Context: an optimization exercise on an open-source flow, tuned for small area. The choices shown serve that exercise and are no tape-out recipe. Function was checked by simulation only, so behaviour that the tests miss may differ from the original. The series may have gaps, and a smaller design here may also do less where the tests do not look. Power is estimated from default activity; no workload was simulated.

## flow/design.v

```verilog
module FSM_MSI_CPU_requests_controller(
	input [1:0] state_in,
	input cpu_write_hit, cpu_read_hit,
	input cpu_write_miss, cpu_read_miss,
	output reg write_back_block_next, 
	output reg [1:0] state_next,bus_next
	);
	parameter INVALID=2'b00, MODIFIED=2'b01, SHARED=2'b10;
	parameter BUS_INVALIDATE=2'b00, BUS_WRITE_MISS=2'b01, BUS_READ_MISS=2'b10, BUS_NONE=2'b11;
	wire cpu_write = cpu_write_hit | cpu_write_miss; 
	wire cpu_read = cpu_read_hit | cpu_read_miss;
	always@(*)begin
		state_next = 2'b11; 
		bus_next = BUS_NONE;
		write_back_block_next = 0;
		case(state_in)
			INVALID:begin
				case({cpu_write,cpu_read})
					2'b01: begin
						state_next = SHARED;
						bus_next = BUS_READ_MISS;
						write_back_block_next = 0;
					end
					2'b10: begin
						state_next = MODIFIED;
						bus_next = BUS_WRITE_MISS;
						write_back_block_next = 0;
					end
					default:begin
						state_next = 2'b11; 
						bus_next = 2'b11;
						write_back_block_next = 0;
					end
				endcase
			end
			MODIFIED:begin
				case({cpu_write_hit,cpu_read_hit,cpu_write_miss,cpu_read_miss})
					4'b0001:begin						
						state_next = SHARED;
						bus_next = BUS_READ_MISS;
						write_back_block_next = 1;
					end
					4'b0010:begin
						state_next = MODIFIED;
						bus_next = BUS_WRITE_MISS;
						write_back_block_next =1;					
					end
					4'b0100,4'b1000:begin
						state_next = MODIFIED;
						bus_next = BUS_NONE;
						write_back_block_next = 0;
					end
					default:begin
						state_next = 2'b11; 
						bus_next = 2'b11;
						write_back_block_next = 0;
					end
				endcase			
			end
			SHARED:begin
				case({cpu_write_hit,cpu_read_hit,cpu_write_miss,cpu_read_miss})
					4'b0001:begin
						state_next = SHARED;
						bus_next = BUS_READ_MISS;
						write_back_block_next = 0;
					end
					4'b0010:begin
						state_next = MODIFIED;
						bus_next = BUS_WRITE_MISS;
						write_back_block_next = 0;
					end
					4'b0100:begin
						state_next = SHARED;
						bus_next = BUS_NONE;
						write_back_block_next = 0;
					end
					4'b1000:begin
						state_next = MODIFIED;
						bus_next = BUS_INVALIDATE;
						write_back_block_next = 0;
					end
					default:begin
						state_next = 2'b11; 
						bus_next = 2'b11;
						write_back_block_next = 0;
					end
				endcase
			end
			default:begin
				state_next = 2'b11; 
				bus_next = 2'b11;
				write_back_block_next = 0;
			end
		endcase
	end
endmodule
module FSM_MSI_BUS_requests_controller(
	input [1:0] state_in,
	input bus_write_miss, 
	input bus_read_miss, 
	input bus_invalidate,
	output reg abort_mem_access_next,
	output reg write_back_block_next,
	output reg [1:0] state_next
	);
	parameter INVALID=2'b00, MODIFIED=2'b01, SHARED=2'b10;
	always@(*)begin
		state_next = state_in;
		write_back_block_next = 0;
		abort_mem_access_next = 0;
		case(state_in)
			MODIFIED:begin
				case({bus_write_miss,bus_read_miss})
					2'b01:begin
						state_next = SHARED;
						write_back_block_next = 1;
						abort_mem_access_next = 1;
					end
					2'b10:begin
						state_next = INVALID;
						write_back_block_next = 1;
						abort_mem_access_next = 1;
					end
					default: begin
						state_next = state_in; 
					 	write_back_block_next = 0;
					 	abort_mem_access_next = 0;
					end
				endcase
			end
			SHARED:begin
				case({bus_invalidate,bus_write_miss,bus_read_miss})
					3'b001:begin
						state_next = SHARED;
						write_back_block_next = 0;
						abort_mem_access_next = 0;
					end
					3'b010,3'b100:begin
						state_next = INVALID;
						write_back_block_next = 0;
						abort_mem_access_next = 0;
					end
					default:begin
					 	write_back_block_next = 0;
					 	abort_mem_access_next = 0;
					 	state_next = state_in;
					end
				endcase
			end
			default:begin
				state_next = state_in;
				write_back_block_next = 0;
				abort_mem_access_next = 0;
			end
		endcase
	end
endmodule
module cache_directlyMapped_32x21bits(
	input clk,rst,core,
	input read, 
	input write,
	input [15:0] write_data,
	input [8:0] mem_address,
	input [1:0] bus_requests, 
	input [8:0] bus_request_mem_address, 
	input bus_data_found, 
	input [15:0] bus_data_delivery, 
	input [15:0] mem_data_delivery,
	output [15:0] data_out_cpu, 
	output cpu_write_back,bus_write_back, 
	output [8:0] address_out_mem_cpu,address_out_mem_bus,
	output [15:0] data_out_mem_cpu,data_out_mem_bus, 
	output bus_reply_abort_mem_access, 
	output [15:0] bus_reply_data_found, 
	output [8:0] ask_mem_address, 
	output [1:0] bus_reply 
	);
	integer i; 
	parameter INVALID=2'b00, MODIFIED=2'b01, SHARED=2'b10;
	parameter BUS_INVALIDATE=2'b00, BUS_WRITE_MISS=2'b01, BUS_READ_MISS=2'b10;
	reg [21:0] cache [0:31]; 
	wire [4:0] cache_index = mem_address[4:0]; 
	wire [3:0] mem_tag = mem_address[8:5];
	wire [4:0] cache_tag_attending_bus = {1'b0, bus_request_mem_address[8:5]}; 
	wire [4:0] cache_index_attending_bus = bus_request_mem_address[4:0];
	wire [1:0] coherency_state_attending_bus = cache[cache_index_attending_bus][21:20];
	wire [1:0] coherency_state_attending_cpu = cache[cache_index][21:20]; 
	wire [3:0] tag = cache[cache_index][19:16];
	wire [15:0] data = cache[cache_index][15:0];
	wire write_hit  = (write & ~read) & ( mem_tag == tag) & coherency_state_attending_cpu!=INVALID; 
	wire write_miss = (write & ~read) & ((mem_tag != tag) | coherency_state_attending_cpu==INVALID);
	wire read_hit   = (~write & read) & ( mem_tag == tag) & coherency_state_attending_cpu!=INVALID;
	wire read_miss  = (~write & read) & ((mem_tag != tag) | coherency_state_attending_cpu==INVALID);
	wire cpu_match = (coherency_state_attending_cpu!=INVALID?1'b1:1'b0) & (tag==mem_tag? 1'b1:1'b0); 
	wire bus_resquest_match = (cache[cache_index_attending_bus][21:20]!=INVALID?1'b1:1'b0) & ({1'b0, cache[cache_index_attending_bus][19:16]}==cache_tag_attending_bus? 1'b1:1'b0);
	wire cpu_controler_write_back, bus_controler_write_back, bus_controler_abort_mem_access;
	wire [1:0] state_next_cpu,state_next_bus; 
	assign data_out_cpu = read_hit == 1'b1 ? data : (bus_data_found == 1 ? bus_data_delivery : mem_data_delivery);
	assign cpu_write_back = cpu_controler_write_back;
	assign bus_write_back = bus_controler_write_back;
	assign address_out_mem_cpu = {cache[cache_index][19:16],cache_index};
	assign address_out_mem_bus =  {cache[cache_index_attending_bus][19:16],cache_index_attending_bus};
	assign data_out_mem_cpu = cache[cache_index][15:0];
	assign data_out_mem_bus = cache[cache_index_attending_bus][15:0];
	assign bus_reply_abort_mem_access = bus_resquest_match == 1 ? bus_controler_abort_mem_access : 1'b0;
	assign bus_reply_data_found = cache[cache_index_attending_bus][15:0]; 
	assign ask_mem_address = mem_address;
	FSM_MSI_CPU_requests_controller _CTRL_R_(
		.state_in(coherency_state_attending_cpu),
		.cpu_write_hit(write_hit),.cpu_read_hit(read_hit),
		.cpu_write_miss(write_miss),.cpu_read_miss(read_miss),
		.write_back_block_next(cpu_controler_write_back), 
		.state_next(state_next_cpu), 
		.bus_next(bus_reply) 
	);
	FSM_MSI_BUS_requests_controller _CTRL_B_(
		.state_in(coherency_state_attending_bus),
		.bus_write_miss(bus_requests==BUS_WRITE_MISS?1'b1:1'b0), 
		.bus_read_miss(bus_requests==BUS_READ_MISS?1'b1:1'b0), 
		.bus_invalidate(bus_requests==BUS_INVALIDATE?1'b1:1'b0),	
		.abort_mem_access_next(bus_controler_abort_mem_access), 
		.write_back_block_next(bus_controler_write_back), 
		.state_next(state_next_bus) 
	);
	always@(posedge clk)begin
		if (rst) begin
			for(i=0;i<32;i=i+1) begin
				cache[i] <= 22'b0;
			end
		end else begin
			cache[cache_index][21:20] <= state_next_cpu; 
			cache[cache_index][19:16] <= mem_tag;
			if (bus_resquest_match==1'b1)begin
				cache[cache_index_attending_bus][21:20] <= state_next_bus; 
			end
			if(write==1'b1)begin
				cache[cache_index][15:0] <= write_data;
			end
			if (bus_data_found==1'b1 && read_miss == 1'b1)begin
				cache[cache_index][15:0] <= bus_data_delivery;
			end 
			else if (bus_data_found==1'b0 && read_miss == 1'b1)begin
				cache[cache_index][15:0] <= mem_data_delivery;
			end
		end
	end
endmodule
module msi_main(
	input clk,
	input rst,
	input core1_write,
	input [8:0] core1_mem_adress,
	input [15:0] core1_write_data,
	input core2_write,
	input [8:0] core2_mem_adress,
	input [15:0] core2_write_data,
	input [15:0] mem_readed1, mem_readed2,
	output [15:0] cache1_data_out_cpu, cache2_data_out_cpu,
	output cache1_write_back_cpu, cache1_write_back_bus, cache2_write_back_cpu, cache2_write_back_bus,
	output [8:0] cache1_address_out_mem_cpu, cache1_address_out_mem_bus, cache2_address_out_mem_cpu, cache2_address_out_mem_bus,
	output [15:0] cache1_data_out_mem_cpu, cache1_data_out_mem_bus, cache2_data_out_mem_cpu, cache2_data_out_mem_bus
);
	wire core1_read = ~core1_write, core2_read = ~core2_write;
	wire [1:0] cache1_bus_reply,cache2_bus_reply;
	wire [8:0] cache1_ask_mem_address,cache2_ask_mem_address;
	wire cache1_bus_reply_data_found, cache2_bus_reply_data_found;
	wire [15:0] cache1_bus_reply_data_delivery, cache2_bus_reply_data_delivery; 
	cache_directlyMapped_32x21bits _CORE1_CACHE_(
		.clk(clk),.rst(rst),.core(1'b0),
		.read(core1_read),
		.write(core1_write),
		.write_data(core1_write_data),
		.mem_address(core1_mem_adress),
		.bus_requests(cache2_bus_reply),
		.bus_request_mem_address(cache2_ask_mem_address),
		.bus_data_found(cache2_bus_reply_data_found),
		.bus_data_delivery(cache2_bus_reply_data_delivery),
		.mem_data_delivery(mem_readed1),
		.cpu_write_back(cache1_write_back_cpu), 
		.bus_write_back(cache1_write_back_bus),
		.data_out_cpu(cache1_data_out_cpu),
		.data_out_mem_cpu(cache1_data_out_mem_cpu),
		.data_out_mem_bus(cache1_data_out_mem_bus),
		.address_out_mem_cpu(cache1_address_out_mem_cpu),
		.address_out_mem_bus(cache1_address_out_mem_bus),
		.bus_reply_abort_mem_access(cache1_bus_reply_data_found),
		.bus_reply_data_found(cache1_bus_reply_data_delivery),
		.ask_mem_address(cache1_ask_mem_address),
		.bus_reply(cache1_bus_reply)
	);
	cache_directlyMapped_32x21bits _CORE2_CACHE_(
		.clk(clk),.rst(rst),.core(1'b1),
		.read(core2_read),
		.write(core2_write),
		.write_data(core2_write_data),
		.mem_address(core2_mem_adress),
		.bus_requests(cache1_bus_reply),
		.bus_request_mem_address(cache1_ask_mem_address),
		.bus_data_found(cache1_bus_reply_data_found),
		.bus_data_delivery(cache1_bus_reply_data_delivery),
		.mem_data_delivery(mem_readed2),
		.cpu_write_back(cache2_write_back_cpu), 
		.bus_write_back(cache2_write_back_bus), 
		.data_out_cpu(cache2_data_out_cpu),
		.data_out_mem_cpu(cache2_data_out_mem_cpu),
		.data_out_mem_bus(cache2_data_out_mem_bus),
		.address_out_mem_cpu(cache2_address_out_mem_cpu),
		.address_out_mem_bus(cache2_address_out_mem_bus),
		.bus_reply_abort_mem_access(cache2_bus_reply_data_found),
		.bus_reply_data_found(cache2_bus_reply_data_delivery),
		.ask_mem_address(cache2_ask_mem_address),
		.bus_reply(cache2_bus_reply)
	);
endmodule
```

## flow/run.sh

```bash
#!/bin/bash
# synth_recipe.tcl (not shown) runs the flow's synth.tcl, then flattens the netlist and writes it again
# the make line also repeats each setting of config.mk as NAME=value (left out here)
make -C /OpenROAD-flow-scripts/flow DESIGN_CONFIG=/design/flow/config.mk WORK_HOME=/design/flow/orfs CLKGATE_MAP_FILE= SYNTH_SCRIPT=/design/flow/synth_recipe.tcl finish
```

## flow/config.mk

```make
export PLATFORM = sky130hd
export DESIGN_NAME = msi_main
export DESIGN_NICKNAME = msi_main
export VERILOG_FILES = /design/flow/design.v
export SDC_FILE = /design/flow/constraint.sdc
export NUM_CORES = 4
export LEC_CHECK = 0
export CAP_MARGIN = 20
export CORE_MARGIN = 2
export CORE_UTILIZATION = 25
export PLACE_DENSITY = 0.4
export SLEW_MARGIN = 20
```

## flow/constraint.sdc

```tcl
create_clock -name core_clock -period 9.0 [get_ports {clk}]
set_input_delay 1.8000 -clock core_clock [delete_from_list [all_inputs] [get_ports {clk}]]
set_output_delay 1.8000 -clock core_clock [all_outputs]
set_load 0.01 [all_outputs]
```

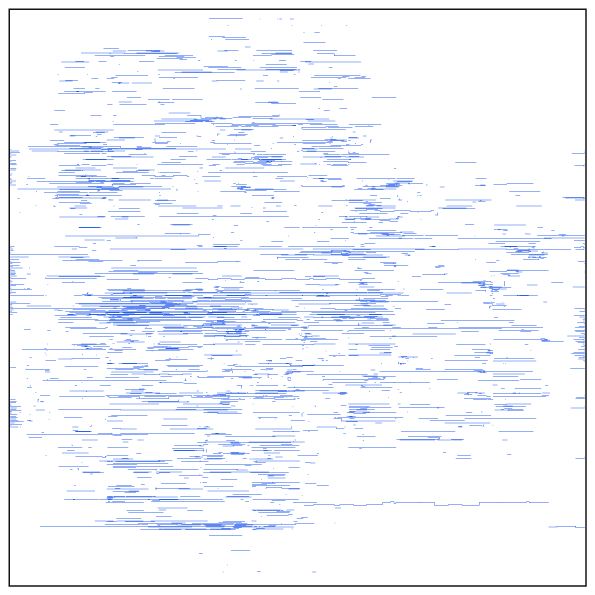
run_1/m3.png
Scale: 1 px per um.
- main direction: horizontal
- nets with wire on the layer: 955
- share of all routed wire: 8.6%
- longest straight run: 212 um
vias: 64.1k
Post-Route WL: 418000 um
GRT met3 Usage: 5.03%

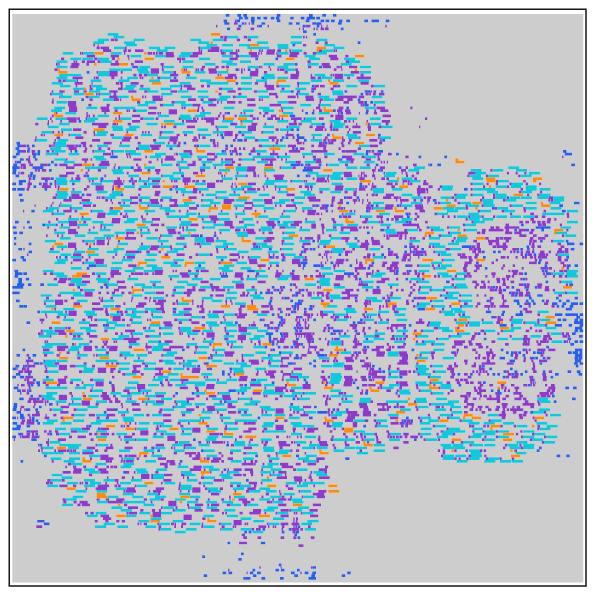
run_1/class_map.png
Scale: 1 px per um. Fill, decap, tap and diode cells in gray.
- purple: remaining logic cells (cells 4202)
- orange: clock drivers and dummy loads (cells 315)
- cyan: registers (cells 1408)
- blue: remaining buffers and delay cells (cells 757)
# rows: 209
Seq/total area: 44.0%
Final Cell Area: 96200 um2
Core ar.: 325000 um2

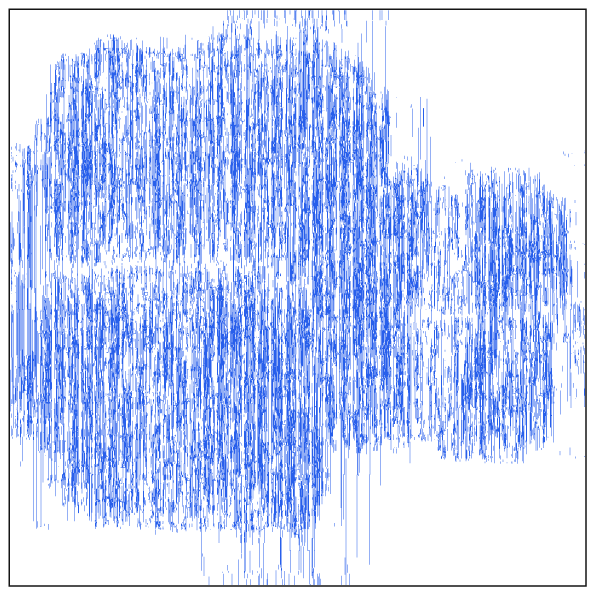
run_1/m2.png
Scale: 1 px per um.
- nets with wire on the layer: 5607
- longest straight run: 201 um
- wire length on this layer: 189 mm
- share of all routed wire: 45%
- main direction: vertical
GR Util met2: 38.3%

==> flow_summary_export.csv, run 1 <==
group,metric,value,unit
route,postRouteAntennaNets,0,
cts,clkLatencyLatePin,0.90,ns
route,met1Wirelength,170000,um
status,status,"finished clean",
setup_path,crit_type,"input pin to primary output",
yosys,yosysMostFrequentCell,"edfxtp_1",
timing,period_share,98.5,%
setup_path,path_cells,"clkdlybuf4s50_1 -> buf_4 -> buf_4 -> or4b_1 -> o22ai_1 -> nor4_1 -> and3_1 -> or4_4 -> nor3_4 -> maj3_1 -> o21ai_0 -> ha_1 -> nand2b_1 -> nor2_1 -> o21ai_2 -> buf_12 -> nor3_4 -> buf_8 -> o21ai_1 -> mux2i_1 -> clkdlybuf4s50_1",
yosys,synth_top_flop_cell,"edfxtp_1",
setup_path,cp.required,7.20,ns
global_routing,antenna_found_initial,27,
timing,finalSetupViolCount,0,
pwr,vdd_drop_max,0.142,mV
min_path,hp-class,"register to register",
route,drc,0,
layout,drive_above_1_share,24.8,%
yosys,synth_top_area_cell,"edfxtp_1",
timing,grt_setup_unrepaired,"true",
floorplanning,initial_core_util,25.1,%
layout,finish.utilization,29.6,%
route,highest_layer,"met5",
global_routing,grt_max_degree,115,
yosys,yosys-top-cells-area,"edfxtp_1 (52%), mux4_2 (16%), mux2i_1 (3.5%)",
timing,min_period,8.87,ns
cts,cts_buffers,180,
floorplanning,die_x,575,um
yosys,syn_area_per_cell,12.8,um2
setup_path,crit_buf_inv,6,
timing,report.final.slew_viol_count,0,
cts,cts_tree,"done",
route,drt_iter0_markers,9133,
cts,hold_buffers,0,
place,io_buffers,221,
yosys,yosysWarnings,3,
place,gp_congestion,0.925,
route,viasPerCell,5.81,
yosys,synthTopCellsByCount,"edfxtp_1 (1408), mux4_2 (576), nand2_1 (548)",
route,firstDrtPassIters,8,
layout,nFillCells,32700,
layout,seqCellArea,42300,um2
pwr,power_leakage,33.2,nW
timing,tightest_slew,1.27,ns
yosys,synth_cell_types,69,
global_routing,grt_overflow,0,
yosys,synthArstFlopShare,0,%
setup_path,worstPathMaxFanout,17,
yosys,synth_edf_count,1408,
setup_path,path_delay_family,"simple AND/OR/NAND/NOR gates",
setup_path,start_kind,"input pin",
route,met3_length,35900,um
setup_path,arrival,7.07,ns
setup_path,crit_slowest_cell,"or4_4",
pwr,power.density,184,nW/um2
route,wl_per_cell,37.9,um
yosys,synthCells,6388,
yosys,synth.top_cell.area_share,51.8,%
timing,max_freq,113,MHz
cts,cts_root_buffer,"clkbuf_16",
cts,clk_pin_slew_worst_paths,0.05,ns
floorplanning,dieArea,331000,um2
flow_run,cap_violations,0,
yosys,ys_seq_elements,1408,
timing,final_hold_viol_count,0,
yosys,syn_nets,6484,
setup_path,crit_path_max_incr_delay,0.62,ns
global_routing,grtUsageTotal,24.6,%
setup_path,setup.worst_path.end_class,"primary output",
place,hpwlAfterDp,282000,um
floorplanning,io_pins,222,
yosys,synth_area,81600,um2
cts,cts_num_sinks,1408,
cts,clockBufferDepth,4,
layout,multi_input_area,36000,um2
place,placed_cell_area,90300,um2
cts,cts.htree.levels,4,
timing,fin_worst_skew,0.101,ns
layout,nets,6645,
global_routing,grt_pass1_wl,562000,um
layout,areaGrowthSynthToFinish,17.9,%
yosys,synth-seq-area-share,51.8,%
route,met2_length,189000,um
floorplanning,die_y,575,um
global_routing,grt_pass1_vias,62600,
timing,max_slew_margin,15.1,%
-- run 1: layout make-up --
class                           instances  area share (%)
Sequential cell                      1408            44.0
Timing Repair Buffer                  757            6.91
Tap cell                             4325            5.63
Multi-Input combinational cell       4142            37.5
Clock inverter                         90           0.748
Clock buffer                          225            4.97
Inverter                               60           0.234
Antenna cell                           33          0.0859
-- run 1: flip-flops by register name, summed over array words and instances, names as in the netlist --
name                 flops
_CORE1_CACHE_.cache    704
_CORE2_CACHE_.cache    704
-- run 1: layout by cell type, fill, tap and decap left out, types with 15 or more instances in the layout --
cell | synthesis | routed
a21o_1 | 127 | 127
a21oi_1 | 453 | 445
a21oi_2 | 101 | 109
a22o_1 | 133 | 133
a22oi_1 | 158 | 157
and2_1 | 31 | 30
and3_1 | 236 | 234
buf_12 | 0 | 26
buf_4 | 60 | 506
clkbuf_1 | 443 | 40
clkbuf_16 | 0 | 185
clkdlybuf4s50_1 | 0 | 200
clkinv_1 | 0 | 39
clkinv_2 | 0 | 29
diode_2 | 0 | 33
edfxtp_1 | 1408 | 1408
inv_1 | 60 | 60
mux2i_1 | 289 | 287
mux4_2 | 576 | 576
nand2_1 | 548 | 548
nand2_2 | 17 | 17
nand2b_1 | 117 | 96
nand2b_2 | 0 | 21
nand3_1 | 71 | 70
nand4_1 | 41 | 41
nand4b_1 | 19 | 19
nor2_1 | 85 | 78
nor4_1 | 69 | 59
nor4b_2 | 0 | 25
o211ai_2 | 15 | 15
o211ai_4 | 16 | 16
o21ai_0 | 443 | 443
o21ai_1 | 135 | 131
o22ai_1 | 190 | 188
o31ai_1 | 48 | 42
o32ai_1 | 33 | 33
or3_1 | 26 | 24
or4_1 | 20 | 17
-- run 1: worst reg2reg max path: stages, from the launching register on --
cell and delay, ns:
edfxtp_1 0.51, mux2i_1 0.20, o22ai_1 0.12, nor4_1 0.52
a21oi_1 0.15, or4_4 0.61, or4_4 0.86, buf_4 0.48
nand2_2 0.15, buf_4 0.53, nand2b_2 0.81
-- run 1: cells by family (layout without fill, tap and decap cells) --
family	count (synthesis)	after routing	synth area share [%]
and+or+nand+nor	1387	1387	9.02
DFF	1408	1408	51.8
other	0	33	0
muxes	865	865	19.5
adders and majority gates	12	12	0.178
buffers and inverters	838	1132	4.86
xor gates and xnor gates	4	4	0.0430
AOI/OAI and AO/OA	1874	1874	14.6
-- run 1: report_power, final --
group,switching [mW],internal (mW)
Clock,3.06,4.03
Combinational,1.91,1.00
Sequential,0.190,7.53
-- run 1: what timing repair did --
item                                    4_1_cts  5_1_grt
cloned                                        0        0
setup buffers                                 0        2
resized for setup                            11       41
endpoints found under the setup margin       21       32
endpoints found under the hold margin         0        0
pin swaps                                     0        2
-- run 1: layer usage --
metal | vias to the layer above | track usage [%]
met3 | 729 | 5.03
met5 | - | 0
li1 | 25800 | -
met2 | 3655 | 38.3
met4 | 12 | 11.9
met1 | 33900 | 32.5
-- run 1: metrics by stage --
| stage | setup slack, ns | hold WS [ns] | cells | total power, mW | setup TNS, ns |
|---|---|---|---|---|---|
| after floorplan | 1.01 | 1.06 | 6388 | 9.17 | 0 |
| after global placement | -0.235 | 1.43 | 10700 | 10.7 | -3.02 |
| after detailed placement | -0.200 | 1.43 | 10700 | 10.7 | -2.49 |
| after CTS | 0.00714 | 1.47 | 11000 | 17.8 | 0 |
| after global routing | -0.0690 | 1.53 | 11000 | 18.1 | -0.201 |
| final | 0.131 | 1.48 | 11000 | 17.7 | 0 |
-- run 1: final timing paths --
| check | endpoint | cells past startpoint | slack, ns | startpoint |
|---|---|---|---|---|
| min reg2reg | _CORE2_CACHE_.cache[16][20]$_DFFE_PP_ | 5 | 1.48 | _CORE2_CACHE_.cache[27][20]$_DFFE_PP_ |
| max | cache2_data_out_cpu[3] | 21 | 0.13 | core2_mem_adress[3] |
| min | _CORE2_CACHE_.cache[16][20]$_DFFE_PP_ | 5 | 1.48 | _CORE2_CACHE_.cache[27][20]$_DFFE_PP_ |
| max reg2reg | _CORE2_CACHE_.cache[26][7]$_SDFFCE_PN0P_ | 10 | 3.56 | _CORE2_CACHE_.cache[14][16]$_SDFFCE_PN0P_ |
==> run 2: a larger rewrite; changed files in full <==
removed: flow/run.sh
==> flow/design.v <==
module FSM_MSI_CPU_requests_controller(
	input valid, modified, hit, write,
	output write_back,
	output modified_next
	);
	assign write_back = valid & modified & ~hit;
	assign modified_next = write | (modified & hit);
endmodule
module FSM_MSI_BUS_requests_controller(
	input valid, modified, tag_match,
	input bus_write, bus_hit, bus_own_m,
	output write_back, supply, match,
	output valid_next, modified_next
	);
	wire own_m = valid & modified;
	assign write_back = own_m & ~bus_hit;            
	assign supply = write_back & tag_match;
	assign match = valid & tag_match;
	assign valid_next = ~(bus_write & (~bus_hit | (~modified & ~bus_own_m)));
	assign modified_next = modified & bus_hit;
endmodule
module cache_directlyMapped_32x21bits(
	input clk, rst,
	input write,
	input [15:0] write_data,
	input [8:0] mem_address,
	input [15:0] mem_data_delivery,
	input bus_write,
	input [8:0] bus_address,
	input bus_hit,               
	input bus_own_m,             
	input bus_data_found,        
	input [15:0] bus_data_delivery,
	output hit, own_m,
	output [15:0] data_out_cpu,
	output cpu_write_back, bus_write_back,
	output [8:0] address_out_mem_cpu, address_out_mem_bus,
	output [15:0] data_out_mem_cpu, data_out_mem_bus,
	output supply
	);
	reg        v  [0:31];
	reg        m  [0:31];
	reg [3:0]  tg [0:31];
	reg [15:0] dt [0:31];
	wire [4:0] idx = mem_address[4:0];
	wire [3:0] tag = mem_address[8:5];
	wire [4:0] bidx = bus_address[4:0];
	wire [3:0] btag = bus_address[8:5];
	wire [31:0] csel = 32'd1 << idx;
	wire [31:0] bsel = 32'd1 << bidx;
	wire [31:0] col [0:21];    
	genvar g, gb;
	generate for (g = 0; g < 32; g = g + 1) begin : rd
		assign col[0][g] = v[g];
		assign col[1][g] = m[g];
		for (gb = 0; gb < 4; gb = gb + 1) begin : t
			assign col[2 + gb][g] = tg[g][gb];
		end
		for (gb = 0; gb < 16; gb = gb + 1) begin : d
			assign col[6 + gb][g] = dt[g][gb];
		end
	end endgenerate
	wire [21:0] c_line, b_line;
	generate for (gb = 0; gb < 22; gb = gb + 1) begin : sel
		line_select32 c_sel(.sel(csel), .d(col[gb]), .q(c_line[gb]));
		line_select32 b_sel(.sel(bsel), .d(col[gb]), .q(b_line[gb]));
	end endgenerate
	wire        c_v = c_line[0], c_m = c_line[1];
	wire        b_v = b_line[0], b_m = b_line[1];
	wire [3:0]  c_tg = c_line[5:2], b_tg = b_line[5:2];
	wire [15:0] c_dt = c_line[21:6], b_dt = b_line[21:6];
	assign hit = c_v & (c_tg == tag);
	assign own_m = c_v & c_m;
	wire c_m_next, b_v_next, b_m_next, b_match;
	FSM_MSI_CPU_requests_controller _CTRL_R_(
		.valid(c_v), .modified(c_m), .hit(hit), .write(write),
		.write_back(cpu_write_back), .modified_next(c_m_next));
	FSM_MSI_BUS_requests_controller _CTRL_B_(
		.valid(b_v), .modified(b_m), .tag_match(b_tg == btag),
		.bus_write(bus_write), .bus_hit(bus_hit), .bus_own_m(bus_own_m),
		.write_back(bus_write_back), .supply(supply), .match(b_match),
		.valid_next(b_v_next), .modified_next(b_m_next));
	assign data_out_cpu = hit ? c_dt : (bus_data_found ? bus_data_delivery : mem_data_delivery);
	wire [15:0] d_next = write ? write_data : data_out_cpu;
	assign address_out_mem_cpu = {c_tg, idx};
	assign address_out_mem_bus = {b_tg, bidx};
	assign data_out_mem_cpu = c_dt;
	assign data_out_mem_bus = b_dt;
	integer i;
	always @(posedge clk) begin
		if (rst) begin
			for (i = 0; i < 32; i = i + 1)
				v[i] <= 1'b0;
		end else begin
			v[idx] <= 1'b1;
			if (b_match)
				v[bidx] <= b_v_next;    
		end
		m[idx] <= c_m_next;
		if (b_match)
			m[bidx] <= b_m_next;
		tg[idx] <= tag;
		dt[idx] <= d_next;
	end
endmodule
module line_select32(
	input [31:0] sel,
	input [31:0] d,
	output q
	);
	wire [10:0] n;
	genvar g;
	generate for (g = 0; g < 10; g = g + 1) begin : grp
		aoi222 a(.a1(sel[3*g]), .a2(d[3*g]), .b1(sel[3*g+1]), .b2(d[3*g+1]),
		         .c1(sel[3*g+2]), .c2(d[3*g+2]), .y(n[g]));
	end endgenerate
	aoi22 last(.a1(sel[30]), .a2(d[30]), .b1(sel[31]), .b2(d[31]), .y(n[10]));
	assign q = ~&n;
endmodule
module aoi222(input a1, a2, b1, b2, c1, c2, output y);
	assign y = ~((a1 & a2) | (b1 & b2) | (c1 & c2));
endmodule
module aoi22(input a1, a2, b1, b2, output y);
	assign y = ~((a1 & a2) | (b1 & b2));
endmodule
module msi_main(
	input clk,
	input rst,
	input core1_write,
	input [8:0] core1_mem_adress,
	input [15:0] core1_write_data,
	input core2_write,
	input [8:0] core2_mem_adress,
	input [15:0] core2_write_data,
	input [15:0] mem_readed1, mem_readed2,
	output [15:0] cache1_data_out_cpu, cache2_data_out_cpu,
	output cache1_write_back_cpu, cache1_write_back_bus, cache2_write_back_cpu, cache2_write_back_bus,
	output [8:0] cache1_address_out_mem_cpu, cache1_address_out_mem_bus, cache2_address_out_mem_cpu, cache2_address_out_mem_bus,
	output [15:0] cache1_data_out_mem_cpu, cache1_data_out_mem_bus, cache2_data_out_mem_cpu, cache2_data_out_mem_bus
);
	wire c1_hit, c2_hit, c1_own_m, c2_own_m;
	wire c1_supply, c2_supply;
	wire [15:0] c1_bus_data, c2_bus_data;
	cache_directlyMapped_32x21bits _CORE1_CACHE_(
		.clk(clk), .rst(rst),
		.write(core1_write), .write_data(core1_write_data), .mem_address(core1_mem_adress),
		.mem_data_delivery(mem_readed1),
		.bus_write(core2_write), .bus_address(core2_mem_adress),
		.bus_hit(c2_hit), .bus_own_m(c2_own_m),
		.bus_data_found(c2_supply), .bus_data_delivery(c2_bus_data),
		.hit(c1_hit), .own_m(c1_own_m),
		.data_out_cpu(cache1_data_out_cpu),
		.cpu_write_back(cache1_write_back_cpu), .bus_write_back(cache1_write_back_bus),
		.address_out_mem_cpu(cache1_address_out_mem_cpu), .address_out_mem_bus(cache1_address_out_mem_bus),
		.data_out_mem_cpu(cache1_data_out_mem_cpu), .data_out_mem_bus(c1_bus_data),
		.supply(c1_supply)
	);
	cache_directlyMapped_32x21bits _CORE2_CACHE_(
		.clk(clk), .rst(rst),
		.write(core2_write), .write_data(core2_write_data), .mem_address(core2_mem_adress),
		.mem_data_delivery(mem_readed2),
		.bus_write(core1_write), .bus_address(core1_mem_adress),
		.bus_hit(c1_hit), .bus_own_m(c1_own_m),
		.bus_data_found(c1_supply), .bus_data_delivery(c1_bus_data),
		.hit(c2_hit), .own_m(c2_own_m),
		.data_out_cpu(cache2_data_out_cpu),
		.cpu_write_back(cache2_write_back_cpu), .bus_write_back(cache2_write_back_bus),
		.address_out_mem_cpu(cache2_address_out_mem_cpu), .address_out_mem_bus(cache2_address_out_mem_bus),
		.data_out_mem_cpu(cache2_data_out_mem_cpu), .data_out_mem_bus(c2_bus_data),
		.supply(c2_supply)
	);
	assign cache1_data_out_mem_bus = c1_bus_data;
	assign cache2_data_out_mem_bus = c2_bus_data;
endmodule
==> flow/flow/run.sh <==
#!/bin/bash
# Own layout flow around the standard ORFS flow:
#  - synthesis is the standard one, except that ABC maps with flow/abc_area.script
#    (choice computation and delay-aware mapping with area recovery, without the
#    buffering and up-sizing of ORFS's speed script; placement repairs slew and timing);
#  - the port buffers use a small buffer instead of the default delay cell;
#  - clock tree synthesis uses small clock buffers and no dummy loads.
# Make output goes to synth.log and standard.log here; every ORFS step keeps its own log
# under orfs/logs/.
set -euo pipefail
here=$(pwd)
rm -rf "$here/scripts_own"
cp -r "$FLOW_HOME/scripts" "$here/scripts_own"
cp "$here/flow/abc_area.script" "$here/scripts_own/abc_area.script"
SCRIPTS_DIR="$here/scripts_own" ABC_AREA=1 bash standard.sh synth > synth.log 2>&1
export BUFFER_PORTS_ARGS="-buffer_cell sky130_fd_sc_hd__buf_2"
export CTS_ARGS="-sink_clustering_enable -repair_clock_nets -dont_use_dummy_load -buf_list sky130_fd_sc_hd__clkbuf_8 -sink_clustering_size 14 -sink_clustering_max_diameter 50"
bash standard.sh > standard.log 2>&1
==> flow/flow/abc_area.script <==
&get -n
&st
&dch
&nf
&put
==> flow/standard.sh <==
#!/bin/bash
# synth_recipe.tcl (not shown) runs the flow's synth.tcl, then flattens the netlist and writes it again
# the make line also repeats each setting of config.mk as NAME=value (left out here)
make -C /OpenROAD-flow-scripts/flow DESIGN_CONFIG=/design/flow/config.mk WORK_HOME=/design/flow/orfs CLKGATE_MAP_FILE= SYNTH_SCRIPT=/design/flow/synth_recipe.tcl "${@:-finish}"
==> flow/config.mk <==
export PLATFORM = sky130hd
export DESIGN_NAME = msi_main
export DESIGN_NICKNAME = msi_main
export VERILOG_FILES = /design/flow/design.v
export SDC_FILE = /design/flow/constraint.sdc
export NUM_CORES = 4
export LEC_CHECK = 0
export CAP_MARGIN = 0
export CELL_PAD_IN_SITES_DETAIL_PLACEMENT = 1
export CELL_PAD_IN_SITES_GLOBAL_PLACEMENT = 2
export CORE_MARGIN = 2
export CORE_UTILIZATION = 30
export PLACE_DENSITY = 0.45
export SETUP_SLACK_MARGIN = 0.1
export SLEW_MARGIN = 0
export SYNTH_HIERARCHICAL = 1
export SYNTH_MINIMUM_KEEP_SIZE = 0
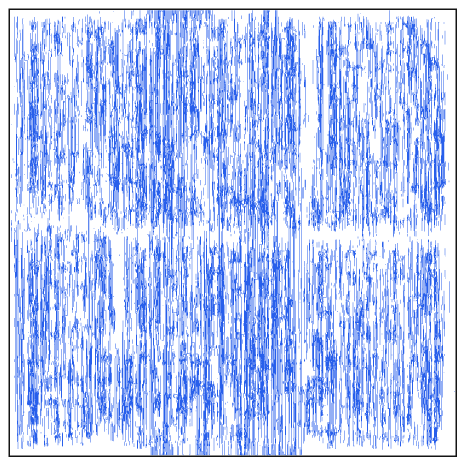
run_2/m2.png
Scale: 1 px per um.
- nets with wire on the layer: 4262
- longest straight run: 287 um
- wire length on this layer: 136 mm
- main direction: vertical
- share of all routed wire: 44%
GR Util met2: 45.1%
Post-Route WL: 311000 um
vias: 47.5k

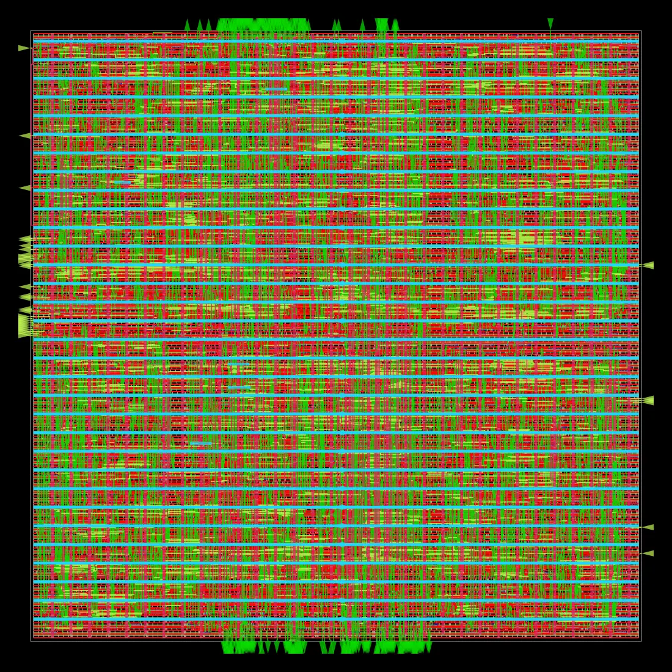
run_2/top_view.png
Die ar.: 199000 um2
# rows: 162
Die W: 446 um

==> run 2 against run 1 <==
  * Largest cell class unchanged
  * Still clean on timing, DRC and antenna
  * Register-to-register slack improved by 0.40 ns
  * Core utilization rose by 6.2 points
  * Design area fell by 28%
  * Critical endpoint is now cache1_data_out_cpu[9]
==> flow_summary_export.csv, run 2 <==
group,metric,value,unit
status,status,"finished clean",
cts,cts_tree,"done",
place,hpwlAfterDp,218000,um
setup_path,worstPathMaxFanout,32,
route,met2_length,136000,um
yosys,ys_seq_elements,1408,
yosys,synthSimpleGateAreaFrac,7.36,%
route,viasPerCell,6.73,
timing,fin_worst_skew,0.121,ns
cts,cts_root_buffer,"clkbuf_8",
yosys,syn_area_per_cell,16.1,um2
global_routing,grt_max_degree,67,
timing,period_share,98.6,%
timing,max_slew_margin,14.3,%
timing,min_period,8.87,ns
setup_path,setup.worst_path.end_class,"primary output",
layout,layout_commonest_cell,"edfxtp_1",
place,dp_slack,0.179,ns
route,met3_length,27900,um
layout,final_cell_mix,"edfxtp_1 (1344), a222oi_1 (880), buf_4 (397)",
yosys,synth-seq-area-share,71.2,%
cts,clkLatencyLatePin,0.98,ns
timing,max_freq,113,MHz
yosys,synth_top_flop_cell,"edfxtp_1",
setup_path,r2r-start,"_CORE1_CACHE_.tg[21][0]$_DFFE_PP_",
yosys,synthMuxAreaShare,1.23,%
yosys,synth_top_area_cell,"edfxtp_1",
global_routing,grtUsageTotal,30.5,%
yosys,synthArstFlopShare,0,%
min_path,hold_end,"_CORE1_CACHE_.v[7]$_DFF_P_",
floorplanning,initial_core_util,30.1,%
timing,final_hold_viol_count,0,
setup_path,start_kind,"input pin",
yosys,synth.top_cell.area_share,69.0,%
route,wl_per_cell,44.1,um
yosys,synth-xor-area-share,0.240,%
setup_path,cp.required,7.20,ns
yosys,yosys.area_share.adder,0,%
yosys,yosys-top-cells-area,"edfxtp_1 (69%), a222oi_1 (15%), dfxtp_1 (2.2%)",
setup_path,rr_worst_depth,13,
place,gp_congestion,0.908,
yosys,synth_top_family_by_area,"compound AO/OA/AOI/OAI gates",
timing,grt_setup_unrepaired,"false",
setup_path,rrSetupSlack,3.96,ns
cts,cts_num_sinks,1408,
yosys,synthTopCellsByCount,"edfxtp_1 (1344), a222oi_1 (880), nor2_1 (228)",
min_path,hp-class,"register to register",
place,io_buffers,221,
global_routing,antenna_found_initial,90,
yosys,synth_area,58500,um2
timing,finalSetupViolCount,0,
layout,top_regs,"_CORE1_CACHE_.dt (512), _CORE2_CACHE_.dt (512)",
cts,clockBufferDepth,3,
setup_path,arrival,7.07,ns
min_path,whs_path_depth,2,
yosys,yosysWarnings,7,
yosys,synthCells,3638,
route,drc,0,
route,postRouteAntennaNets,0,
cts,cts.htree.levels,4,
min_path,worstHoldStart,"_CORE1_CACHE_.v[7]$_DFF_P_",
route,highest_layer,"met5",
flow_run,cap_violations,0,
timing,report.final.slew_viol_count,0,
pwr,power_leakage,21.8,nW
timing,tightest_slew,1.28,ns
floorplanning,io_pins,222,
cts,clk_pin_slew_worst_paths,0.04,ns
global_routing,grt_overflow,0,
yosys,synth_edf_count,1344,
route,firstDrtPassIters,11,
layout,areaGrowthSynthToFinish,19.0,%
yosys,synth-compound-area-share,19.7,%
route,drt_iter0_markers,9305,
timing,worst_slack,0.128,ns
yosys,synth_cell_types,31,
-- run 2: cell types whose count changed after synthesis, sizes merged, moves of 143 or more --
cell	before	now
o21ai	582	130
nand2	567	106
a222oi	0	880
a21oi	554	0
clkbuf	444	0
and3	236	2
nor2	85	228
mux4	576	0
buf	334	20
o22ai	191	0
mux2i	289	0
-- run 2: how the worst max path moves through the flow --
stage                              startpoint                       to  slack, ns  depth (start not counted)
after floorplan           core1_mem_adress[0]   cache1_data_out_cpu[8]       0.26                         12
after global placement    core1_mem_adress[4]   cache1_data_out_cpu[9]       0.14                         17
after detailed placement  core1_mem_adress[4]   cache1_data_out_cpu[9]       0.18                         17
after CTS                 core1_mem_adress[4]   cache1_data_out_cpu[9]       0.14                         17
after global routing      core2_mem_adress[2]  cache2_data_out_cpu[10]       0.10                         18
final                     core1_mem_adress[4]   cache1_data_out_cpu[9]       0.13                         17
-- run 2: kinds of logic (layout without fill, tap and decap cells) --
kind of cell              Yosys count  in the layout
AOI/OAI and AO/OA                1292           1292
xor gates and xnor gates           16             16
buffers and inverters              24            820
DFF                              1408           1408
muxes                              64             64
other                               0             80
and+or+nand+nor                   834            834
-- run 2: power by group --
group / total, mW / internal (mW) / leakage [nW] / switching, mW
Sequential: 7.35 / 7.31 / 12.7 / 0.0440
Clock: 4.18 / 1.81 / 1.34 / 2.37
Combinational: 1.41 / 0.320 / 7.70 / 1.09
-- run 2: final cells by class --
type                       instances  area (um2)
fill                           19800      125000
sequential                      1408       41600
multi-input combinational       2206       17700
timing repair buffer             630        4360
tap                             2542        3180
clock buffer                     186        2560
antenna                           80         200
inverter                           4        15.0
-- run 2: metrics by stage --
| step | util, % | instance area [um2] | cells | hold slack [ns] |
|---|---|---|---|---|
| floorplan | - | 58500 | 3638 | 0.482 |
| global placement | 34.4 | 66800 | 6790 | 0.500 |
| detailed placement | 34.4 | 66800 | 6790 | 0.510 |
| CTS | 35.7 | 69400 | 6976 | 0.525 |
| global route | 35.8 | 69500 | 7017 | 0.562 |
| finish | 35.8 | 69600 | 7056 | 0.527 |
-- run 2: critical path, stage by stage --
cell,delay [ns]
buf_2,0.27
buf_4,0.30
nand3b_1,0.54
nor2_2,0.19
buf_4,0.21
a222oi_1,0.50
nand4_1,0.42
or3_1,0.49
xor2_1,0.18
nor4_2,0.46
nor3b_2,0.32
buf_12,0.26
nor2b_1,0.07
a221oi_1,0.56
buf_4,0.25
nor2_1,0.06
buf_2,0.13
-- run 2: modules after synthesis (local to each module, per instance), a selection --
module                           flip-flops and latches  cell area [um2]  cells inside  copies in the design
FSM_MSI_BUS_requests_controller                       0             36.3             7                     2
FSM_MSI_CPU_requests_controller                       0             16.3             2                     2
aoi22                                                 0             7.51             1                    88
aoi222                                                0             10.0             1                   880
cache_directlyMapped_32x21bits                      704            23400          1150                     2
line_select32                                         0             23.8             4                    88
-- run 2: per-layer routing --
metal / global-route usage [%] / vias to the layer above
li1: - / 18900
met1: 42.5 / 25100
met2: 45.1 / 2930
met3: 5.90 / 504
met4: 15.4 / 10
met5: 0 / -
-- run 2: what timing repair did --
action / in CTS / in global routing
resized for setup: 0 / 1
setup endpoints to repair: 0 / 6
buffers inserted: 0 / 0
hold buffers: 0 / 0
==> run 2 -> run 3 <==
--- a/flow/config.mk
+++ b/flow/config.mk
@@ -7,5 +7,3 @@
 export LEC_CHECK = 0
-export CAP_MARGIN = 0
-export CELL_PAD_IN_SITES_DETAIL_PLACEMENT = 1
-export CELL_PAD_IN_SITES_GLOBAL_PLACEMENT = 2
+export CAP_MARGIN = 20
 export CORE_MARGIN = 2
@@ -14,3 +12,3 @@
 export SETUP_SLACK_MARGIN = 0.1
-export SLEW_MARGIN = 0
+export SLEW_MARGIN = 20
 export SYNTH_HIERARCHICAL = 1
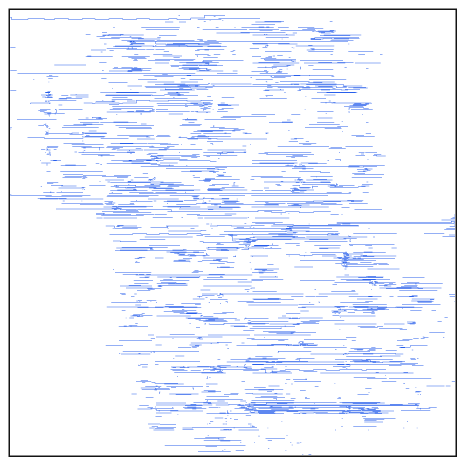
run_3/m3.png
Scale: 1 px per um.
- share of all routed wire: 10%
- wire length on this layer: 28.6 mm
GRT met3 Usage: 5.14%
Post-Route WL: 277000 um
vias: 47.2k

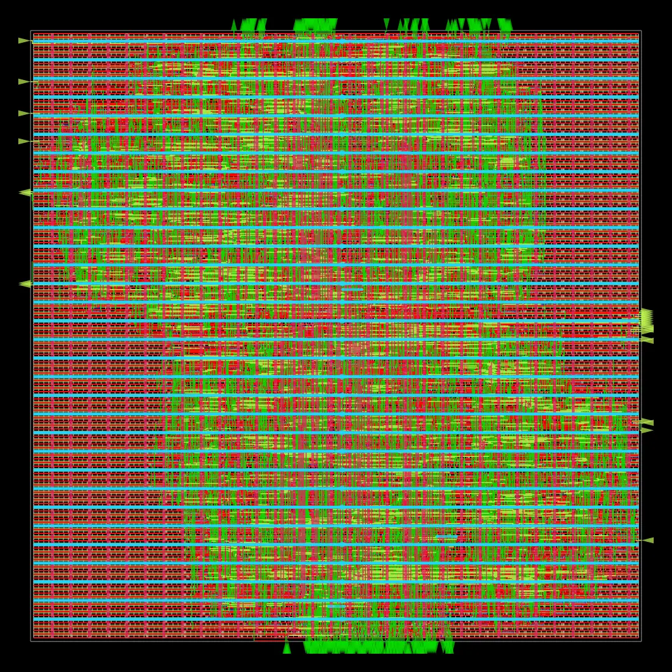
run_3/top_view.png
total I/O pin count: 222
non-filler cells in the finished layout: 7074
die extent in y: 446 um

==> run 3 against run 2 <==
  * Routed wire length decreased by 11%
  * Clock-buffer cell count is 19 lower
  * Largest power group unchanged
  * Die area unchanged
==> flow_summary_export.csv, run 3 <==
group,metric,value,unit
status,status,"finished clean",
yosys,synth_top_flop_cell,"edfxtp_1",
timing,final_hold_viol_count,0,
cts,clkLatencyLatePin,1.00,ns
timing,max_slew_margin,23.2,%
yosys,synth_cell_types,31,
route,drt_iter0_markers,11100,
min_path,whs_path_depth,2,
flow_run,cap_violations,0,
global_routing,grt_max_degree,67,
layout,top_regs,"_CORE1_CACHE_.dt (512), _CORE2_CACHE_.dt (512)",
cts,clk_pin_slew_worst_paths,0.06,ns
floorplanning,rows,162,
timing,worst_slack,0.264,ns
setup_path,worstPathMaxFanout,26,
timing,report.final.slew_viol_count,0,
yosys,yosysWarnings,7,
floorplanning,die_x,446,um
setup_path,cp.required,7.20,ns
floorplanning,initial_core_util,30.1,%
yosys,synthArstFlopShare,0,%
global_routing,met1_usage,35.4,%
timing,tightest_slew,1.15,ns
pwr,power_leakage,21.4,nW
global_routing,grt_overflow,0,
min_path,worstHoldStart,"_CORE2_CACHE_.v[14]$_DFF_P_",
yosys,synth.top_cell.area_share,69.0,%
min_path,hp-class,"register to register",
place,hpwlAfterDp,190000,um
setup_path,r2r-start,"_CORE2_CACHE_.tg[20][2]$_DFFE_PP_",
place,gp_congestion,0.948,
place,dp_slack,0.0249,ns
cts,cts_tree,"done",
cts,clockBufferDepth,3,
cts,cts_num_sinks,1408,
global_routing,antenna_found_initial,53,
layout,areaGrowthSynthToFinish,18.1,%
timing,max_freq,114,MHz
layout,final_cell_mix,"edfxtp_1 (1344), a222oi_1 (880), buf_4 (349)",
setup_path,arrival,6.94,ns
cts,cts.htree.levels,4,
[run 3: kinds of logic after synthesis]
logic type / share of synthesized area [%]
XOR/XNOR: 0.240
AO/OA/AOI/OAI: 19.7
flip-flops: 71.2
AND/OR/NAND/NOR: 7.36
buffers and inverters: 0.282
multiplexers: 1.23
[run 3: Yosys stat by module (local to each module, per instance), excerpt]
module	cell area, um2	cells inside	times used
FSM_MSI_BUS_requests_controller	36.3	7	2
FSM_MSI_CPU_requests_controller	16.3	2	2
aoi22	7.51	1	88
aoi222	10.0	1	880
cache_directlyMapped_32x21bits	23400	1150	2
line_select32	23.8	4	88
[run 3: area by class of cell]
cell class | instances | area [um2]
antenna | 174 | 435
multi-input combinational | 2206 | 17800
inverter | 4 | 15.0
timing repair buffer | 573 | 3780
clock buffer | 167 | 2300
fill | 18600 | 125000
tap | 2542 | 3180
sequential | 1408 | 41600
[run 3: worst max-delay path, stage by stage]
cell      delay, ns
buf_2          0.52
or3b_1         0.65
nor2_2         0.30
a222oi_1       0.43
nand4_1        0.39
or3_1          0.52
xor2_1         0.16
nor4_1         0.57
nor3b_2        0.33
buf_4          0.36
nor2b_1        0.08
a221oi_1       0.49
nor2_1         0.08
buf_2          0.16
[run 3: worst max path at each step]
stage                                    to  slack (ns)
detailed placement  cache1_data_out_cpu[15]        0.02
finish              cache2_data_out_cpu[14]        0.26
floorplan            cache1_data_out_cpu[8]        0.26
global placement     cache1_data_out_cpu[5]        0.02
global route        cache2_data_out_cpu[14]        0.10
CTS                 cache1_data_out_cpu[15]        0.28
[run 3: report_power, final]
| part | switching [mW] | internal (mW) | leakage, nW |
|---|---|---|---|
| registers | 0.0420 | 7.31 | 12.7 |
| clock network | 2.27 | 1.63 | 1.20 |
| logic | 1.04 | 0.306 | 7.42 |
[run 3: routing by layer]
layer,wire length (um),vias up
li1,-,18900
met1,106000,24200
met2,123000,3480
met3,28600,560
met4,19100,6
met5,38,-
[run 3: per-stage QoR]
| step | std cells | utilization (%) | area [um2] |
|---|---|---|---|
| after floorplan | 3638 | - | 58500 |
| after global placement | 6729 | 34.1 | 66300 |
| after detailed placement | 6729 | 34.1 | 66300 |
| after CTS | 6896 | 35.3 | 68600 |
| after global routing | 7059 | 35.5 | 69100 |
| final | 7074 | 35.6 | 69100 |
[run 3: what timing repair did]
action / 4_1_cts / 5_1_grt
setup buffers: 0 / 3
gates resized for setup: 2 / 3
setup endpoints to repair: 3 / 10
==> run 3 -> run 4 <==
--- a/flow/flow/run.sh
+++ b/flow/flow/run.sh
@@ -16,3 +16,3 @@
 export BUFFER_PORTS_ARGS="-buffer_cell sky130_fd_sc_hd__buf_2"
-export CTS_ARGS="-sink_clustering_enable -repair_clock_nets -dont_use_dummy_load -buf_list sky130_fd_sc_hd__clkbuf_8 -sink_clustering_size 14 -sink_clustering_max_diameter 50"
+export CTS_ARGS="-sink_clustering_enable -repair_clock_nets -dont_use_dummy_load -buf_list sky130_fd_sc_hd__clkbuf_16 -sink_clustering_size 30 -sink_clustering_max_diameter 80"
 bash standard.sh > standard.log 2>&1
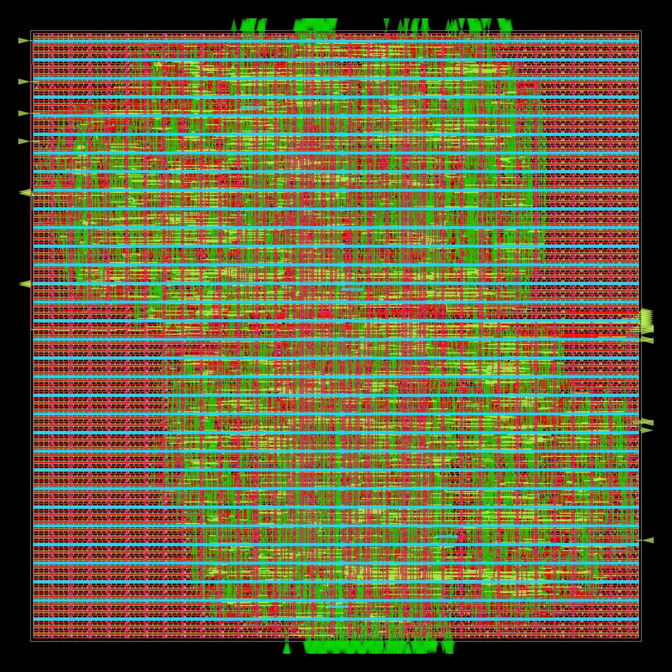
run_4/top_view.png
Final Cell Area: 69200 um2
utilization after layout: 35.6%

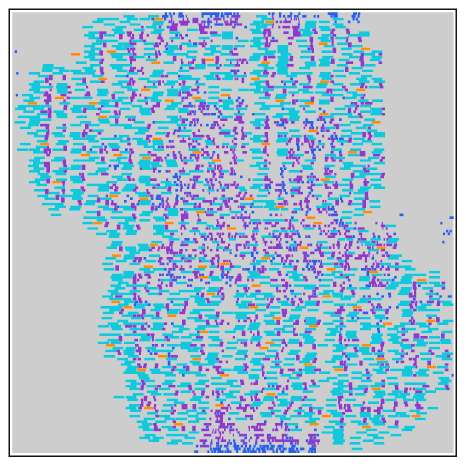
run_4/class_map.png
Scale: 1 px per um. Fill, decap, tap and diode cells in gray.
- orange: clock-net drivers (cells 94)
- blue: remaining buffers and delay cells (cells 573)
- cyan: registers (cells 1408)
- purple: remaining logic cells (cells 2210)
Seq/total area: 60.2%
Core ar.: 194000 um2

==> run 4 against run 3 <==
  * Critical path type unchanged
  * Combinational power about the same
  * Synthesized area unchanged
  * Still clean
  * Highest routed layer unchanged
  * Synthesized cell count unchanged
  * Sequential power about the same
  * Critical path depth up 2
==> flow_summary_export.csv, run 4 <==
group,metric,value,unit
status,status,"finished clean",
timing,report.final.slew_viol_count,0,
place,placed_cell_area,66300,um2
layout,drive_above_1_share,21.4,%
place,hpwlAfterDp,190000,um
yosys,yosys-top-cells-area,"edfxtp_1 (69%), a222oi_1 (15%), dfxtp_1 (2.2%)",
min_path,hp-class,"register to register",
cts,cts_num_sinks,1408,
layout,final_cell_mix,"edfxtp_1 (1344), a222oi_1 (880), buf_4 (349)",
yosys,synth_cell_types,31,
pwr,power_leakage,21.3,nW
cts,clk_pin_slew_worst_paths,0.06,ns
flow_run,cap_violations,0,
timing,worst_slack,0.162,ns
route,drt_iter0_markers,11500,
place,gp_congestion,0.948,
pwr,p_int,9.45,mW
timing,final_hold_viol_count,0,
global_routing,grt_max_degree,67,
floorplanning,die_y,446,um
pwr,p_sw,3.29,mW
pwr,seqPwrFrac,57.6,%
timing,tightest_slew,1.18,ns
yosys,synthTopCellsByCount,"edfxtp_1 (1344), a222oi_1 (880), nor2_1 (228)",
global_routing,grt_overflow,0,
yosys,synth_top_flop_cell,"edfxtp_1",
setup_path,arrival,7.04,ns
cts,cts_root_buffer,"clkbuf_16",
layout,layout_commonest_cell,"edfxtp_1",
yosys,yosysWarnings,7,
yosys,synthCells,3638,
setup_path,rr_worst_depth,11,
setup_path,worstPathMaxFanout,26,
timing,max_freq,113,MHz
place,dp_slack,0.0249,ns
floorplanning,initial_core_util,30.1,%
setup_path,r2r-start,"_CORE2_CACHE_.tg[18][2]$_DFFE_PP_",
layout,top_regs,"_CORE1_CACHE_.dt (512), _CORE2_CACHE_.dt (512)",
layout,areaGrowthSynthToFinish,18.2,%
yosys,yosysMostFrequentCell,"edfxtp_1",
place,place_inst,6729,
yosys,synth_area,58500,um2
route,via_count,46900,
layout,fin_cells,7001,
yosys,synth.top_cell.area_share,69.0,%
route,wirelength,275000,um
setup_path,cp.required,7.20,ns
floorplanning,die_x,446,um
yosys,synthArstFlopShare,0,%
cts,cts.htree.levels,3,
cts,cts_tree,"done",
global_routing,antenna_found_initial,52,
pwr,clockPowerShare,31.8,%
setup_path,crit_end,"cache1_data_out_cpu[9]",
cts,clkLatencyLatePin,0.81,ns
timing,fin_worst_skew,0.136,ns
pwr,power_frac_comb,10.6,%
cts,clockBufferDepth,3,
pwr,p_sw_share,25.8,%
floorplanning,io_pins,222,
timing,max_slew_margin,21.4,%
floorplanning,rows,162,
-- run 4: power groups by stage --
stage	Sequential, mW	Combinational, mW	Clock (mW)
floorplan	7.48	0.456	0
detailed placement	7.49	1.31	0
CTS	7.34	1.31	4.11
global placement	7.49	1.31	0
global route	7.35	1.36	4.32
finish	7.34	1.35	4.05
-- run 4: critical path: stages --
cell	delay [ns]
buf_2	0.37
buf_4	0.39
nand3b_1	0.47
nor2_2	0.79
a222oi_1	0.24
nand4_1	0.27
or3_1	0.41
xor2_1	0.14
nor4_2	0.53
buf_4	0.22
nor3b_2	0.19
buf_4	0.37
nor2b_1	0.10
a221oi_1	0.46
nor2_1	0.08
buf_2	0.16
-- run 4: through the flow --
step	power, mW	hold WS, ns
final	12.7	0.534
after global routing	13.0	0.553
after CTS	12.8	0.526
after detailed placement	8.80	0.506
after global placement	8.80	0.502
after floorplan	7.94	0.482
-- run 4: cell families (layout without fill, tap and decap cells) --
logic type / count (synthesis) / in the layout / synth area share, %
AOI/OAI and AO/OA: 1292 / 1292 / 19.7
xor gates and xnor gates: 16 / 16 / 0.240
buffers and inverters: 24 / 671 / 0.282
DFF: 1408 / 1408 / 71.2
muxes: 64 / 64 / 1.23
other: 0 / 174 / 0
and+or+nand+nor: 834 / 834 / 7.36
-- run 4: cell type report --
cell class                 instances  area (um2)
tap                             2542        3180
clock buffer                      94        2350
timing repair buffer             573        3780
multi-input combinational       2206       17800
fill                           18600      125000
antenna                          174         435
inverter                           4        15.0
sequential                      1408       41600
-- run 4: modules after synthesis (local to each module, per instance), a selection --
| module | copies in the design | cell area, um2 |
|---|---|---|
| aoi222 | 880 | 10.0 |
| aoi22 | 88 | 7.51 |
| line_select32 | 88 | 23.8 |
| cache_directlyMapped_32x21bits | 2 | 23400 |
| FSM_MSI_CPU_requests_controller | 2 | 16.3 |
| FSM_MSI_BUS_requests_controller | 2 | 36.3 |
-- run 4: worst min-delay path by stage --
stage                                        endpoint  depth (start not counted)                   startpoint
after CTS                 _CORE2_CACHE_.v[22]$_DFF_P_                          2  _CORE2_CACHE_.v[22]$_DFF_P_
final                     _CORE1_CACHE_.v[22]$_DFF_P_                          2  _CORE1_CACHE_.v[22]$_DFF_P_
after floorplan            _CORE1_CACHE_.v[0]$_DFF_P_                          2   _CORE1_CACHE_.v[0]$_DFF_P_
after global placement    _CORE1_CACHE_.v[12]$_DFF_P_                          2  _CORE1_CACHE_.v[12]$_DFF_P_
after global routing       _CORE2_CACHE_.v[9]$_DFF_P_                          2   _CORE2_CACHE_.v[9]$_DFF_P_
after detailed placement  _CORE2_CACHE_.v[22]$_DFF_P_                          2  _CORE2_CACHE_.v[22]$_DFF_P_
-- run 4: metal layers --
layer | routed length (um) | global-route usage [%] | share of wire [%] | up-vias
li1 | - | - | - | 18800
met1 | 105000 | 35.1 | 38 | 24300
met2 | 123000 | 40.6 | 45 | 3366
met3 | 29000 | 5.24 | 11 | 468
met4 | 18400 | 15.4 | 6.7 | 8
met5 | 53 | 0 | 0.019 | -
-- run 4: timing repair --
item                                    in CTS  in global routing
endpoints found under the setup margin       9                  7
resized for setup                            2                  3
setup buffers                                0                  3
==> run 4 -> run 5 <==
--- a/flow/flow/run.sh
+++ b/flow/flow/run.sh
@@ -16,3 +16,3 @@
 export BUFFER_PORTS_ARGS="-buffer_cell sky130_fd_sc_hd__buf_2"
-export CTS_ARGS="-sink_clustering_enable -repair_clock_nets -dont_use_dummy_load -buf_list sky130_fd_sc_hd__clkbuf_16 -sink_clustering_size 30 -sink_clustering_max_diameter 80"
+export CTS_ARGS="-sink_clustering_enable -repair_clock_nets -dont_use_dummy_load -buf_list sky130_fd_sc_hd__clkbuf_8 -sink_clustering_size 18 -sink_clustering_max_diameter 55"
 bash standard.sh > standard.log 2>&1
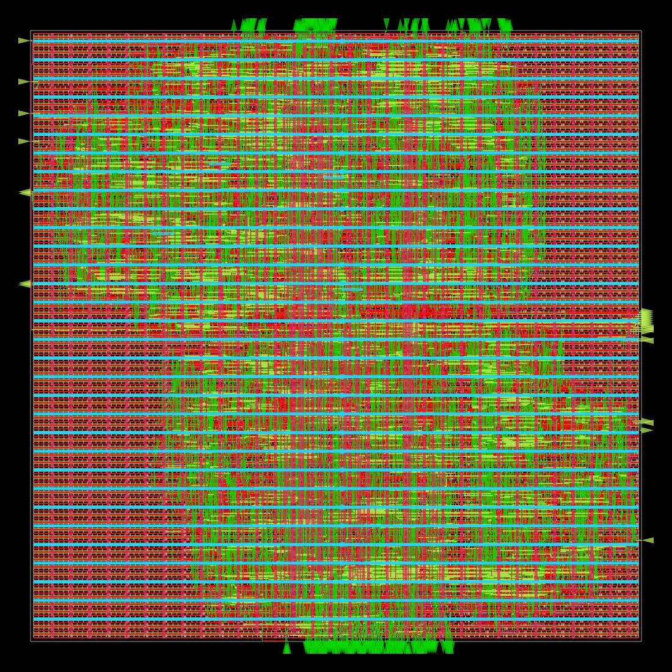
run_5/top_view.png
non-filler cells in the finished layout: 7076
Post-Route WL: 276000 um

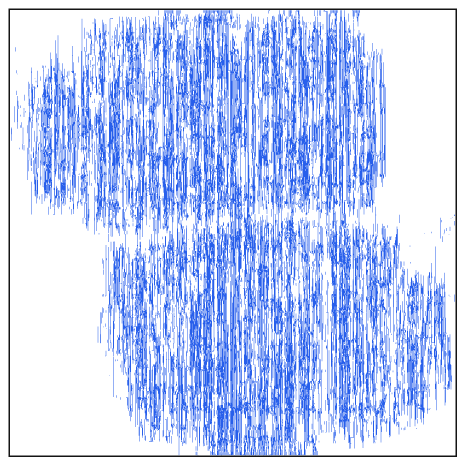
run_5/m2.png
Scale: 1 px per um.
- longest straight run: 224 um
- share of all routed wire: 44%
GR Util met2: 40.1%
vias: 47.1k

==> run 5 against run 4 <==
  * Core utilization is 0.19 points lower
  * Combinational power hardly changed
  * Via count is 0.50% higher
  * Routed wire length is 0.39% higher
  * First-iteration DRC count is 2.5% lower
  * Synthesized area stayed put
  * Clock power is 12% lower
  * Sequential power hardly changed
  * Design area is 0.53% lower
==> flow_summary_export.csv, run 5 <==
group,metric,value,unit
floorplanning,die_x,446,um
layout,drive_above_1_share,22.2,%
cts,clkLatencyLatePin,0.97,ns
route,met3_length,28600,um
timing,final_hold_viol_count,0,
global_routing,grt_overflow,0,
floorplanning,io_pins,222,
global_routing,grt_max_degree,67,
layout,final_cell_mix,"edfxtp_1 (1344), a222oi_1 (880), buf_4 (349)",
yosys,synthCells,3638,
layout,areaGrowthSynthToFinish,17.6,%
layout,top_regs,"_CORE1_CACHE_.dt (512), _CORE2_CACHE_.dt (512)",
pwr,power_leakage,21.2,nW
floorplanning,core,194000,um2
layout,layout_commonest_cell,"edfxtp_1",
setup_path,path_common_cell,"buf_2",
route,drt_iter0_markers,11200,
setup_path,crit_path_max_incr_delay,0.65,ns
floorplanning,initial_core_util,30.1,%
cts,cts_tree,"done",
cts,cts_root_buffer,"clkbuf_8",
timing,fin_worst_skew,0.147,ns
yosys,synth_cell_types,31,
setup_path,crit_slowest_cell,"or3b_1",
setup_path,arrival,6.92,ns
min_path,hp-class,"register to register",
route,met1Wirelength,106000,um
setup_path,cp.required,7.20,ns
yosys,synth_top_flop_cell,"edfxtp_1",
cts,clk_pin_slew_worst_paths,0.08,ns
timing,max_freq,115,MHz
yosys,synthTopCellsByCount,"edfxtp_1 (1344), a222oi_1 (880), nor2_1 (228)",
yosys,yosys-top-cells-area,"edfxtp_1 (69%), a222oi_1 (15%), dfxtp_1 (2.2%)",
cts,cts.htree.levels,4,
floorplanning,die_y,446,um
route,met2_length,122000,um
yosys,yosysMostFrequentCell,"edfxtp_1",
cts,cts_num_sinks,1408,
place,hpwlAfterDp,190000,um
timing,tightest_slew,1.17,ns
status,status,"finished clean",
-- run 5: path summary, 6_finish.rpt --
check / startpoint / to / cells after the start
min: _CORE2_CACHE_.v[9]$_DFF_P_ / _CORE2_CACHE_.v[9]$_DFF_P_ / 2
max: core2_mem_adress[2] / cache2_data_out_cpu[14] / 14
min reg2reg: _CORE2_CACHE_.v[9]$_DFF_P_ / _CORE2_CACHE_.v[9]$_DFF_P_ / 2
max reg2reg: _CORE2_CACHE_.tg[18][2]$_DFFE_PP_ / _CORE1_CACHE_.dt[19][9]$_DFFE_PP_ / 11
-- run 5: layer usage --
metal,up-vias,track usage [%]
li1,18900,-
met1,24300,35.1
met2,3358,40.1
met3,547,5.42
met4,8,17.0
met5,-,0
-- run 5: Yosys stat by module, one instance, submodules excluded, a selection --
module,area (um2),flops+latches,cells
aoi222,10.0,0,1
FSM_MSI_CPU_requests_controller,16.3,0,2
aoi22,7.51,0,1
line_select32,23.8,0,4
cache_directlyMapped_32x21bits,23400,704,1150
FSM_MSI_BUS_requests_controller,36.3,0,7
-- run 5: cells by family (layout without fill, tap and decap cells) --
kind of cell           Yosys count  count (layout)  synth area share [%]
buffers and inverters           24             716                 0.282
other                            0             204                     0
AO/OA/AOI/OAI                 1292            1292                  19.7
multiplexers                    64              64                  1.23
XOR/XNOR                        16              16                 0.240
AND/OR/NAND/NOR                834             834                  7.36
flip-flops                    1408            1408                  71.2
-- run 5: what timing repair did --
action / 4_1_cts / 5_1_grt
setup endpoints to repair: 3 / 9
hold endpoints to repair: 0 / 0
gates cloned: 0 / 0
gates resized for setup: 2 / 3
buffers inserted: 0 / 3
-- run 5: final cells by class --
| class | instances | share of cell area [%] |
|---|---|---|
| flip-flops and latches | 1408 | 60.5 |
| multi-input cells | 2206 | 25.8 |
| repair buffers | 573 | 5.49 |
| well taps | 2542 | 4.62 |
| clock buffers | 139 | 2.78 |
| diodes | 204 | 0.742 |
| inverters | 4 | 0.0218 |
-- run 5: stage by stage --
step	cells	utilization, %	hold WS (ns)	setup slack (ns)	cell area (um2)
6_report	7076	35.4	0.530	0.276	68800
3_5_place_dp	6729	34.1	0.506	0.0249	66300
5_1_grt	7062	35.4	0.553	0.0874	68800
4_1_cts	6868	35.1	0.527	0.279	68200
2_1_floorplan	3638	-	0.482	0.256	58500
3_3_place_gp	6729	34.1	0.502	0.0170	66300
-- run 5: power by group --
group	leakage (nW)	switching (mW)	total (mW)	internal, mW
logic	7.42	1.04	1.35	0.306
registers	12.7	0.0422	7.35	7.30
clock network	1.00	2.20	3.57	1.37
-- run 5: worst max-delay path: cells and delay by family --
| kind | cells | cell delay [ns] |
|---|---|---|
| compound gates | 2 | 0.94 |
| xor+xnor | 1 | 0.16 |
| buf+inv | 3 | 1.05 |
| simple gates | 8 | 2.88 |
==> run 5 -> run 6 <==
--- a/flow/flow/run.sh
+++ b/flow/flow/run.sh
@@ -16,3 +16,3 @@
 export BUFFER_PORTS_ARGS="-buffer_cell sky130_fd_sc_hd__buf_2"
-export CTS_ARGS="-sink_clustering_enable -repair_clock_nets -dont_use_dummy_load -buf_list sky130_fd_sc_hd__clkbuf_8 -sink_clustering_size 18 -sink_clustering_max_diameter 55"
+export CTS_ARGS="-sink_clustering_enable -repair_clock_nets -dont_use_dummy_load -buf_list sky130_fd_sc_hd__clkbuf_4 -sink_clustering_size 10 -sink_clustering_max_diameter 40"
 bash standard.sh > standard.log 2>&1
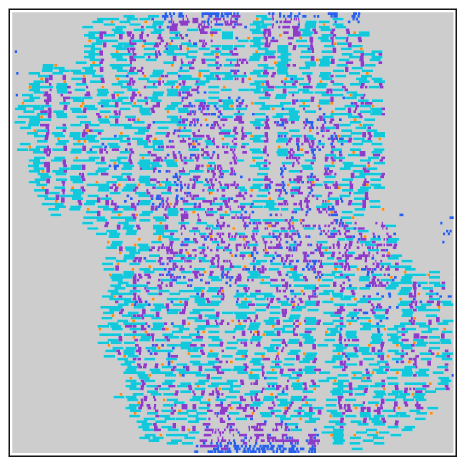
run_6/class_map.png
Scale: 1 px per um. Fill, decap, tap and diode cells in gray.
- purple: remaining logic cells (cells 2210)
- orange: clock-net drivers (cells 239)
- cyan: registers (cells 1408)
- blue: remaining buffers and delay cells (cells 573)
utilization after layout: 35.3%
Final Cell Area: 68700 um2
Seq/total area: 60.6%

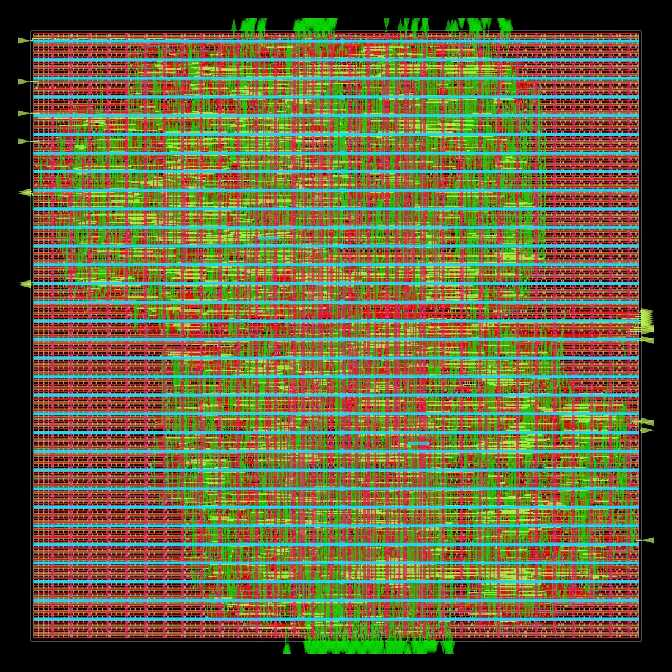
run_6/top_view.png
Post-Route WL: 277000 um
non-filler cells in the finished layout: 7168

==> run 6 against run 5 <==
  * Die area unchanged
  * Register-to-register slack got worse by 0.14 ns
  * Clock power fell by 4%
  * Design area shrank 0.20%
  * Fmax decreased by 0.34%
  * First-iteration DRC count shrank 0.94%
  * Flip-flop and latch count did not move
  * Critical path type unchanged
  * Critical endpoint is now cache1_data_out_cpu[14]
  * Largest cell class unchanged
  * Largest power group unchanged
==> flow_summary_export.csv, run 6 <==
group,metric,value,unit
timing,setup-tns-final,0,ns
setup_path,crit_type,"input pin to primary output",
route,firstDrtPassIters,14,
setup_path,setup.worst_path.end_class,"primary output",
global_routing,grtUsageTotal,26.8,%
layout,nets,4518,
timing,finalSetupViolCount,0,
timing,grt_setup_unrepaired,"false",
timing,max_slew_margin,24.6,%
layout,layout_commonest_cell,"edfxtp_1",
timing,period_share,97.3,%
layout,top_regs,"_CORE1_CACHE_.dt (512), _CORE2_CACHE_.dt (512)",
timing,tightest_slew,1.13,ns
layout,final_cell_mix,"edfxtp_1 (1344), a222oi_1 (880), buf_4 (349)",
cts,cts_root_buffer,"clkbuf_4",
place,io_buffers,221,
min_path,worstHoldStart,"_CORE2_CACHE_.v[9]$_DFF_P_",
setup_path,path_common_cell,"buf_4",
route,highest_layer,"met5",
pwr,power,12.1,mW
flow_run,cap_violations,0,
cts,cts.htree.levels,4,
setup_path,crit_start,"core1_mem_adress[4]",
cts,cts_num_sinks,1408,
yosys,yosys-top-cells-area,"edfxtp_1 (69%), a222oi_1 (15%), dfxtp_1 (2.2%)",
cts,cts_tree,"done",
floorplanning,rows,162,
cts,clk_pin_slew_worst_paths,0.07,ns
route,drt_iter0_markers,11100,
floorplanning,die_x,446,um
place,dp_slack,0.0249,ns
timing,min_period,8.75,ns
cts,hold_buffers,0,
yosys,synth_top_area_cell,"edfxtp_1",
place,place_inst,6729,
timing,final_hold_viol_count,0,
cts,clockBufferDepth,3,
route,met3_length,29800,um
pwr,power_leakage,21.3,nW
setup_path,cp.required,7.20,ns
yosys,synthArstFlopShare,0,%
timing,holdWs,0.531,ns
yosys,synth-seq-area-share,71.2,%
cts,cts_buffers,239,
route,via_count,47700,
setup_path,crit_slowest_cell,"nor2_2",
floorplanning,dieArea,199000,um2
place,placed_cell_area,66300,um2
layout,areaGrowthSynthToFinish,17.3,%
setup_path,start_kind,"input pin",
yosys,ys_seq_elements,1408,
timing,fin_worst_skew,0.254,ns
floorplanning,io_pins,222,
yosys,synth_area,58500,um2
setup_path,worstPathMaxFanout,26,
global_routing,grt_overflow,0,
cts,clkLatencyLatePin,1.38,ns
floorplanning,core,194000,um2
timing,max_freq,114,MHz
route,wl_per_cell,38.6,um
global_routing,grt_pass1_vias,44500,
yosys,synth.top_cell.area_share,69.0,%
setup_path,arrival,6.95,ns
setup_path,r2r-start,"_CORE2_CACHE_.tg[18][2]$_DFFE_PP_",
yosys,syn_nets,3724,
timing,worst_slack,0.247,ns
pwr,vdd_drop_max,0.109,mV
floorplanning,die_y,446,um
yosys,synthCells,3638,
place,hpwlAfterDp,190000,um
yosys,synthTopCellsByCount,"edfxtp_1 (1344), a222oi_1 (880), nor2_1 (228)",
status,status,"finished clean",
global_routing,grt_max_degree,67,
route,viasPerCell,6.65,
pwr,power.density,177,nW/um2
yosys,yosysMostFrequentCell,"edfxtp_1",
yosys,synth_top_flop_cell,"edfxtp_1",
yosys,synth_edf_count,1344,
global_routing,antenna_found_initial,55,
timing,report.final.slew_viol_count,0,
yosys,yosysWarnings,7,
layout,drive_above_1_share,24.0,%
route,postRouteAntennaNets,0,
global_routing,grt_pass1_wl,371000,um
setup_path,crit_path_max_incr_delay,0.78,ns
yosys,synth_cell_types,31,
floorplanning,initial_core_util,30.1,%
place,gp_congestion,0.948,
yosys,syn_area_per_cell,16.1,um2
route,met1Wirelength,105000,um
setup_path,path_cells,"buf_2 -> buf_4 -> nand3b_1 -> nor2_2 -> a222oi_1 -> nand4_1 -> or3_1 -> xor2_1 -> nor4_2 -> buf_4 -> nor3b_2 -> buf_4 -> nor2b_1 -> a221oi_2 -> nor2_1 -> buf_2",
route,drc,0,
route,met2_length,122000,um
min_path,hp-class,"register to register",
-- run 6: cell families after synthesis --
group                     count (synthesis)  synth area share (%)
buffers and inverters                    24                 0.282
muxes                                    64                  1.23
and+or+nand+nor                         834                  7.36
xor gates and xnor gates                 16                 0.240
AOI/OAI and AO/OA                      1292                  19.7
DFF                                    1408                  71.2
-- run 6: final cells by class --
cell class              instances  area (um2)
diodes                        196         490
clock buffers                 239        1790
fillers                     18700      126000
inverters                       4        15.0
multi-input cells            2206       17800
flip-flops and latches       1408       41600
well taps                    2542        3180
repair buffers                573        3780
-- run 6: what timing repair did --
action                                  CTS  global route
resized for setup                         2             4
endpoints found under the setup margin    9             5
setup buffers                             0             3
pin swaps                                 0             0
-- run 6: metal layers --
layer,vias up,GRT usage (%)
li1,19200,-
met1,24400,35.1
met2,3541,40.2
met3,565,5.83
met4,4,17.3
met5,-,0
-- run 6: power breakdown --
group,internal (mW),switching (mW),total (mW)
clock network,1.20,2.24,3.44
registers,7.30,0.0419,7.35
logic,0.306,1.04,1.35
-- run 6: final timing paths --
kind / to / slack (ns) / depth (start not counted)
worst min-delay path: _CORE2_CACHE_.v[9]$_DFF_P_ / 0.53 / 2
worst min register to register: _CORE2_CACHE_.v[9]$_DFF_P_ / 0.53 / 2
worst max register to register: _CORE1_CACHE_.dt[22][9]$_DFFE_PP_ / 3.93 / 11
worst max-delay path: cache1_data_out_cpu[14] / 0.25 / 16
-- run 6: critical path, delay by kind of cell --
family	cells	cell delay (ns)
compound gates	2	0.59
xor+xnor	1	0.14
buf+inv	5	1.53
simple gates	8	2.82
-- run 6: per-module statistics from Yosys, one instance, submodules excluded, a selection --
module	area, um2	cells	times used	flip-flops and latches
cache_directlyMapped_32x21bits	23400	1150	2	704
FSM_MSI_BUS_requests_controller	36.3	7	2	0
line_select32	23.8	4	88	0
FSM_MSI_CPU_requests_controller	16.3	2	2	0
aoi222	10.0	1	880	0
aoi22	7.51	1	88	0
==> run 6 -> run 7 <==
--- a/flow/config.mk
+++ b/flow/config.mk
@@ -9,4 +9,4 @@
 export CORE_MARGIN = 2
-export CORE_UTILIZATION = 30
-export PLACE_DENSITY = 0.45
+export CORE_UTILIZATION = 40
+export PLACE_DENSITY = 0.55
 export SETUP_SLACK_MARGIN = 0.1
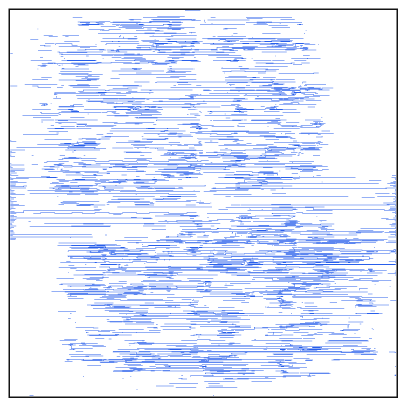
run_7/m3.png
Scale: 1 px per um.
- share of all routed wire: 16%
- wire length on this layer: 39.7 mm
- main direction: horizontal
- nets with wire on the layer: 1048
vias: 47.5k
GRT met3 Usage: 10.9%
Post-Route WL: 250000 um

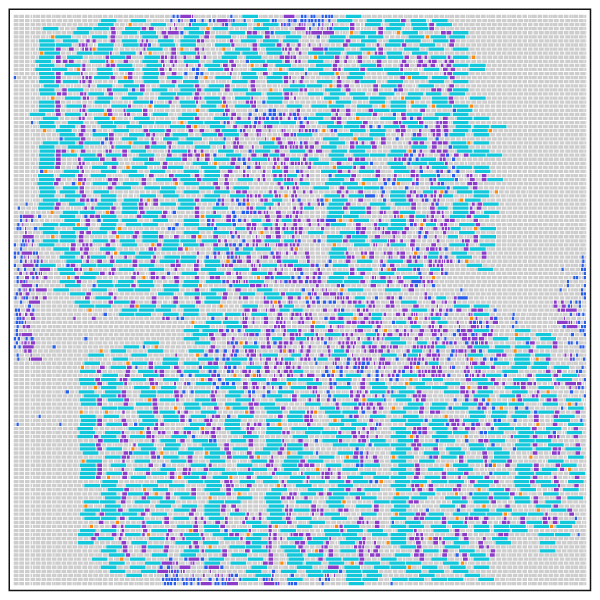
run_7/class_map.png
Scale: 1.5 px per um. Fill, decap, tap and diode cells in gray.
- cyan: registers (cells 1408)
- blue: remaining buffers and delay cells (cells 587)
- orange: clock-net drivers (cells 203)
- purple: remaining logic cells (cells 2210)
Seq/total area: 61.9%
# rows: 140

==> run 7 against run 6 <==
  * Non-clock buffer count rose by 14
  * Fmax rose by 0.15%
  * Critical endpoint is now cache1_data_out_cpu[9]
  * Largest power group unchanged
  * Still clean on timing, DRC and antenna
  * Routed wire length shrank 9.6%
  * Sequential share of layout area increased by 1.3 points
  * Die area fell by 25%
  * Cell count decreased by 11%
  * First-iteration DRC count rose by 9.4%
  * Core utilization is 11 points higher
==> flow_summary_export.csv, run 7 <==
group,metric,value,unit
status,status,"finished clean",
pwr,vdd_drop_max,0.114,mV
timing,min_period,8.74,ns
timing,max_slew_margin,28.8,%
layout,multi_input_area,17700,um2
layout,drive_above_1_share,23.2,%
yosys,synth_top_area_cell,"edfxtp_1",
layout,final_cell_mix,"edfxtp_1 (1344), a222oi_1 (880), buf_4 (362)",
min_path,hp-class,"register to register",
global_routing,grt_max_degree,67,
timing,report.final.slew_viol_count,0,
global_routing,grt_overflow,0,
route,wl_per_cell,39.4,um
timing,period_share,97.1,%
global_routing,grtUsageTotal,32.3,%
timing,tightest_slew,1.07,ns
place,io_buffers,221,
floorplanning,die_x,386,um
cts,cts_num_sinks,1408,
global_routing,grt_pass1_wl,342000,um
floorplanning,initial_core_util,40.2,%
yosys,synth_top_flop_cell,"edfxtp_1",
route,firstDrtPassIters,13,
flow_run,cap_violations,0,
cts,cts_tree,"done",
setup_path,cp.required,7.20,ns
setup_path,setup.worst_path.end_class,"primary output",
global_routing,grt_pass1_vias,44600,
cts,clockBufferDepth,3,
layout,layout_commonest_cell,"edfxtp_1",
place,gp_congestion,0.937,
route,drc,0,
yosys,synthCells,3638,
route,postRouteAntennaNets,0,
setup_path,start_kind,"input pin",
timing,holdWs,0.532,ns
yosys,yosysWarnings,7,
yosys,synthTopCellsByCount,"edfxtp_1 (1344), a222oi_1 (880), nor2_1 (228)",
yosys,synth.top_cell.area_share,69.0,%
route,drt_iter0_markers,12100,
floorplanning,io_pins,222,
layout,areaGrowthSynthToFinish,14.9,%
yosys,syn_nets,3724,
timing,finalSetupViolCount,0,
yosys,synth_edf_count,1344,
global_routing,antenna_found_initial,34,
timing,final_hold_viol_count,0,
yosys,yosys-top-cells-area,"edfxtp_1 (69%), a222oi_1 (15%), dfxtp_1 (2.2%)",
yosys,syn_area_per_cell,16.1,um2
cts,cts_buffers,203,
cts,clk_pin_slew_worst_paths,0.06,ns
place,hpwlAfterDp,168000,um
setup_path,worstPathMaxFanout,26,
yosys,synth_cell_types,31,
timing,grt_setup_unrepaired,"false",
yosys,ys_seq_elements,1408,
yosys,yosysMostFrequentCell,"edfxtp_1",
layout,nFillCells,12800,
setup_path,crit_type,"input pin to primary output",
floorplanning,core,145000,um2
layout,nets,4496,
layout,seqCellArea,41600,um2
cts,cts_root_buffer,"clkbuf_4",
pwr,power_leakage,21.1,nW
layout,top_regs,"_CORE1_CACHE_.dt (512), _CORE2_CACHE_.dt (512)",
cts,cts.htree.levels,4,
floorplanning,dieArea,149000,um2
pwr,power.density,175,nW/um2
setup_path,arrival,6.94,ns
cts,clkLatencyLatePin,1.30,ns
route,viasPerCell,7.47,
yosys,synth_area,58500,um2
floorplanning,die_y,386,um
cts,postCtsSetupBuffers,0,
yosys,synth-seq-area-share,71.2,%
yosys,synthArstFlopShare,0,%
timing,fin_worst_skew,0.160,ns
timing,max_freq,114,MHz
timing,setup-tns-final,0,ns
[run 7: cell types whose count changed in the layout (fill, tap and decap cells not counted), moves of 4 or more]
| cell | change |
|---|---|
| nor2_4 | +4 |
| a221oi_2 | -16 |
| clkbuf_4 | -35 |
| nor2_2 | -4 |
| a221oi_1 | +16 |
| diode_2 | -163 |
| buf_4 | +13 |
[run 7: worst max-delay path, cell delays in order]
cell      delay (ns)
buf_2           0.54
or3b_1          0.63
nor2_2          0.22
buf_4           0.28
a222oi_1        0.33
nand4_1         0.24
or3_1           0.41
xnor2_1         0.16
and4_1          0.28
nand2_1         0.10
clkinv_1        0.19
nor3b_2         0.26
buf_4           0.36
nor2b_1         0.10
a221oi_2        0.52
buf_4           0.26
nor2_1          0.05
buf_2           0.15
[run 7: final timing paths]
kind | from | endpoint | slack (ns) | depth (start not counted)
max reg2reg | _CORE1_CACHE_.tg[24][0]$_DFFE_PP_ | _CORE1_CACHE_.dt[24][9]$_DFFE_PP_ | 4.23 | 14
min reg2reg | _CORE1_CACHE_.v[20]$_DFF_P_ | _CORE1_CACHE_.v[20]$_DFF_P_ | 0.53 | 2
max | core1_mem_adress[4] | cache1_data_out_cpu[9] | 0.26 | 18
min | _CORE1_CACHE_.v[20]$_DFF_P_ | _CORE1_CACHE_.v[20]$_DFF_P_ | 0.53 | 2
[run 7: layout make-up]
cell class,count,area share [%]
sequential,1408,61.9
inverter,4,0.0223
tap,1917,3.57
timing repair buffer,587,5.81
antenna,33,0.123
multi-input combinational,2206,26.3
clock buffer,203,2.27
[run 7: routing by layer]
| layer | GRT usage (%) | wire (um) |
|---|---|---|
| met1 | 44.7 | 93600 |
| met2 | 47.1 | 107000 |
| met3 | 10.9 | 39700 |
| met4 | 11.8 | 9740 |
| met5 | 0 | 141 |
[run 7: cell families (layout without fill, tap and decap cells)]
logic type / Yosys count / after routing / synth area share (%)
other: 0 / 33 / 0
AO/OA/AOI/OAI: 1292 / 1292 / 19.7
buffers and inverters: 24 / 794 / 0.282
multiplexers: 64 / 64 / 1.23
flip-flops: 1408 / 1408 / 71.2
AND/OR/NAND/NOR: 834 / 834 / 7.36
XOR/XNOR: 16 / 16 / 0.240
[run 7: power by group]
part           internal, mW  switching, mW
logic                 0.309          0.948
registers              7.30         0.0418
clock network          1.03           2.13
[run 7: metrics by stage]
stage          total power [mW]  util [%]  cell area [um2]  setup slack, ns  cells
5_1_grt                    12.1      46.2            67200            0.119   6336
2_1_floorplan              7.94         -            58500            0.256   3638
3_5_place_dp               8.70      45.1            65600           0.0741   6122
6_report                   11.8      46.3            67200            0.260   6358
3_3_place_gp               8.70      45.1            65600            0.105   6122
4_1_cts                    11.7      46.2            67100            0.193   6325
[run 7: repair_timing]
item                                    CTS  global route
hold buffers                              0             0
resized for setup                         1             7
endpoints found under the setup margin    1             4
cloned                                    0             0
[run 7: per-module statistics from Yosys (local to each module, per instance), a selection]
| module | times used | area [um2] | flops+latches |
|---|---|---|---|
| cache_directlyMapped_32x21bits | 2 | 23400 | 704 |
| aoi22 | 88 | 7.51 | 0 |
| FSM_MSI_BUS_requests_controller | 2 | 36.3 | 0 |
| aoi222 | 880 | 10.0 | 0 |
| line_select32 | 88 | 23.8 | 0 |
| FSM_MSI_CPU_requests_controller | 2 | 16.3 | 0 |
==> run 7 -> run 8 <==
==> flow/flow/run.sh (replaced) <==
#!/bin/bash
# Own layout flow: the standard ORFS flow (standard synthesis unchanged), with
#  - the port buffers made with a small buffer instead of the default delay cell,
#  - clock tree synthesis with small (clkbuf_4) clock buffers and no dummy loads.
# Make output goes to standard.log here; every ORFS step keeps its own log under orfs/logs/.
set -euo pipefail
export BUFFER_PORTS_ARGS="-buffer_cell sky130_fd_sc_hd__buf_2"
export CTS_ARGS="-sink_clustering_enable -repair_clock_nets -dont_use_dummy_load -buf_list sky130_fd_sc_hd__clkbuf_4 -sink_clustering_size 10 -sink_clustering_max_diameter 40"
bash standard.sh > standard.log 2>&1
--- a/flow/config.mk
+++ b/flow/config.mk
@@ -9,4 +9,4 @@
 export CORE_MARGIN = 2
-export CORE_UTILIZATION = 40
-export PLACE_DENSITY = 0.55
+export CORE_UTILIZATION = 30
+export PLACE_DENSITY = 0.45
 export SETUP_SLACK_MARGIN = 0.1
removed: flow/flow/abc_area.script
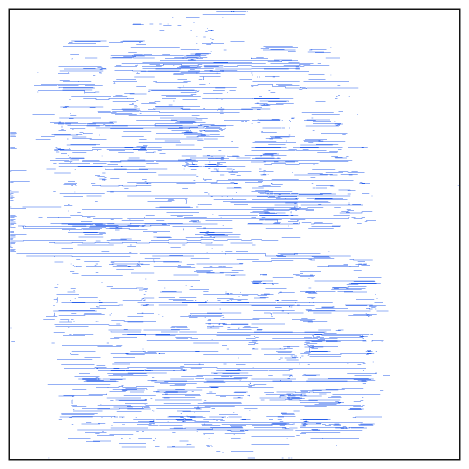
run_8/m3.png
Scale: 1 px per um.
- wire length on this layer: 28.7 mm
- nets with wire on the layer: 864
- main direction: horizontal
- share of all routed wire: 11%
GRT met3 Usage: 5.84%
Post-Route WL: 267000 um

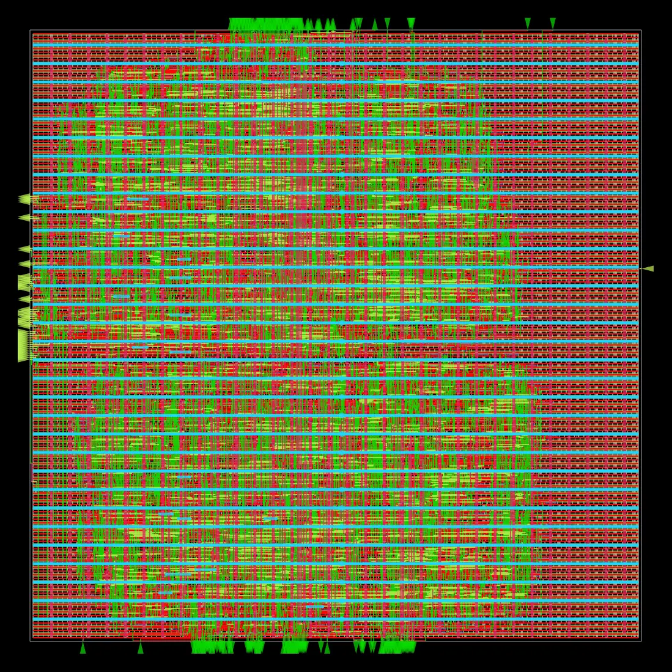
run_8/top_view.png
Final Cell Area: 68200 um2
Die W: 449 um
Die ar.: 202000 um2

==> run 8 against run 7 <==
  * Combinational power barely moved
  * Synthesized area rose by 1.5%
  * Core utilization fell by 12 points
  * Fmax rose by 0.71%
  * Clock power rose by 4%
  * Highest routed layer unchanged
  * First-iteration DRC count fell by 18%
  * Cell count rose by 11%
  * Routed wire length rose by 6.7%
  * Global-route usage fell by 6.9 points
  * Worst hold slack got worse by 0.0019 ns
==> flow_summary_export.csv, run 8 <==
group,metric,value,unit
cts,cts_num_sinks,1408,
flow_run,cap_violations,0,
layout,finish.utilization,34.6,%
yosys,synth.top_cell.area_share,68.0,%
layout,top_regs,"_CORE1_CACHE_.dt (512), _CORE2_CACHE_.dt (512)",
setup_path,crit_slowest_cell,"nand2b_1",
pwr,vdd_drop_max,0.140,mV
timing,final_hold_viol_count,0,
setup_path,start_kind,"input pin",
setup_path,path_common_cell,"buf_4",
yosys,yosysWarnings,7,
timing,period_share,96.4,%
pwr,power.density,175,nW/um2
setup_path,arrival,6.88,ns
yosys,syn_nets,3818,
place,gp_congestion,0.931,
layout,areaGrowthSynthToFinish,14.8,%
yosys,synth_top_area_cell,"edfxtp_1",
setup_path,worstPathMaxFanout,24,
global_routing,grtUsageTotal,25.4,%
cts,cts_root_buffer,"clkbuf_4",
global_routing,antenna_found_initial,59,
yosys,synthArstFlopShare,0,%
cts,cts.htree.levels,4,
timing,report.final.slew_viol_count,0,
global_routing,grt_pass1_wl,360000,um
timing,holdWs,0.530,ns
cts,clockBufferDepth,3,
layout,nets,4421,
yosys,synth_top_flop_cell,"edfxtp_1",
global_routing,grt_pass1_vias,43700,
yosys,syn_area_per_cell,15.9,um2
layout,nFillCells,19200,
cts,postCtsSetupBuffers,0,
setup_path,crit_path_max_incr_delay,0.68,ns
route,drc,0,
yosys,yosysMostFrequentCell,"edfxtp_1",
layout,layout_commonest_cell,"edfxtp_1",
status,status,"finished clean",
route,wl_per_cell,38.0,um
global_routing,grt_max_degree,65,
timing,max_freq,115,MHz
cts,clk_pin_slew_worst_paths,0.07,ns
global_routing,grt_overflow,0,
timing,finalSetupViolCount,0,
yosys,ys_seq_elements,1408,
floorplanning,initial_core_util,30.1,%
route,firstDrtPassIters,11,
timing,fin_worst_skew,0.163,ns
cts,hold_buffers,0,
timing,setup-tns-final,0,ns
setup_path,path_cells,"buf_2 -> nand2b_1 -> nor2_2 -> buf_4 -> a222oi_1 -> nand4_1 -> or3_1 -> xor2_1 -> nor4_1 -> buf_4 -> nor3b_4 -> buf_4 -> nor2b_1 -> a221oi_1 -> nor2_1 -> buf_2",
floorplanning,core,197000,um2
setup_path,setup.worst_path.end_class,"primary output",
route,viasPerCell,6.57,
yosys,synth_edf_count,1344,
yosys,synthTopCellsByCount,"edfxtp_1 (1344), a222oi_1 (880), nor2_1 (284)",
setup_path,path_delay_family,"simple AND/OR/NAND/NOR gates",
run 8: cell count changes in the layout (fill, tap and decap cells not counted), moves of 32 or more:
cell     before  now
a21oi_1       0   32
a22oi_1      88    0
a22oi_2       0   88
a31oi_1      64    0
buf_4       362  305
mux2_1       64    8
mux2_2        0   56
nand3_1      92  128
nor2_1       36  102
o21ai_0     130   74
o31ai_1      64    0
run 8: per-layer routing:
metal  up-vias  part of all wire (%)  global-route usage, %
met1     23700                    38                   33.0
met2      3241                    45                   38.8
met4        32                   6.5                   14.9
li1      18700                     -                      -
met3       558                    11                   5.84
met5         -                 0.067                      0
run 8: cell families after synthesis:
group	share of synthesized area (%)
buf+inv	1.18
xor+xnor	0.236
simple gates	8.00
flops	70.1
mux	1.21
compound gates	19.3
run 8: through the flow:
| stage | area, um2 | instances | setup slack [ns] | power [mW] |
|---|---|---|---|---|
| floorplan | 59400 | 3732 | 1.30 | 7.98 |
| global placement | 66400 | 6759 | 0.363 | 8.77 |
| detailed placement | 66400 | 6759 | 0.315 | 8.78 |
| CTS | 68000 | 6973 | 0.291 | 12.0 |
| global route | 68100 | 7017 | 0.161 | 12.3 |
| finish | 68200 | 7032 | 0.322 | 11.9 |
run 8: path summary, 6_finish.rpt:
check                              startpoint                                 to  slack [ns]  depth (start not counted)
max reg2reg  _CORE2_CACHE_.tg[3][3]$_DFFE_PP_  _CORE1_CACHE_.dt[21][9]$_DFFE_PP_        4.18                         11
max                       core1_mem_adress[1]             cache1_data_out_cpu[3]        0.32                         16
min reg2reg       _CORE2_CACHE_.v[21]$_DFF_P_        _CORE2_CACHE_.v[21]$_DFF_P_        0.53                          2
min               _CORE2_CACHE_.v[21]$_DFF_P_        _CORE2_CACHE_.v[21]$_DFF_P_        0.53                          2
run 8: worst min-delay path: stages (launching register included):
cell and delay (ns):
dfxtp_1 0.33, o32ai_1 0.11, nor2_1 0.05
run 8: where the power goes:
part	internal (mW)	switching, mW	total [mW]
clock network	1.08	2.20	3.28
logic	0.304	0.990	1.29
registers	7.30	0.0443	7.35
run 8: repair_timing:
action / CTS / global route
hold endpoints to repair: 0 / 0
resized for setup: 0 / 1
setup endpoints to repair: 0 / 7
run 8: layout make-up:
cell class / instances / area, um2 / share of cell area, %
clock buffer: 214 / 1610 / 2.36
tap: 2640 / 3300 / 4.85
sequential: 1408 / 41600 / 61.1
timing repair buffer: 527 / 3420 / 5.01
multi-input combinational: 2184 / 18000 / 26.5
antenna: 59 / 148 / 0.217
run 8: Yosys stat by module (local to each module, per instance), excerpt:
| module | cells inside | copies in the design |
|---|---|---|
| aoi22 | 1 | 88 |
| cache_directlyMapped_32x21bits | 1197 | 2 |
| FSM_MSI_CPU_requests_controller | 2 | 2 |
| FSM_MSI_BUS_requests_controller | 7 | 2 |
| aoi222 | 1 | 880 |
| line_select32 | 4 | 88 |
==> run 8 -> run 9 <==
--- a/flow/config.mk
+++ b/flow/config.mk
@@ -9,4 +9,4 @@
 export CORE_MARGIN = 2
-export CORE_UTILIZATION = 30
-export PLACE_DENSITY = 0.45
+export CORE_UTILIZATION = 40
+export PLACE_DENSITY = 0.55
 export SETUP_SLACK_MARGIN = 0.1
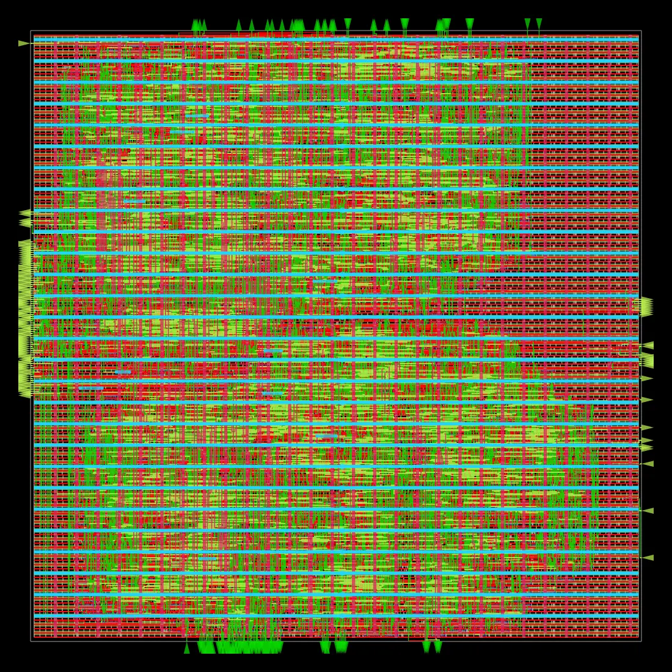
run_9/top_view.png
Die ar.: 152000 um2
Post-Route WL: 250000 um
# rows: 141
die extent in y: 389 um
Die W: 389 um

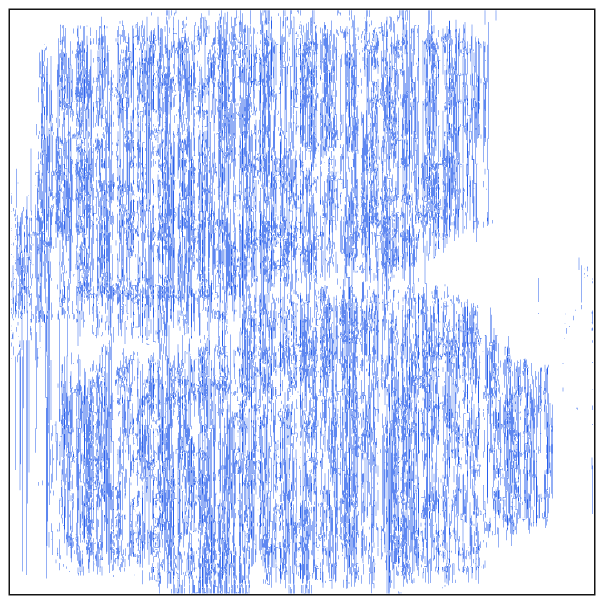
run_9/m2.png
Scale: 1.5 px per um.
- main direction: vertical
- share of all routed wire: 42%
GR Util met2: 45.6%
vias: 46.9k

==> run 9 against run 8 <==
  * Still clean on timing, DRC and antenna
  * Register-to-register slack improved by 0.04 ns
  * Worst setup slack got worse by 0.026 ns
  * Worst hold slack improved by 0.0080 ns
  * Routed wire length decreased by 6.3%
  * Cell count decreased by 11%
==> flow_summary_export.csv, run 9 <==
group,metric,value,unit
setup_path,crit_path_max_incr_delay,0.63,ns
cts,cts.htree.levels,4,
setup_path,path_cells,"buf_2 -> or3_1 -> nor2_2 -> buf_4 -> a222oi_1 -> nand4_1 -> or3_1 -> xnor2_1 -> nand3_1 -> nor2_1 -> nor3b_4 -> buf_4 -> a221oi_1 -> nor2_1 -> buf_2",
yosys,ys_seq_elements,1408,
setup_path,arrival,6.90,ns
yosys,syn_area_per_cell,15.9,um2
yosys,synth_top_area_cell,"edfxtp_1",
timing,grt_setup_unrepaired,"false",
setup_path,crit_buf_inv,4,
route,firstDrtPassIters,13,
cts,cts_tree,"done",
flow_run,cap_violations,0,
cts,hold_buffers,0,
route,drc,0,
setup_path,start_kind,"input pin",
yosys,yosysMostFrequentCell,"edfxtp_1",
route,postRouteAntennaNets,0,
timing,final_hold_viol_count,0,
global_routing,grt_pass1_vias,43600,
timing,period_share,96.7,%
setup_path,cp.required,7.20,ns
layout,nets,4398,
setup_path,rrSetupSlack,4.22,ns
timing,max_freq,115,MHz
layout,layout_commonest_cell,"edfxtp_1",
yosys,synth-seq-area-share,70.1,%
floorplanning,io_pins,222,
setup_path,crit_slowest_cell,"or3_1",
min_path,worstHoldStart,"_CORE2_CACHE_.v[28]$_DFF_P_",
place,hpwlAfterDp,166000,um
route,viasPerCell,7.50,
status,status,"finished clean",
timing,holdWs,0.538,ns
pwr,power_leakage,20.7,nW
place,gp_congestion,0.976,
global_routing,grt_pass1_wl,341000,um
setup_path,crit_start,"core1_mem_adress[3]",
yosys,yosysWarnings,7,
yosys,syn_nets,3818,
setup_path,crit_type,"input pin to primary output",
yosys,synthTopCellsByCount,"edfxtp_1 (1344), a222oi_1 (880), nor2_1 (284)",
cts,post_cts_resized,0,
cts,clk_pin_slew_worst_paths,0.07,ns
floorplanning,core,148000,um2
layout,final_area,67000,um2
cts,cts_num_sinks,1408,
yosys,synthCells,3732,
timing,finalSetupViolCount,0,
global_routing,grtUsageTotal,31.9,%
floorplanning,initial_core_util,40.2,%
yosys,synthArstFlopShare,0,%
yosys,synth.top_cell.area_share,68.0,%
layout,drive_above_1_share,25.9,%
cts,cts_root_buffer,"clkbuf_4",
layout,top_regs,"_CORE1_CACHE_.dt (512), _CORE2_CACHE_.dt (512)",
yosys,synth_edf_count,1344,
global_routing,grt_overflow,0,
pwr,power.density,175,nW/um2
timing,min_period,8.70,ns
layout,final_cell_mix,"edfxtp_1 (1344), a222oi_1 (880), buf_4 (304)",
setup_path,worstPathMaxFanout,32,
yosys,synth_top_flop_cell,"edfxtp_1",
pwr,vdd_drop_max,0.124,mV
timing,max_slew_margin,26.3,%
timing,report.final.slew_viol_count,0,
timing,fin_worst_skew,0.155,ns
place,placed_cell_area,65500,um2
place,place_inst,6049,
layout,areaGrowthSynthToFinish,12.8,%
global_routing,grt_max_degree,65,
global_routing,antenna_found_initial,57,
timing,setup-tns-final,0,ns
setup_path,r2r-start,"_CORE2_CACHE_.tg[20][1]$_DFFE_PP_",
cts,postCtsSetupBuffers,0,
cts,clockBufferDepth,3,
setup_path,path_delay_family,"simple AND/OR/NAND/NOR gates",
route,wl_per_cell,40.0,um
yosys,synth_cell_types,43,
setup_path,setup.worst_path.end_class,"primary output",
yosys,yosys-top-cells-area,"edfxtp_1 (68%), a222oi_1 (15%), dfxtp_1 (2.2%)",
layout,fin_cells,6261,
run 9: cell counts after synthesis:
No cell type changed its count.
run 9: layout make-up:
type / count / area [um2]
fill: 12900 / 80700
sequential: 1408 / 41600
multi-input combinational: 2184 / 18000
timing repair buffer: 528 / 3440
tap: 1930 / 2410
clock buffer: 190 / 1430
antenna: 21 / 52.6
run 9: worst register-to-register path, cell delays in order (launching register included):
cell	delay, ns
edfxtp_1	0.44
a222oi_1	0.34
nand4_1	0.40
or3_1	0.53
xor2_1	0.16
nor4_1	0.61
nor3b_4	0.38
buf_4	0.39
a221oi_1	0.24
o31ai_4	0.69
buf_4	0.41
run 9: modules after synthesis (local to each module, per instance), a selection:
module	flops+latches	area (um2)
cache_directlyMapped_32x21bits	704	23600
FSM_MSI_BUS_requests_controller	0	42.5
line_select32	0	23.8
FSM_MSI_CPU_requests_controller	0	17.5
aoi22	0	12.5
aoi222	0	10.0
run 9: power breakdown:
group / internal, mW / total, mW / switching, mW / leakage (nW)
sequential: 7.30 / 7.35 / 0.0454 / 12.7
clock: 0.962 / 3.09 / 2.13 / 0.874
combinational: 0.306 / 1.27 / 0.967 / 7.11
run 9: path summary, 6_finish.rpt:
path	endpoint	depth (start not counted)
hold / removal	_CORE2_CACHE_.v[28]$_DFF_P_	2
setup reg to reg	_CORE1_CACHE_.dt[2][2]$_DFFE_PP_	10
hold reg to reg	_CORE2_CACHE_.v[28]$_DFF_P_	2
setup / recovery	cache1_data_out_cpu[1]	15
run 9: layer usage:
layer | up-vias | track usage [%] | share of wire [%]
li1 | 18600 | - | -
met1 | 23500 | 44.6 | 38
met2 | 4301 | 45.6 | 42
met3 | 565 | 9.66 | 15
met4 | 20 | 14.2 | 4.8
met5 | - | 0 | 0.046
run 9: cells by family after synthesis:
logic type	share of synthesized area [%]
mux	1.21
buf+inv	1.18
xor+xnor	0.236
simple gates	8.00
compound gates	19.3
flops	70.1
run 9: metrics by stage:
stage,setup slack (ns),util [%],power [mW]
4_1_cts,0.416,45.3,11.7
3_3_place_gp,0.428,44.3,8.72
5_1_grt,0.214,45.3,12.0
3_5_place_dp,0.440,44.3,8.73
2_1_floorplan,1.30,-,7.98
6_report,0.296,45.4,11.7
==> run 9 -> run 10 <==
--- a/flow/config.mk
+++ b/flow/config.mk
@@ -9,4 +9,4 @@
 export CORE_MARGIN = 2
-export CORE_UTILIZATION = 40
-export PLACE_DENSITY = 0.55
+export CORE_UTILIZATION = 45
+export PLACE_DENSITY = 0.6
 export SETUP_SLACK_MARGIN = 0.1
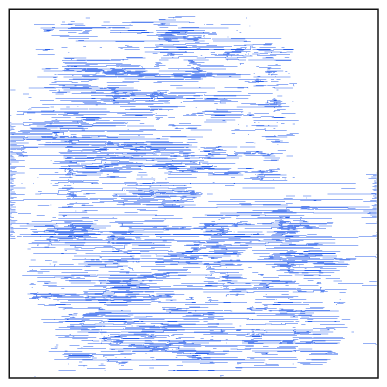
run_10/m3.png
Scale: 1 px per um.
- main direction: horizontal
- share of all routed wire: 17%
vias: 46.8k
GRT met3 Usage: 10.7%
Post-Route WL: 236000 um

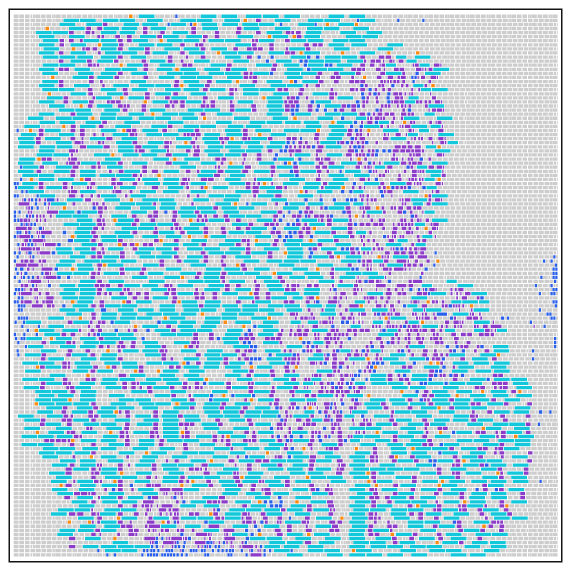
run_10/class_map.png
Scale: 1.5 px per um. Fill, decap, tap and diode cells in gray.
- purple: remaining logic cells (cells 2184)
- orange: clock-net drivers (cells 185)
- cyan: registers (cells 1408)
- blue: remaining buffers and delay cells (cells 508)
Core ar.: 131000 um2
Seq/total area: 62.6%
Final Cell Area: 66500 um2
# rows: 133

==> run 10 against run 9 <==
  * Die area shrank 11%
  * Still clean on timing, DRC and antenna
  * Largest power group unchanged
  * Largest cell class unchanged
  * Clock power is 3% lower
  * Sequential share of layout area rose by 0.41 points
  * Critical path type unchanged
  * Clock skew decreased by 0.035 ns
  * Global-route usage rose by 1.8 points
  * Synthesized cell count stayed put
  * Sequential power is essentially flat
  * Fmax grew 0.90%
  * Routed wire length is 5.8% lower
==> flow_summary_export.csv, run 10 <==
group,metric,value,unit
setup_path,crit_buf_inv,3,
timing,period_share,95.9,%
flow_run,cap_violations,0,
layout,fin_cells,6047,
timing,report.final.slew_viol_count,0,
timing,final_hold_viol_count,0,
timing,fin_worst_skew,0.120,ns
yosys,synth_top_flop_cell,"edfxtp_1",
yosys,synth-compound-area-share,19.3,%
yosys,synth_edf_count,1344,
yosys,synth_top_family_by_area,"compound AO/OA/AOI/OAI gates",
cts,postCtsSetupBuffers,0,
floorplanning,dieArea,135000,um2
yosys,yosysWarnings,7,
pwr,vdd_drop_max,0.135,mV
yosys,synth.top_cell.area_share,68.0,%
status,status,"finished clean",
yosys,synth_cell_types,43,
yosys,syn_area_per_cell,15.9,um2
yosys,synthTopCellsByCount,"edfxtp_1 (1344), a222oi_1 (880), nor2_1 (284)",
setup_path,arrival,6.83,ns
setup_path,crit_slowest_cell,"a221oi_2",
yosys,synthMuxAreaShare,1.21,%
global_routing,grt_overflow,0,
timing,max_slew_margin,23.5,%
global_routing,grt_pass1_wl,325000,um
timing,max_freq,116,MHz
timing,holdWs,0.538,ns
cts,cts_num_sinks,1408,
timing,finalSetupViolCount,0,
place,dp_slack,0.543,ns
setup_path,cp.required,7.20,ns
yosys,syn_nets,3818,
cts,cts_tree,"done",
global_routing,antenna_found_initial,21,
floorplanning,io_pins,222,
place,hpwlAfterDp,157000,um
yosys,synth-seq-area-share,70.1,%
global_routing,grtUsageTotal,33.7,%
pwr,power.density,174,nW/um2
layout,layout_commonest_cell,"edfxtp_1",
pwr,p_sw,3.03,mW
floorplanning,initial_core_util,45.2,%
layout,areaGrowthSynthToFinish,12.0,%
route,postRouteAntennaNets,0,
yosys,synth-xor-area-share,0.236,%
layout,finish.utilization,50.7,%
route,drc,0,
pwr,clockPowerShare,26.0,%
cts,cts.htree.levels,4,
layout,top_regs,"_CORE1_CACHE_.dt (512), _CORE2_CACHE_.dt (512)",
setup_path,path_delay_family,"simple AND/OR/NAND/NOR gates",
timing,grt_setup_unrepaired,"false",
setup_path,worstPathMaxFanout,29,
floorplanning,die_x,367,um
route,wl_per_cell,39.0,um
cts,hold_buffers,0,
layout,final_cell_mix,"edfxtp_1 (1344), a222oi_1 (880), buf_4 (283)",
place,placed_cell_area,65100,um2
yosys,synthArstFlopShare,0,%
cts,clk_pin_slew_worst_paths,0.08,ns
layout,nets,4373,
setup_path,setup.worst_path.end_class,"primary output",
yosys,yosys.area_share.adder,0,%
## run 10: cell counts after synthesis
No cell type changed its count.
## run 10: power by group through the flow
stage               combinational, mW  clock (mW)  sequential [mW]
floorplan                       0.491           0             7.49
global route                     1.23        3.27             7.35
CTS                              1.17        3.03             7.34
global placement                 1.15           0             7.49
finish                           1.21        3.01             7.35
detailed placement               1.16           0             7.49
## run 10: per-layer routing
layer	global-route usage (%)	wire, um	vias to the layer above
met3	10.7	40600	653
met1	47.7	85800	23100
li1	-	-	18500
met2	47.9	98400	4585
met4	13.7	10700	14
met5	0.356	169	-
## run 10: final cells by class
cell class	instances	area (um2)
Fill cell	11000	64800
Sequential cell	1408	41600
Antenna cell	7	17.5
Multi-Input combinational cell	2184	18000
Timing Repair Buffer	508	3290
Tap cell	1755	2200
Clock buffer	185	1390
## run 10: logic make-up after synthesis
family	after synthesis
compound gates	1196
buf+inv	140
flops	1408
mux	64
simple gates	908
xor+xnor	16
## run 10: per-module statistics from Yosys, one instance, submodules excluded, a selection
module | cell area [um2] | cells
FSM_MSI_BUS_requests_controller | 42.5 | 7
FSM_MSI_CPU_requests_controller | 17.5 | 2
aoi22 | 12.5 | 1
aoi222 | 10.0 | 1
cache_directlyMapped_32x21bits | 23600 | 1197
line_select32 | 23.8 | 4
## run 10: tightest hold or removal path: stages (launching register included)
cell and delay, ns:
dfxtp_1 0.33, o32ai_1 0.11, nor2_1 0.06
## run 10: final timing paths
path / start / end / slack [ns] / cells after the start
worst max-delay path: core1_mem_adress[0] / cache1_data_out_cpu[12] / 0.37 / 14
worst min-delay path: _CORE1_CACHE_.v[28]$_DFF_P_ / _CORE1_CACHE_.v[28]$_DFF_P_ / 0.54 / 2
worst max register to register: _CORE2_CACHE_.tg[18][0]$_DFFE_PP_ / _CORE1_CACHE_.dt[8][13]$_DFFE_PP_ / 4.26 / 12
worst min register to register: _CORE1_CACHE_.v[28]$_DFF_P_ / _CORE1_CACHE_.v[28]$_DFF_P_ / 0.54 / 2
==> run 10 -> run 11 <==
==> flow/flow/run.sh (replaced) <==
#!/bin/bash
# Own layout flow: the standard ORFS flow (standard synthesis unchanged), with
#  - the port buffers made with a small buffer instead of the default delay cell,
#  - clock tree synthesis with small clock buffers and no dummy loads.
# Make output goes to standard.log here; every ORFS step keeps its own log under orfs/logs/.
set -euo pipefail
export BUFFER_PORTS_ARGS="-buffer_cell sky130_fd_sc_hd__buf_2"
export CTS_ARGS="-sink_clustering_enable -repair_clock_nets -dont_use_dummy_load -buf_list sky130_fd_sc_hd__clkbuf_8 -sink_clustering_size 14 -sink_clustering_max_diameter 50"
bash standard.sh > standard.log 2>&1
--- a/flow/config.mk
+++ b/flow/config.mk
@@ -9,4 +9,4 @@
 export CORE_MARGIN = 2
-export CORE_UTILIZATION = 45
-export PLACE_DENSITY = 0.6
+export CORE_UTILIZATION = 30
+export PLACE_DENSITY = 0.45
 export SETUP_SLACK_MARGIN = 0.1
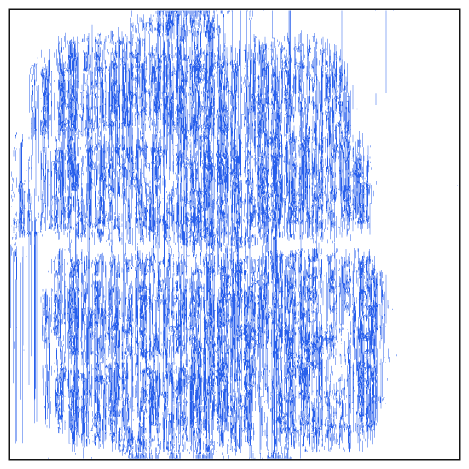
run_11/m2.png
Scale: 1 px per um.
- wire length on this layer: 119 mm
- share of all routed wire: 45%
- main direction: vertical
GR Util met2: 39.2%
vias: 45.8k
Post-Route WL: 267000 um

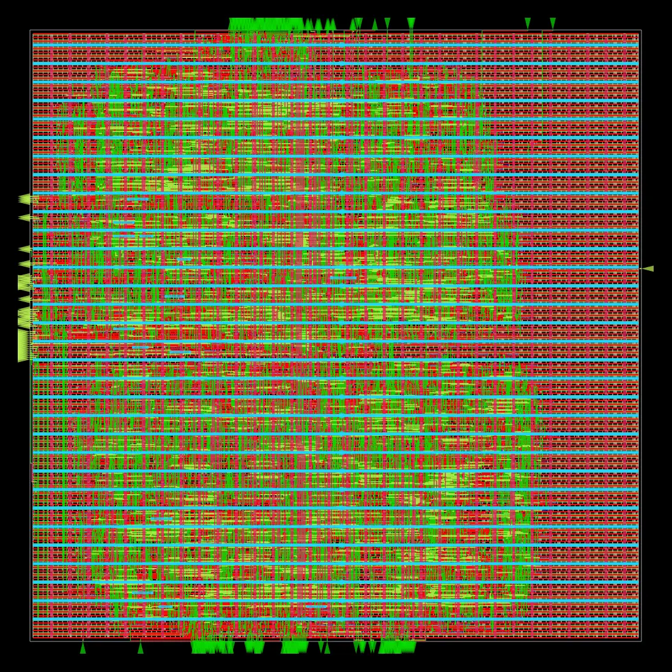
run_11/top_view.png
Final Cell Area: 68600 um2
Die ar.: 202000 um2
Die W: 449 um
non-filler cells in the finished layout: 6957

==> run 11 against run 10 <==
  * Still clean on timing, DRC and antenna
  * Worst setup slack worse by 0.035 ns
  * Clock skew down 0.027 ns
  * Sequential power is essentially flat
  * Clock-buffer cell count decreased by 33
  * Critical path depth is 2 higher
  * Register-to-register slack improved by 0.05 ns
  * Non-clock buffer count grew 20
  * Clock power is 23% higher
  * Fmax is 0.41% lower
  * Flip-flop and latch count is the same
  * Largest cell class unchanged
  * Highest routed layer unchanged
==> flow_summary_export.csv, run 11 <==
group,metric,value,unit
yosys,syn_nets,3818,
yosys,synth_area,59400,um2
pwr,p_sw_share,26.3,%
cts,hold_buffers,0,
pwr,power.density,180,nW/um2
yosys,yosys-top-cells-area,"edfxtp_1 (68%), a222oi_1 (15%), dfxtp_1 (2.2%)",
place,gp_congestion,0.931,
yosys,yosysWarnings,7,
pwr,seqPwrFrac,59.5,%
layout,nFillCells,19000,
flow_run,cap_violations,0,
timing,worst_slack,0.338,ns
pwr,p_int,9.11,mW
global_routing,grt_pass1_wl,359000,um
timing,grt_setup_unrepaired,"false",
setup_path,rr_worst_depth,11,
yosys,synth_edf_count,1344,
setup_path,cp.required,7.20,ns
global_routing,grtUsageTotal,25.4,%
status,status,"finished clean",
cts,cts.htree.levels,4,
layout,final_cell_mix,"edfxtp_1 (1344), a222oi_1 (880), buf_4 (305)",
place,io_buffers,221,
pwr,power,12.4,mW
yosys,synth_top_flop_cell,"edfxtp_1",
cts,clockBufferDepth,3,
place,hpwlAfterDp,182000,um
yosys,synthCells,3732,
global_routing,grt_max_degree,65,
global_routing,grt_pass1_vias,43200,
place,dp_slack,0.315,ns
layout,nets,4360,
global_routing,grt_overflow,0,
layout,layout_commonest_cell,"edfxtp_1",
yosys,synth_top_area_cell,"edfxtp_1",
timing,finalSetupViolCount,0,
setup_path,crit_type,"input pin to primary output",
cts,postCtsSetupBuffers,0,
setup_path,r2r-start,"_CORE2_CACHE_.tg[3][0]$_DFFE_PP_",
cts,cts_buffers,152,
layout,top_regs,"_CORE1_CACHE_.dt (512), _CORE2_CACHE_.dt (512)",
yosys,synthArstFlopShare,0,%
setup_path,worstReg2RegEnd,"_CORE1_CACHE_.dt[15][9]$_DFFE_PP_",
pwr,power_frac_comb,10.5,%
min_path,hp-class,"register to register",
route,wl_per_cell,38.3,um
setup_path,start_kind,"input pin",
route,drt_iter0_markers,9658,
timing,fin_worst_skew,0.0938,ns
timing,holdWs,0.527,ns
timing,final_hold_viol_count,0,
global_routing,antenna_found_initial,42,
pwr,p_sw,3.24,mW
yosys,synth.top_cell.area_share,68.0,%
setup_path,worstPathMaxFanout,24,
floorplanning,rows,163,
timing,report.final.slew_viol_count,0,
cts,cts_num_sinks,1408,
setup_path,rrSetupSlack,4.31,ns
setup_path,arrival,6.86,ns
timing,min_period,8.66,ns
timing,period_share,96.2,%
yosys,synthTopCellsByCount,"edfxtp_1 (1344), a222oi_1 (880), nor2_1 (284)",
route,viasPerCell,6.59,
route,drc,0,
pwr,vdd_drop_max,0.166,mV
setup_path,crit_start,"core1_mem_adress[1]",
timing,setup-tns-final,0,ns
floorplanning,io_pins,222,
cts,clk_pin_slew_worst_paths,0.05,ns
cts,cts_tree,"done",
route,postRouteAntennaNets,0,
timing,max_slew_margin,21.7,%
yosys,synth_cell_types,43,
yosys,syn_area_per_cell,15.9,um2
setup_path,crit_end,"cache1_data_out_cpu[3]",
layout,finish.utilization,34.8,%
yosys,yosysMostFrequentCell,"edfxtp_1",
yosys,synth-seq-area-share,70.1,%
layout,drive_above_1_share,25.3,%
floorplanning,initial_core_util,30.1,%
floorplanning,core,197000,um2
timing,max_freq,115,MHz
route,firstDrtPassIters,12,
setup_path,setup.worst_path.end_class,"primary output",
pwr,clockPowerShare,30.0,%
cts,post_cts_resized,0,
cts,cts_root_buffer,"clkbuf_8",
pwr,power_leakage,20.9,nW
cts,clkLatencyLatePin,0.96,ns
layout,areaGrowthSynthToFinish,15.5,%
timing,tightest_slew,1.17,ns
yosys,ys_seq_elements,1408,
==> run 11: cell counts after synthesis <==
No cell type changed its count.
==> run 11: how the worst min path moves through the flow <==
stage / startpoint / endpoint / slack, ns / cells after the start
floorplan: _CORE1_CACHE_.v[15]$_DFF_P_ / _CORE1_CACHE_.v[15]$_DFF_P_ / 0.49 / 2
global placement: _CORE2_CACHE_.v[21]$_DFF_P_ / _CORE2_CACHE_.v[21]$_DFF_P_ / 0.51 / 2
detailed placement: _CORE2_CACHE_.v[21]$_DFF_P_ / _CORE2_CACHE_.v[21]$_DFF_P_ / 0.52 / 2
CTS: _CORE1_CACHE_.v[27]$_DFF_P_ / _CORE1_CACHE_.v[27]$_DFF_P_ / 0.52 / 2
global route: _CORE2_CACHE_.v[25]$_DFF_P_ / _CORE2_CACHE_.v[25]$_DFF_P_ / 0.56 / 2
finish: _CORE1_CACHE_.v[27]$_DFF_P_ / _CORE1_CACHE_.v[27]$_DFF_P_ / 0.53 / 2
==> run 11: kinds of logic (layout without fill, tap and decap cells) <==
group / Yosys count / after routing / synth area share (%)
other: 0 / 45 / 0
DFF: 1408 / 1408 / 70.1
xor gates and xnor gates: 16 / 16 / 0.236
AOI/OAI and AO/OA: 1196 / 1196 / 19.3
muxes: 64 / 64 / 1.21
and+or+nand+nor: 908 / 908 / 8.00
buffers and inverters: 140 / 680 / 1.18
==> run 11: metrics by stage <==
stage,area [um2],cells
after detailed placement,66400,6759
final,68600,6957
after CTS,68500,6911
after floorplan,59400,3732
after global routing,68600,6942
after global placement,66400,6759
==> run 11: layout make-up <==
class	instances	area (um2)	share of cell area [%]
Sequential cell	1408	41600	60.7
Multi-Input combinational cell	2184	18000	26.3
Timing Repair Buffer	528	3430	4.99
Tap cell	2640	3300	4.81
Clock buffer	152	2090	3.05
Antenna cell	45	113	0.164
==> run 11: per-layer routing <==
layer / vias up / global-route usage (%) / routed length, um
met1: 23800 / 33.3 / 103000
met2: 3110 / 39.2 / 119000
li1: 18400 / - / -
met3: 489 / 5.33 / 27400
met5: - / 0 / 174
met4: 28 / 13.5 / 16400
==> run 11: power groups by stage <==
stage                     sequential [mW]  clock (mW)  combinational (mW)
after floorplan                      7.49           0               0.491
after CTS                            7.35        3.77                1.28
after detailed placement             7.49           0                1.28
after global placement               7.49           0                1.28
after global routing                 7.36        3.99                1.33
final                                7.35        3.70                1.30
==> run 11: modules after synthesis, one instance, submodules excluded, a selection <==
| module | cells | cell area, um2 |
|---|---|---|
| cache_directlyMapped_32x21bits | 1197 | 23600 |
| FSM_MSI_BUS_requests_controller | 7 | 42.5 |
| line_select32 | 4 | 23.8 |
| FSM_MSI_CPU_requests_controller | 2 | 17.5 |
| aoi22 | 1 | 12.5 |
| aoi222 | 1 | 10.0 |
==> run 11: critical path, cell delays in order <==
cell	delay, ns
buf_2	0.32
nand2b_1	0.70
nor2_2	0.21
buf_4	0.30
a222oi_1	0.53
nand4_1	0.31
or3_1	0.49
xor2_1	0.17
nor4_1	0.27
buf_4	0.17
nor3b_4	0.35
buf_4	0.36
nor2b_1	0.08
a221oi_1	0.49
nor2_1	0.08
buf_2	0.16

==> afterwards: timing with drivers on the ports <==
The flow's constraints put no driver on any port. The routed layouts listed below were extracted and timed again, unchanged, in two steps.
Step 1, drivers: a clkbuf_16 drives clk and a buf_2 each remaining input, both assumed.
Step 2 moves the port delays by t, midway between the first and last clock arrival at a register: inputs arrive t later, outputs are due t later. That takes back most of the time a late clock gives input paths.
Three values: no drivers, after step 1, after step 2; two values: the first two.
| run | shift t [ns] | setup WS [ns] | worst hold slack (ns) | worst register clock-pin slew, ns |
|---|---|---|---|---|
| run 1 | 0.940 | 0.131 / 0.104 / 0.104 | 1.484 / 1.484 / 1.484 | 0.07 / 0.07 |
| run 2 | 1.002 | 0.128 / 0.102 / 0.102 | 0.527 / 0.527 / 0.527 | 0.09 / 0.09 |
| run 3 | 0.995 | 0.264 / 0.206 / 0.206 | 0.531 / 0.531 / 0.531 | 0.10 / 0.10 |
| run 4 | 0.823 | 0.162 / 0.138 / 0.138 | 0.534 / 0.534 / 0.534 | 0.11 / 0.11 |
| run 5 | 0.978 | 0.276 / 0.254 / 0.254 | 0.530 / 0.530 / 0.530 | 0.11 / 0.11 |
| run 6 | 1.343 | 0.247 / 0.222 / 0.222 | 0.531 / 0.531 / 0.531 | 0.11 / 0.11 |
| run 7 | 1.300 | 0.260 / 0.230 / 0.230 | 0.532 / 0.532 / 0.532 | 0.12 / 0.12 |
| run 8 | 1.357 | 0.322 / 0.290 / 0.290 | 0.530 / 0.530 / 0.530 | 0.12 / 0.12 |
| run 9 | 1.295 | 0.296 / 0.203 / 0.203 | 0.538 / 0.538 / 0.538 | 0.12 / 0.12 |
| run 10 | 1.252 | 0.373 / 0.349 / 0.350 | 0.538 / 0.538 / 0.538 | 0.12 / 0.12 |
| run 11 | 0.992 | 0.338 / 0.268 / 0.268 | 0.527 / 0.527 / 0.527 | 0.10 / 0.10 |
After both steps setup and hold are still met in every run listed. The setup slack of run 9, which loses most, moves by -0.093 ns with the drivers and by -0.093 ns with both steps.
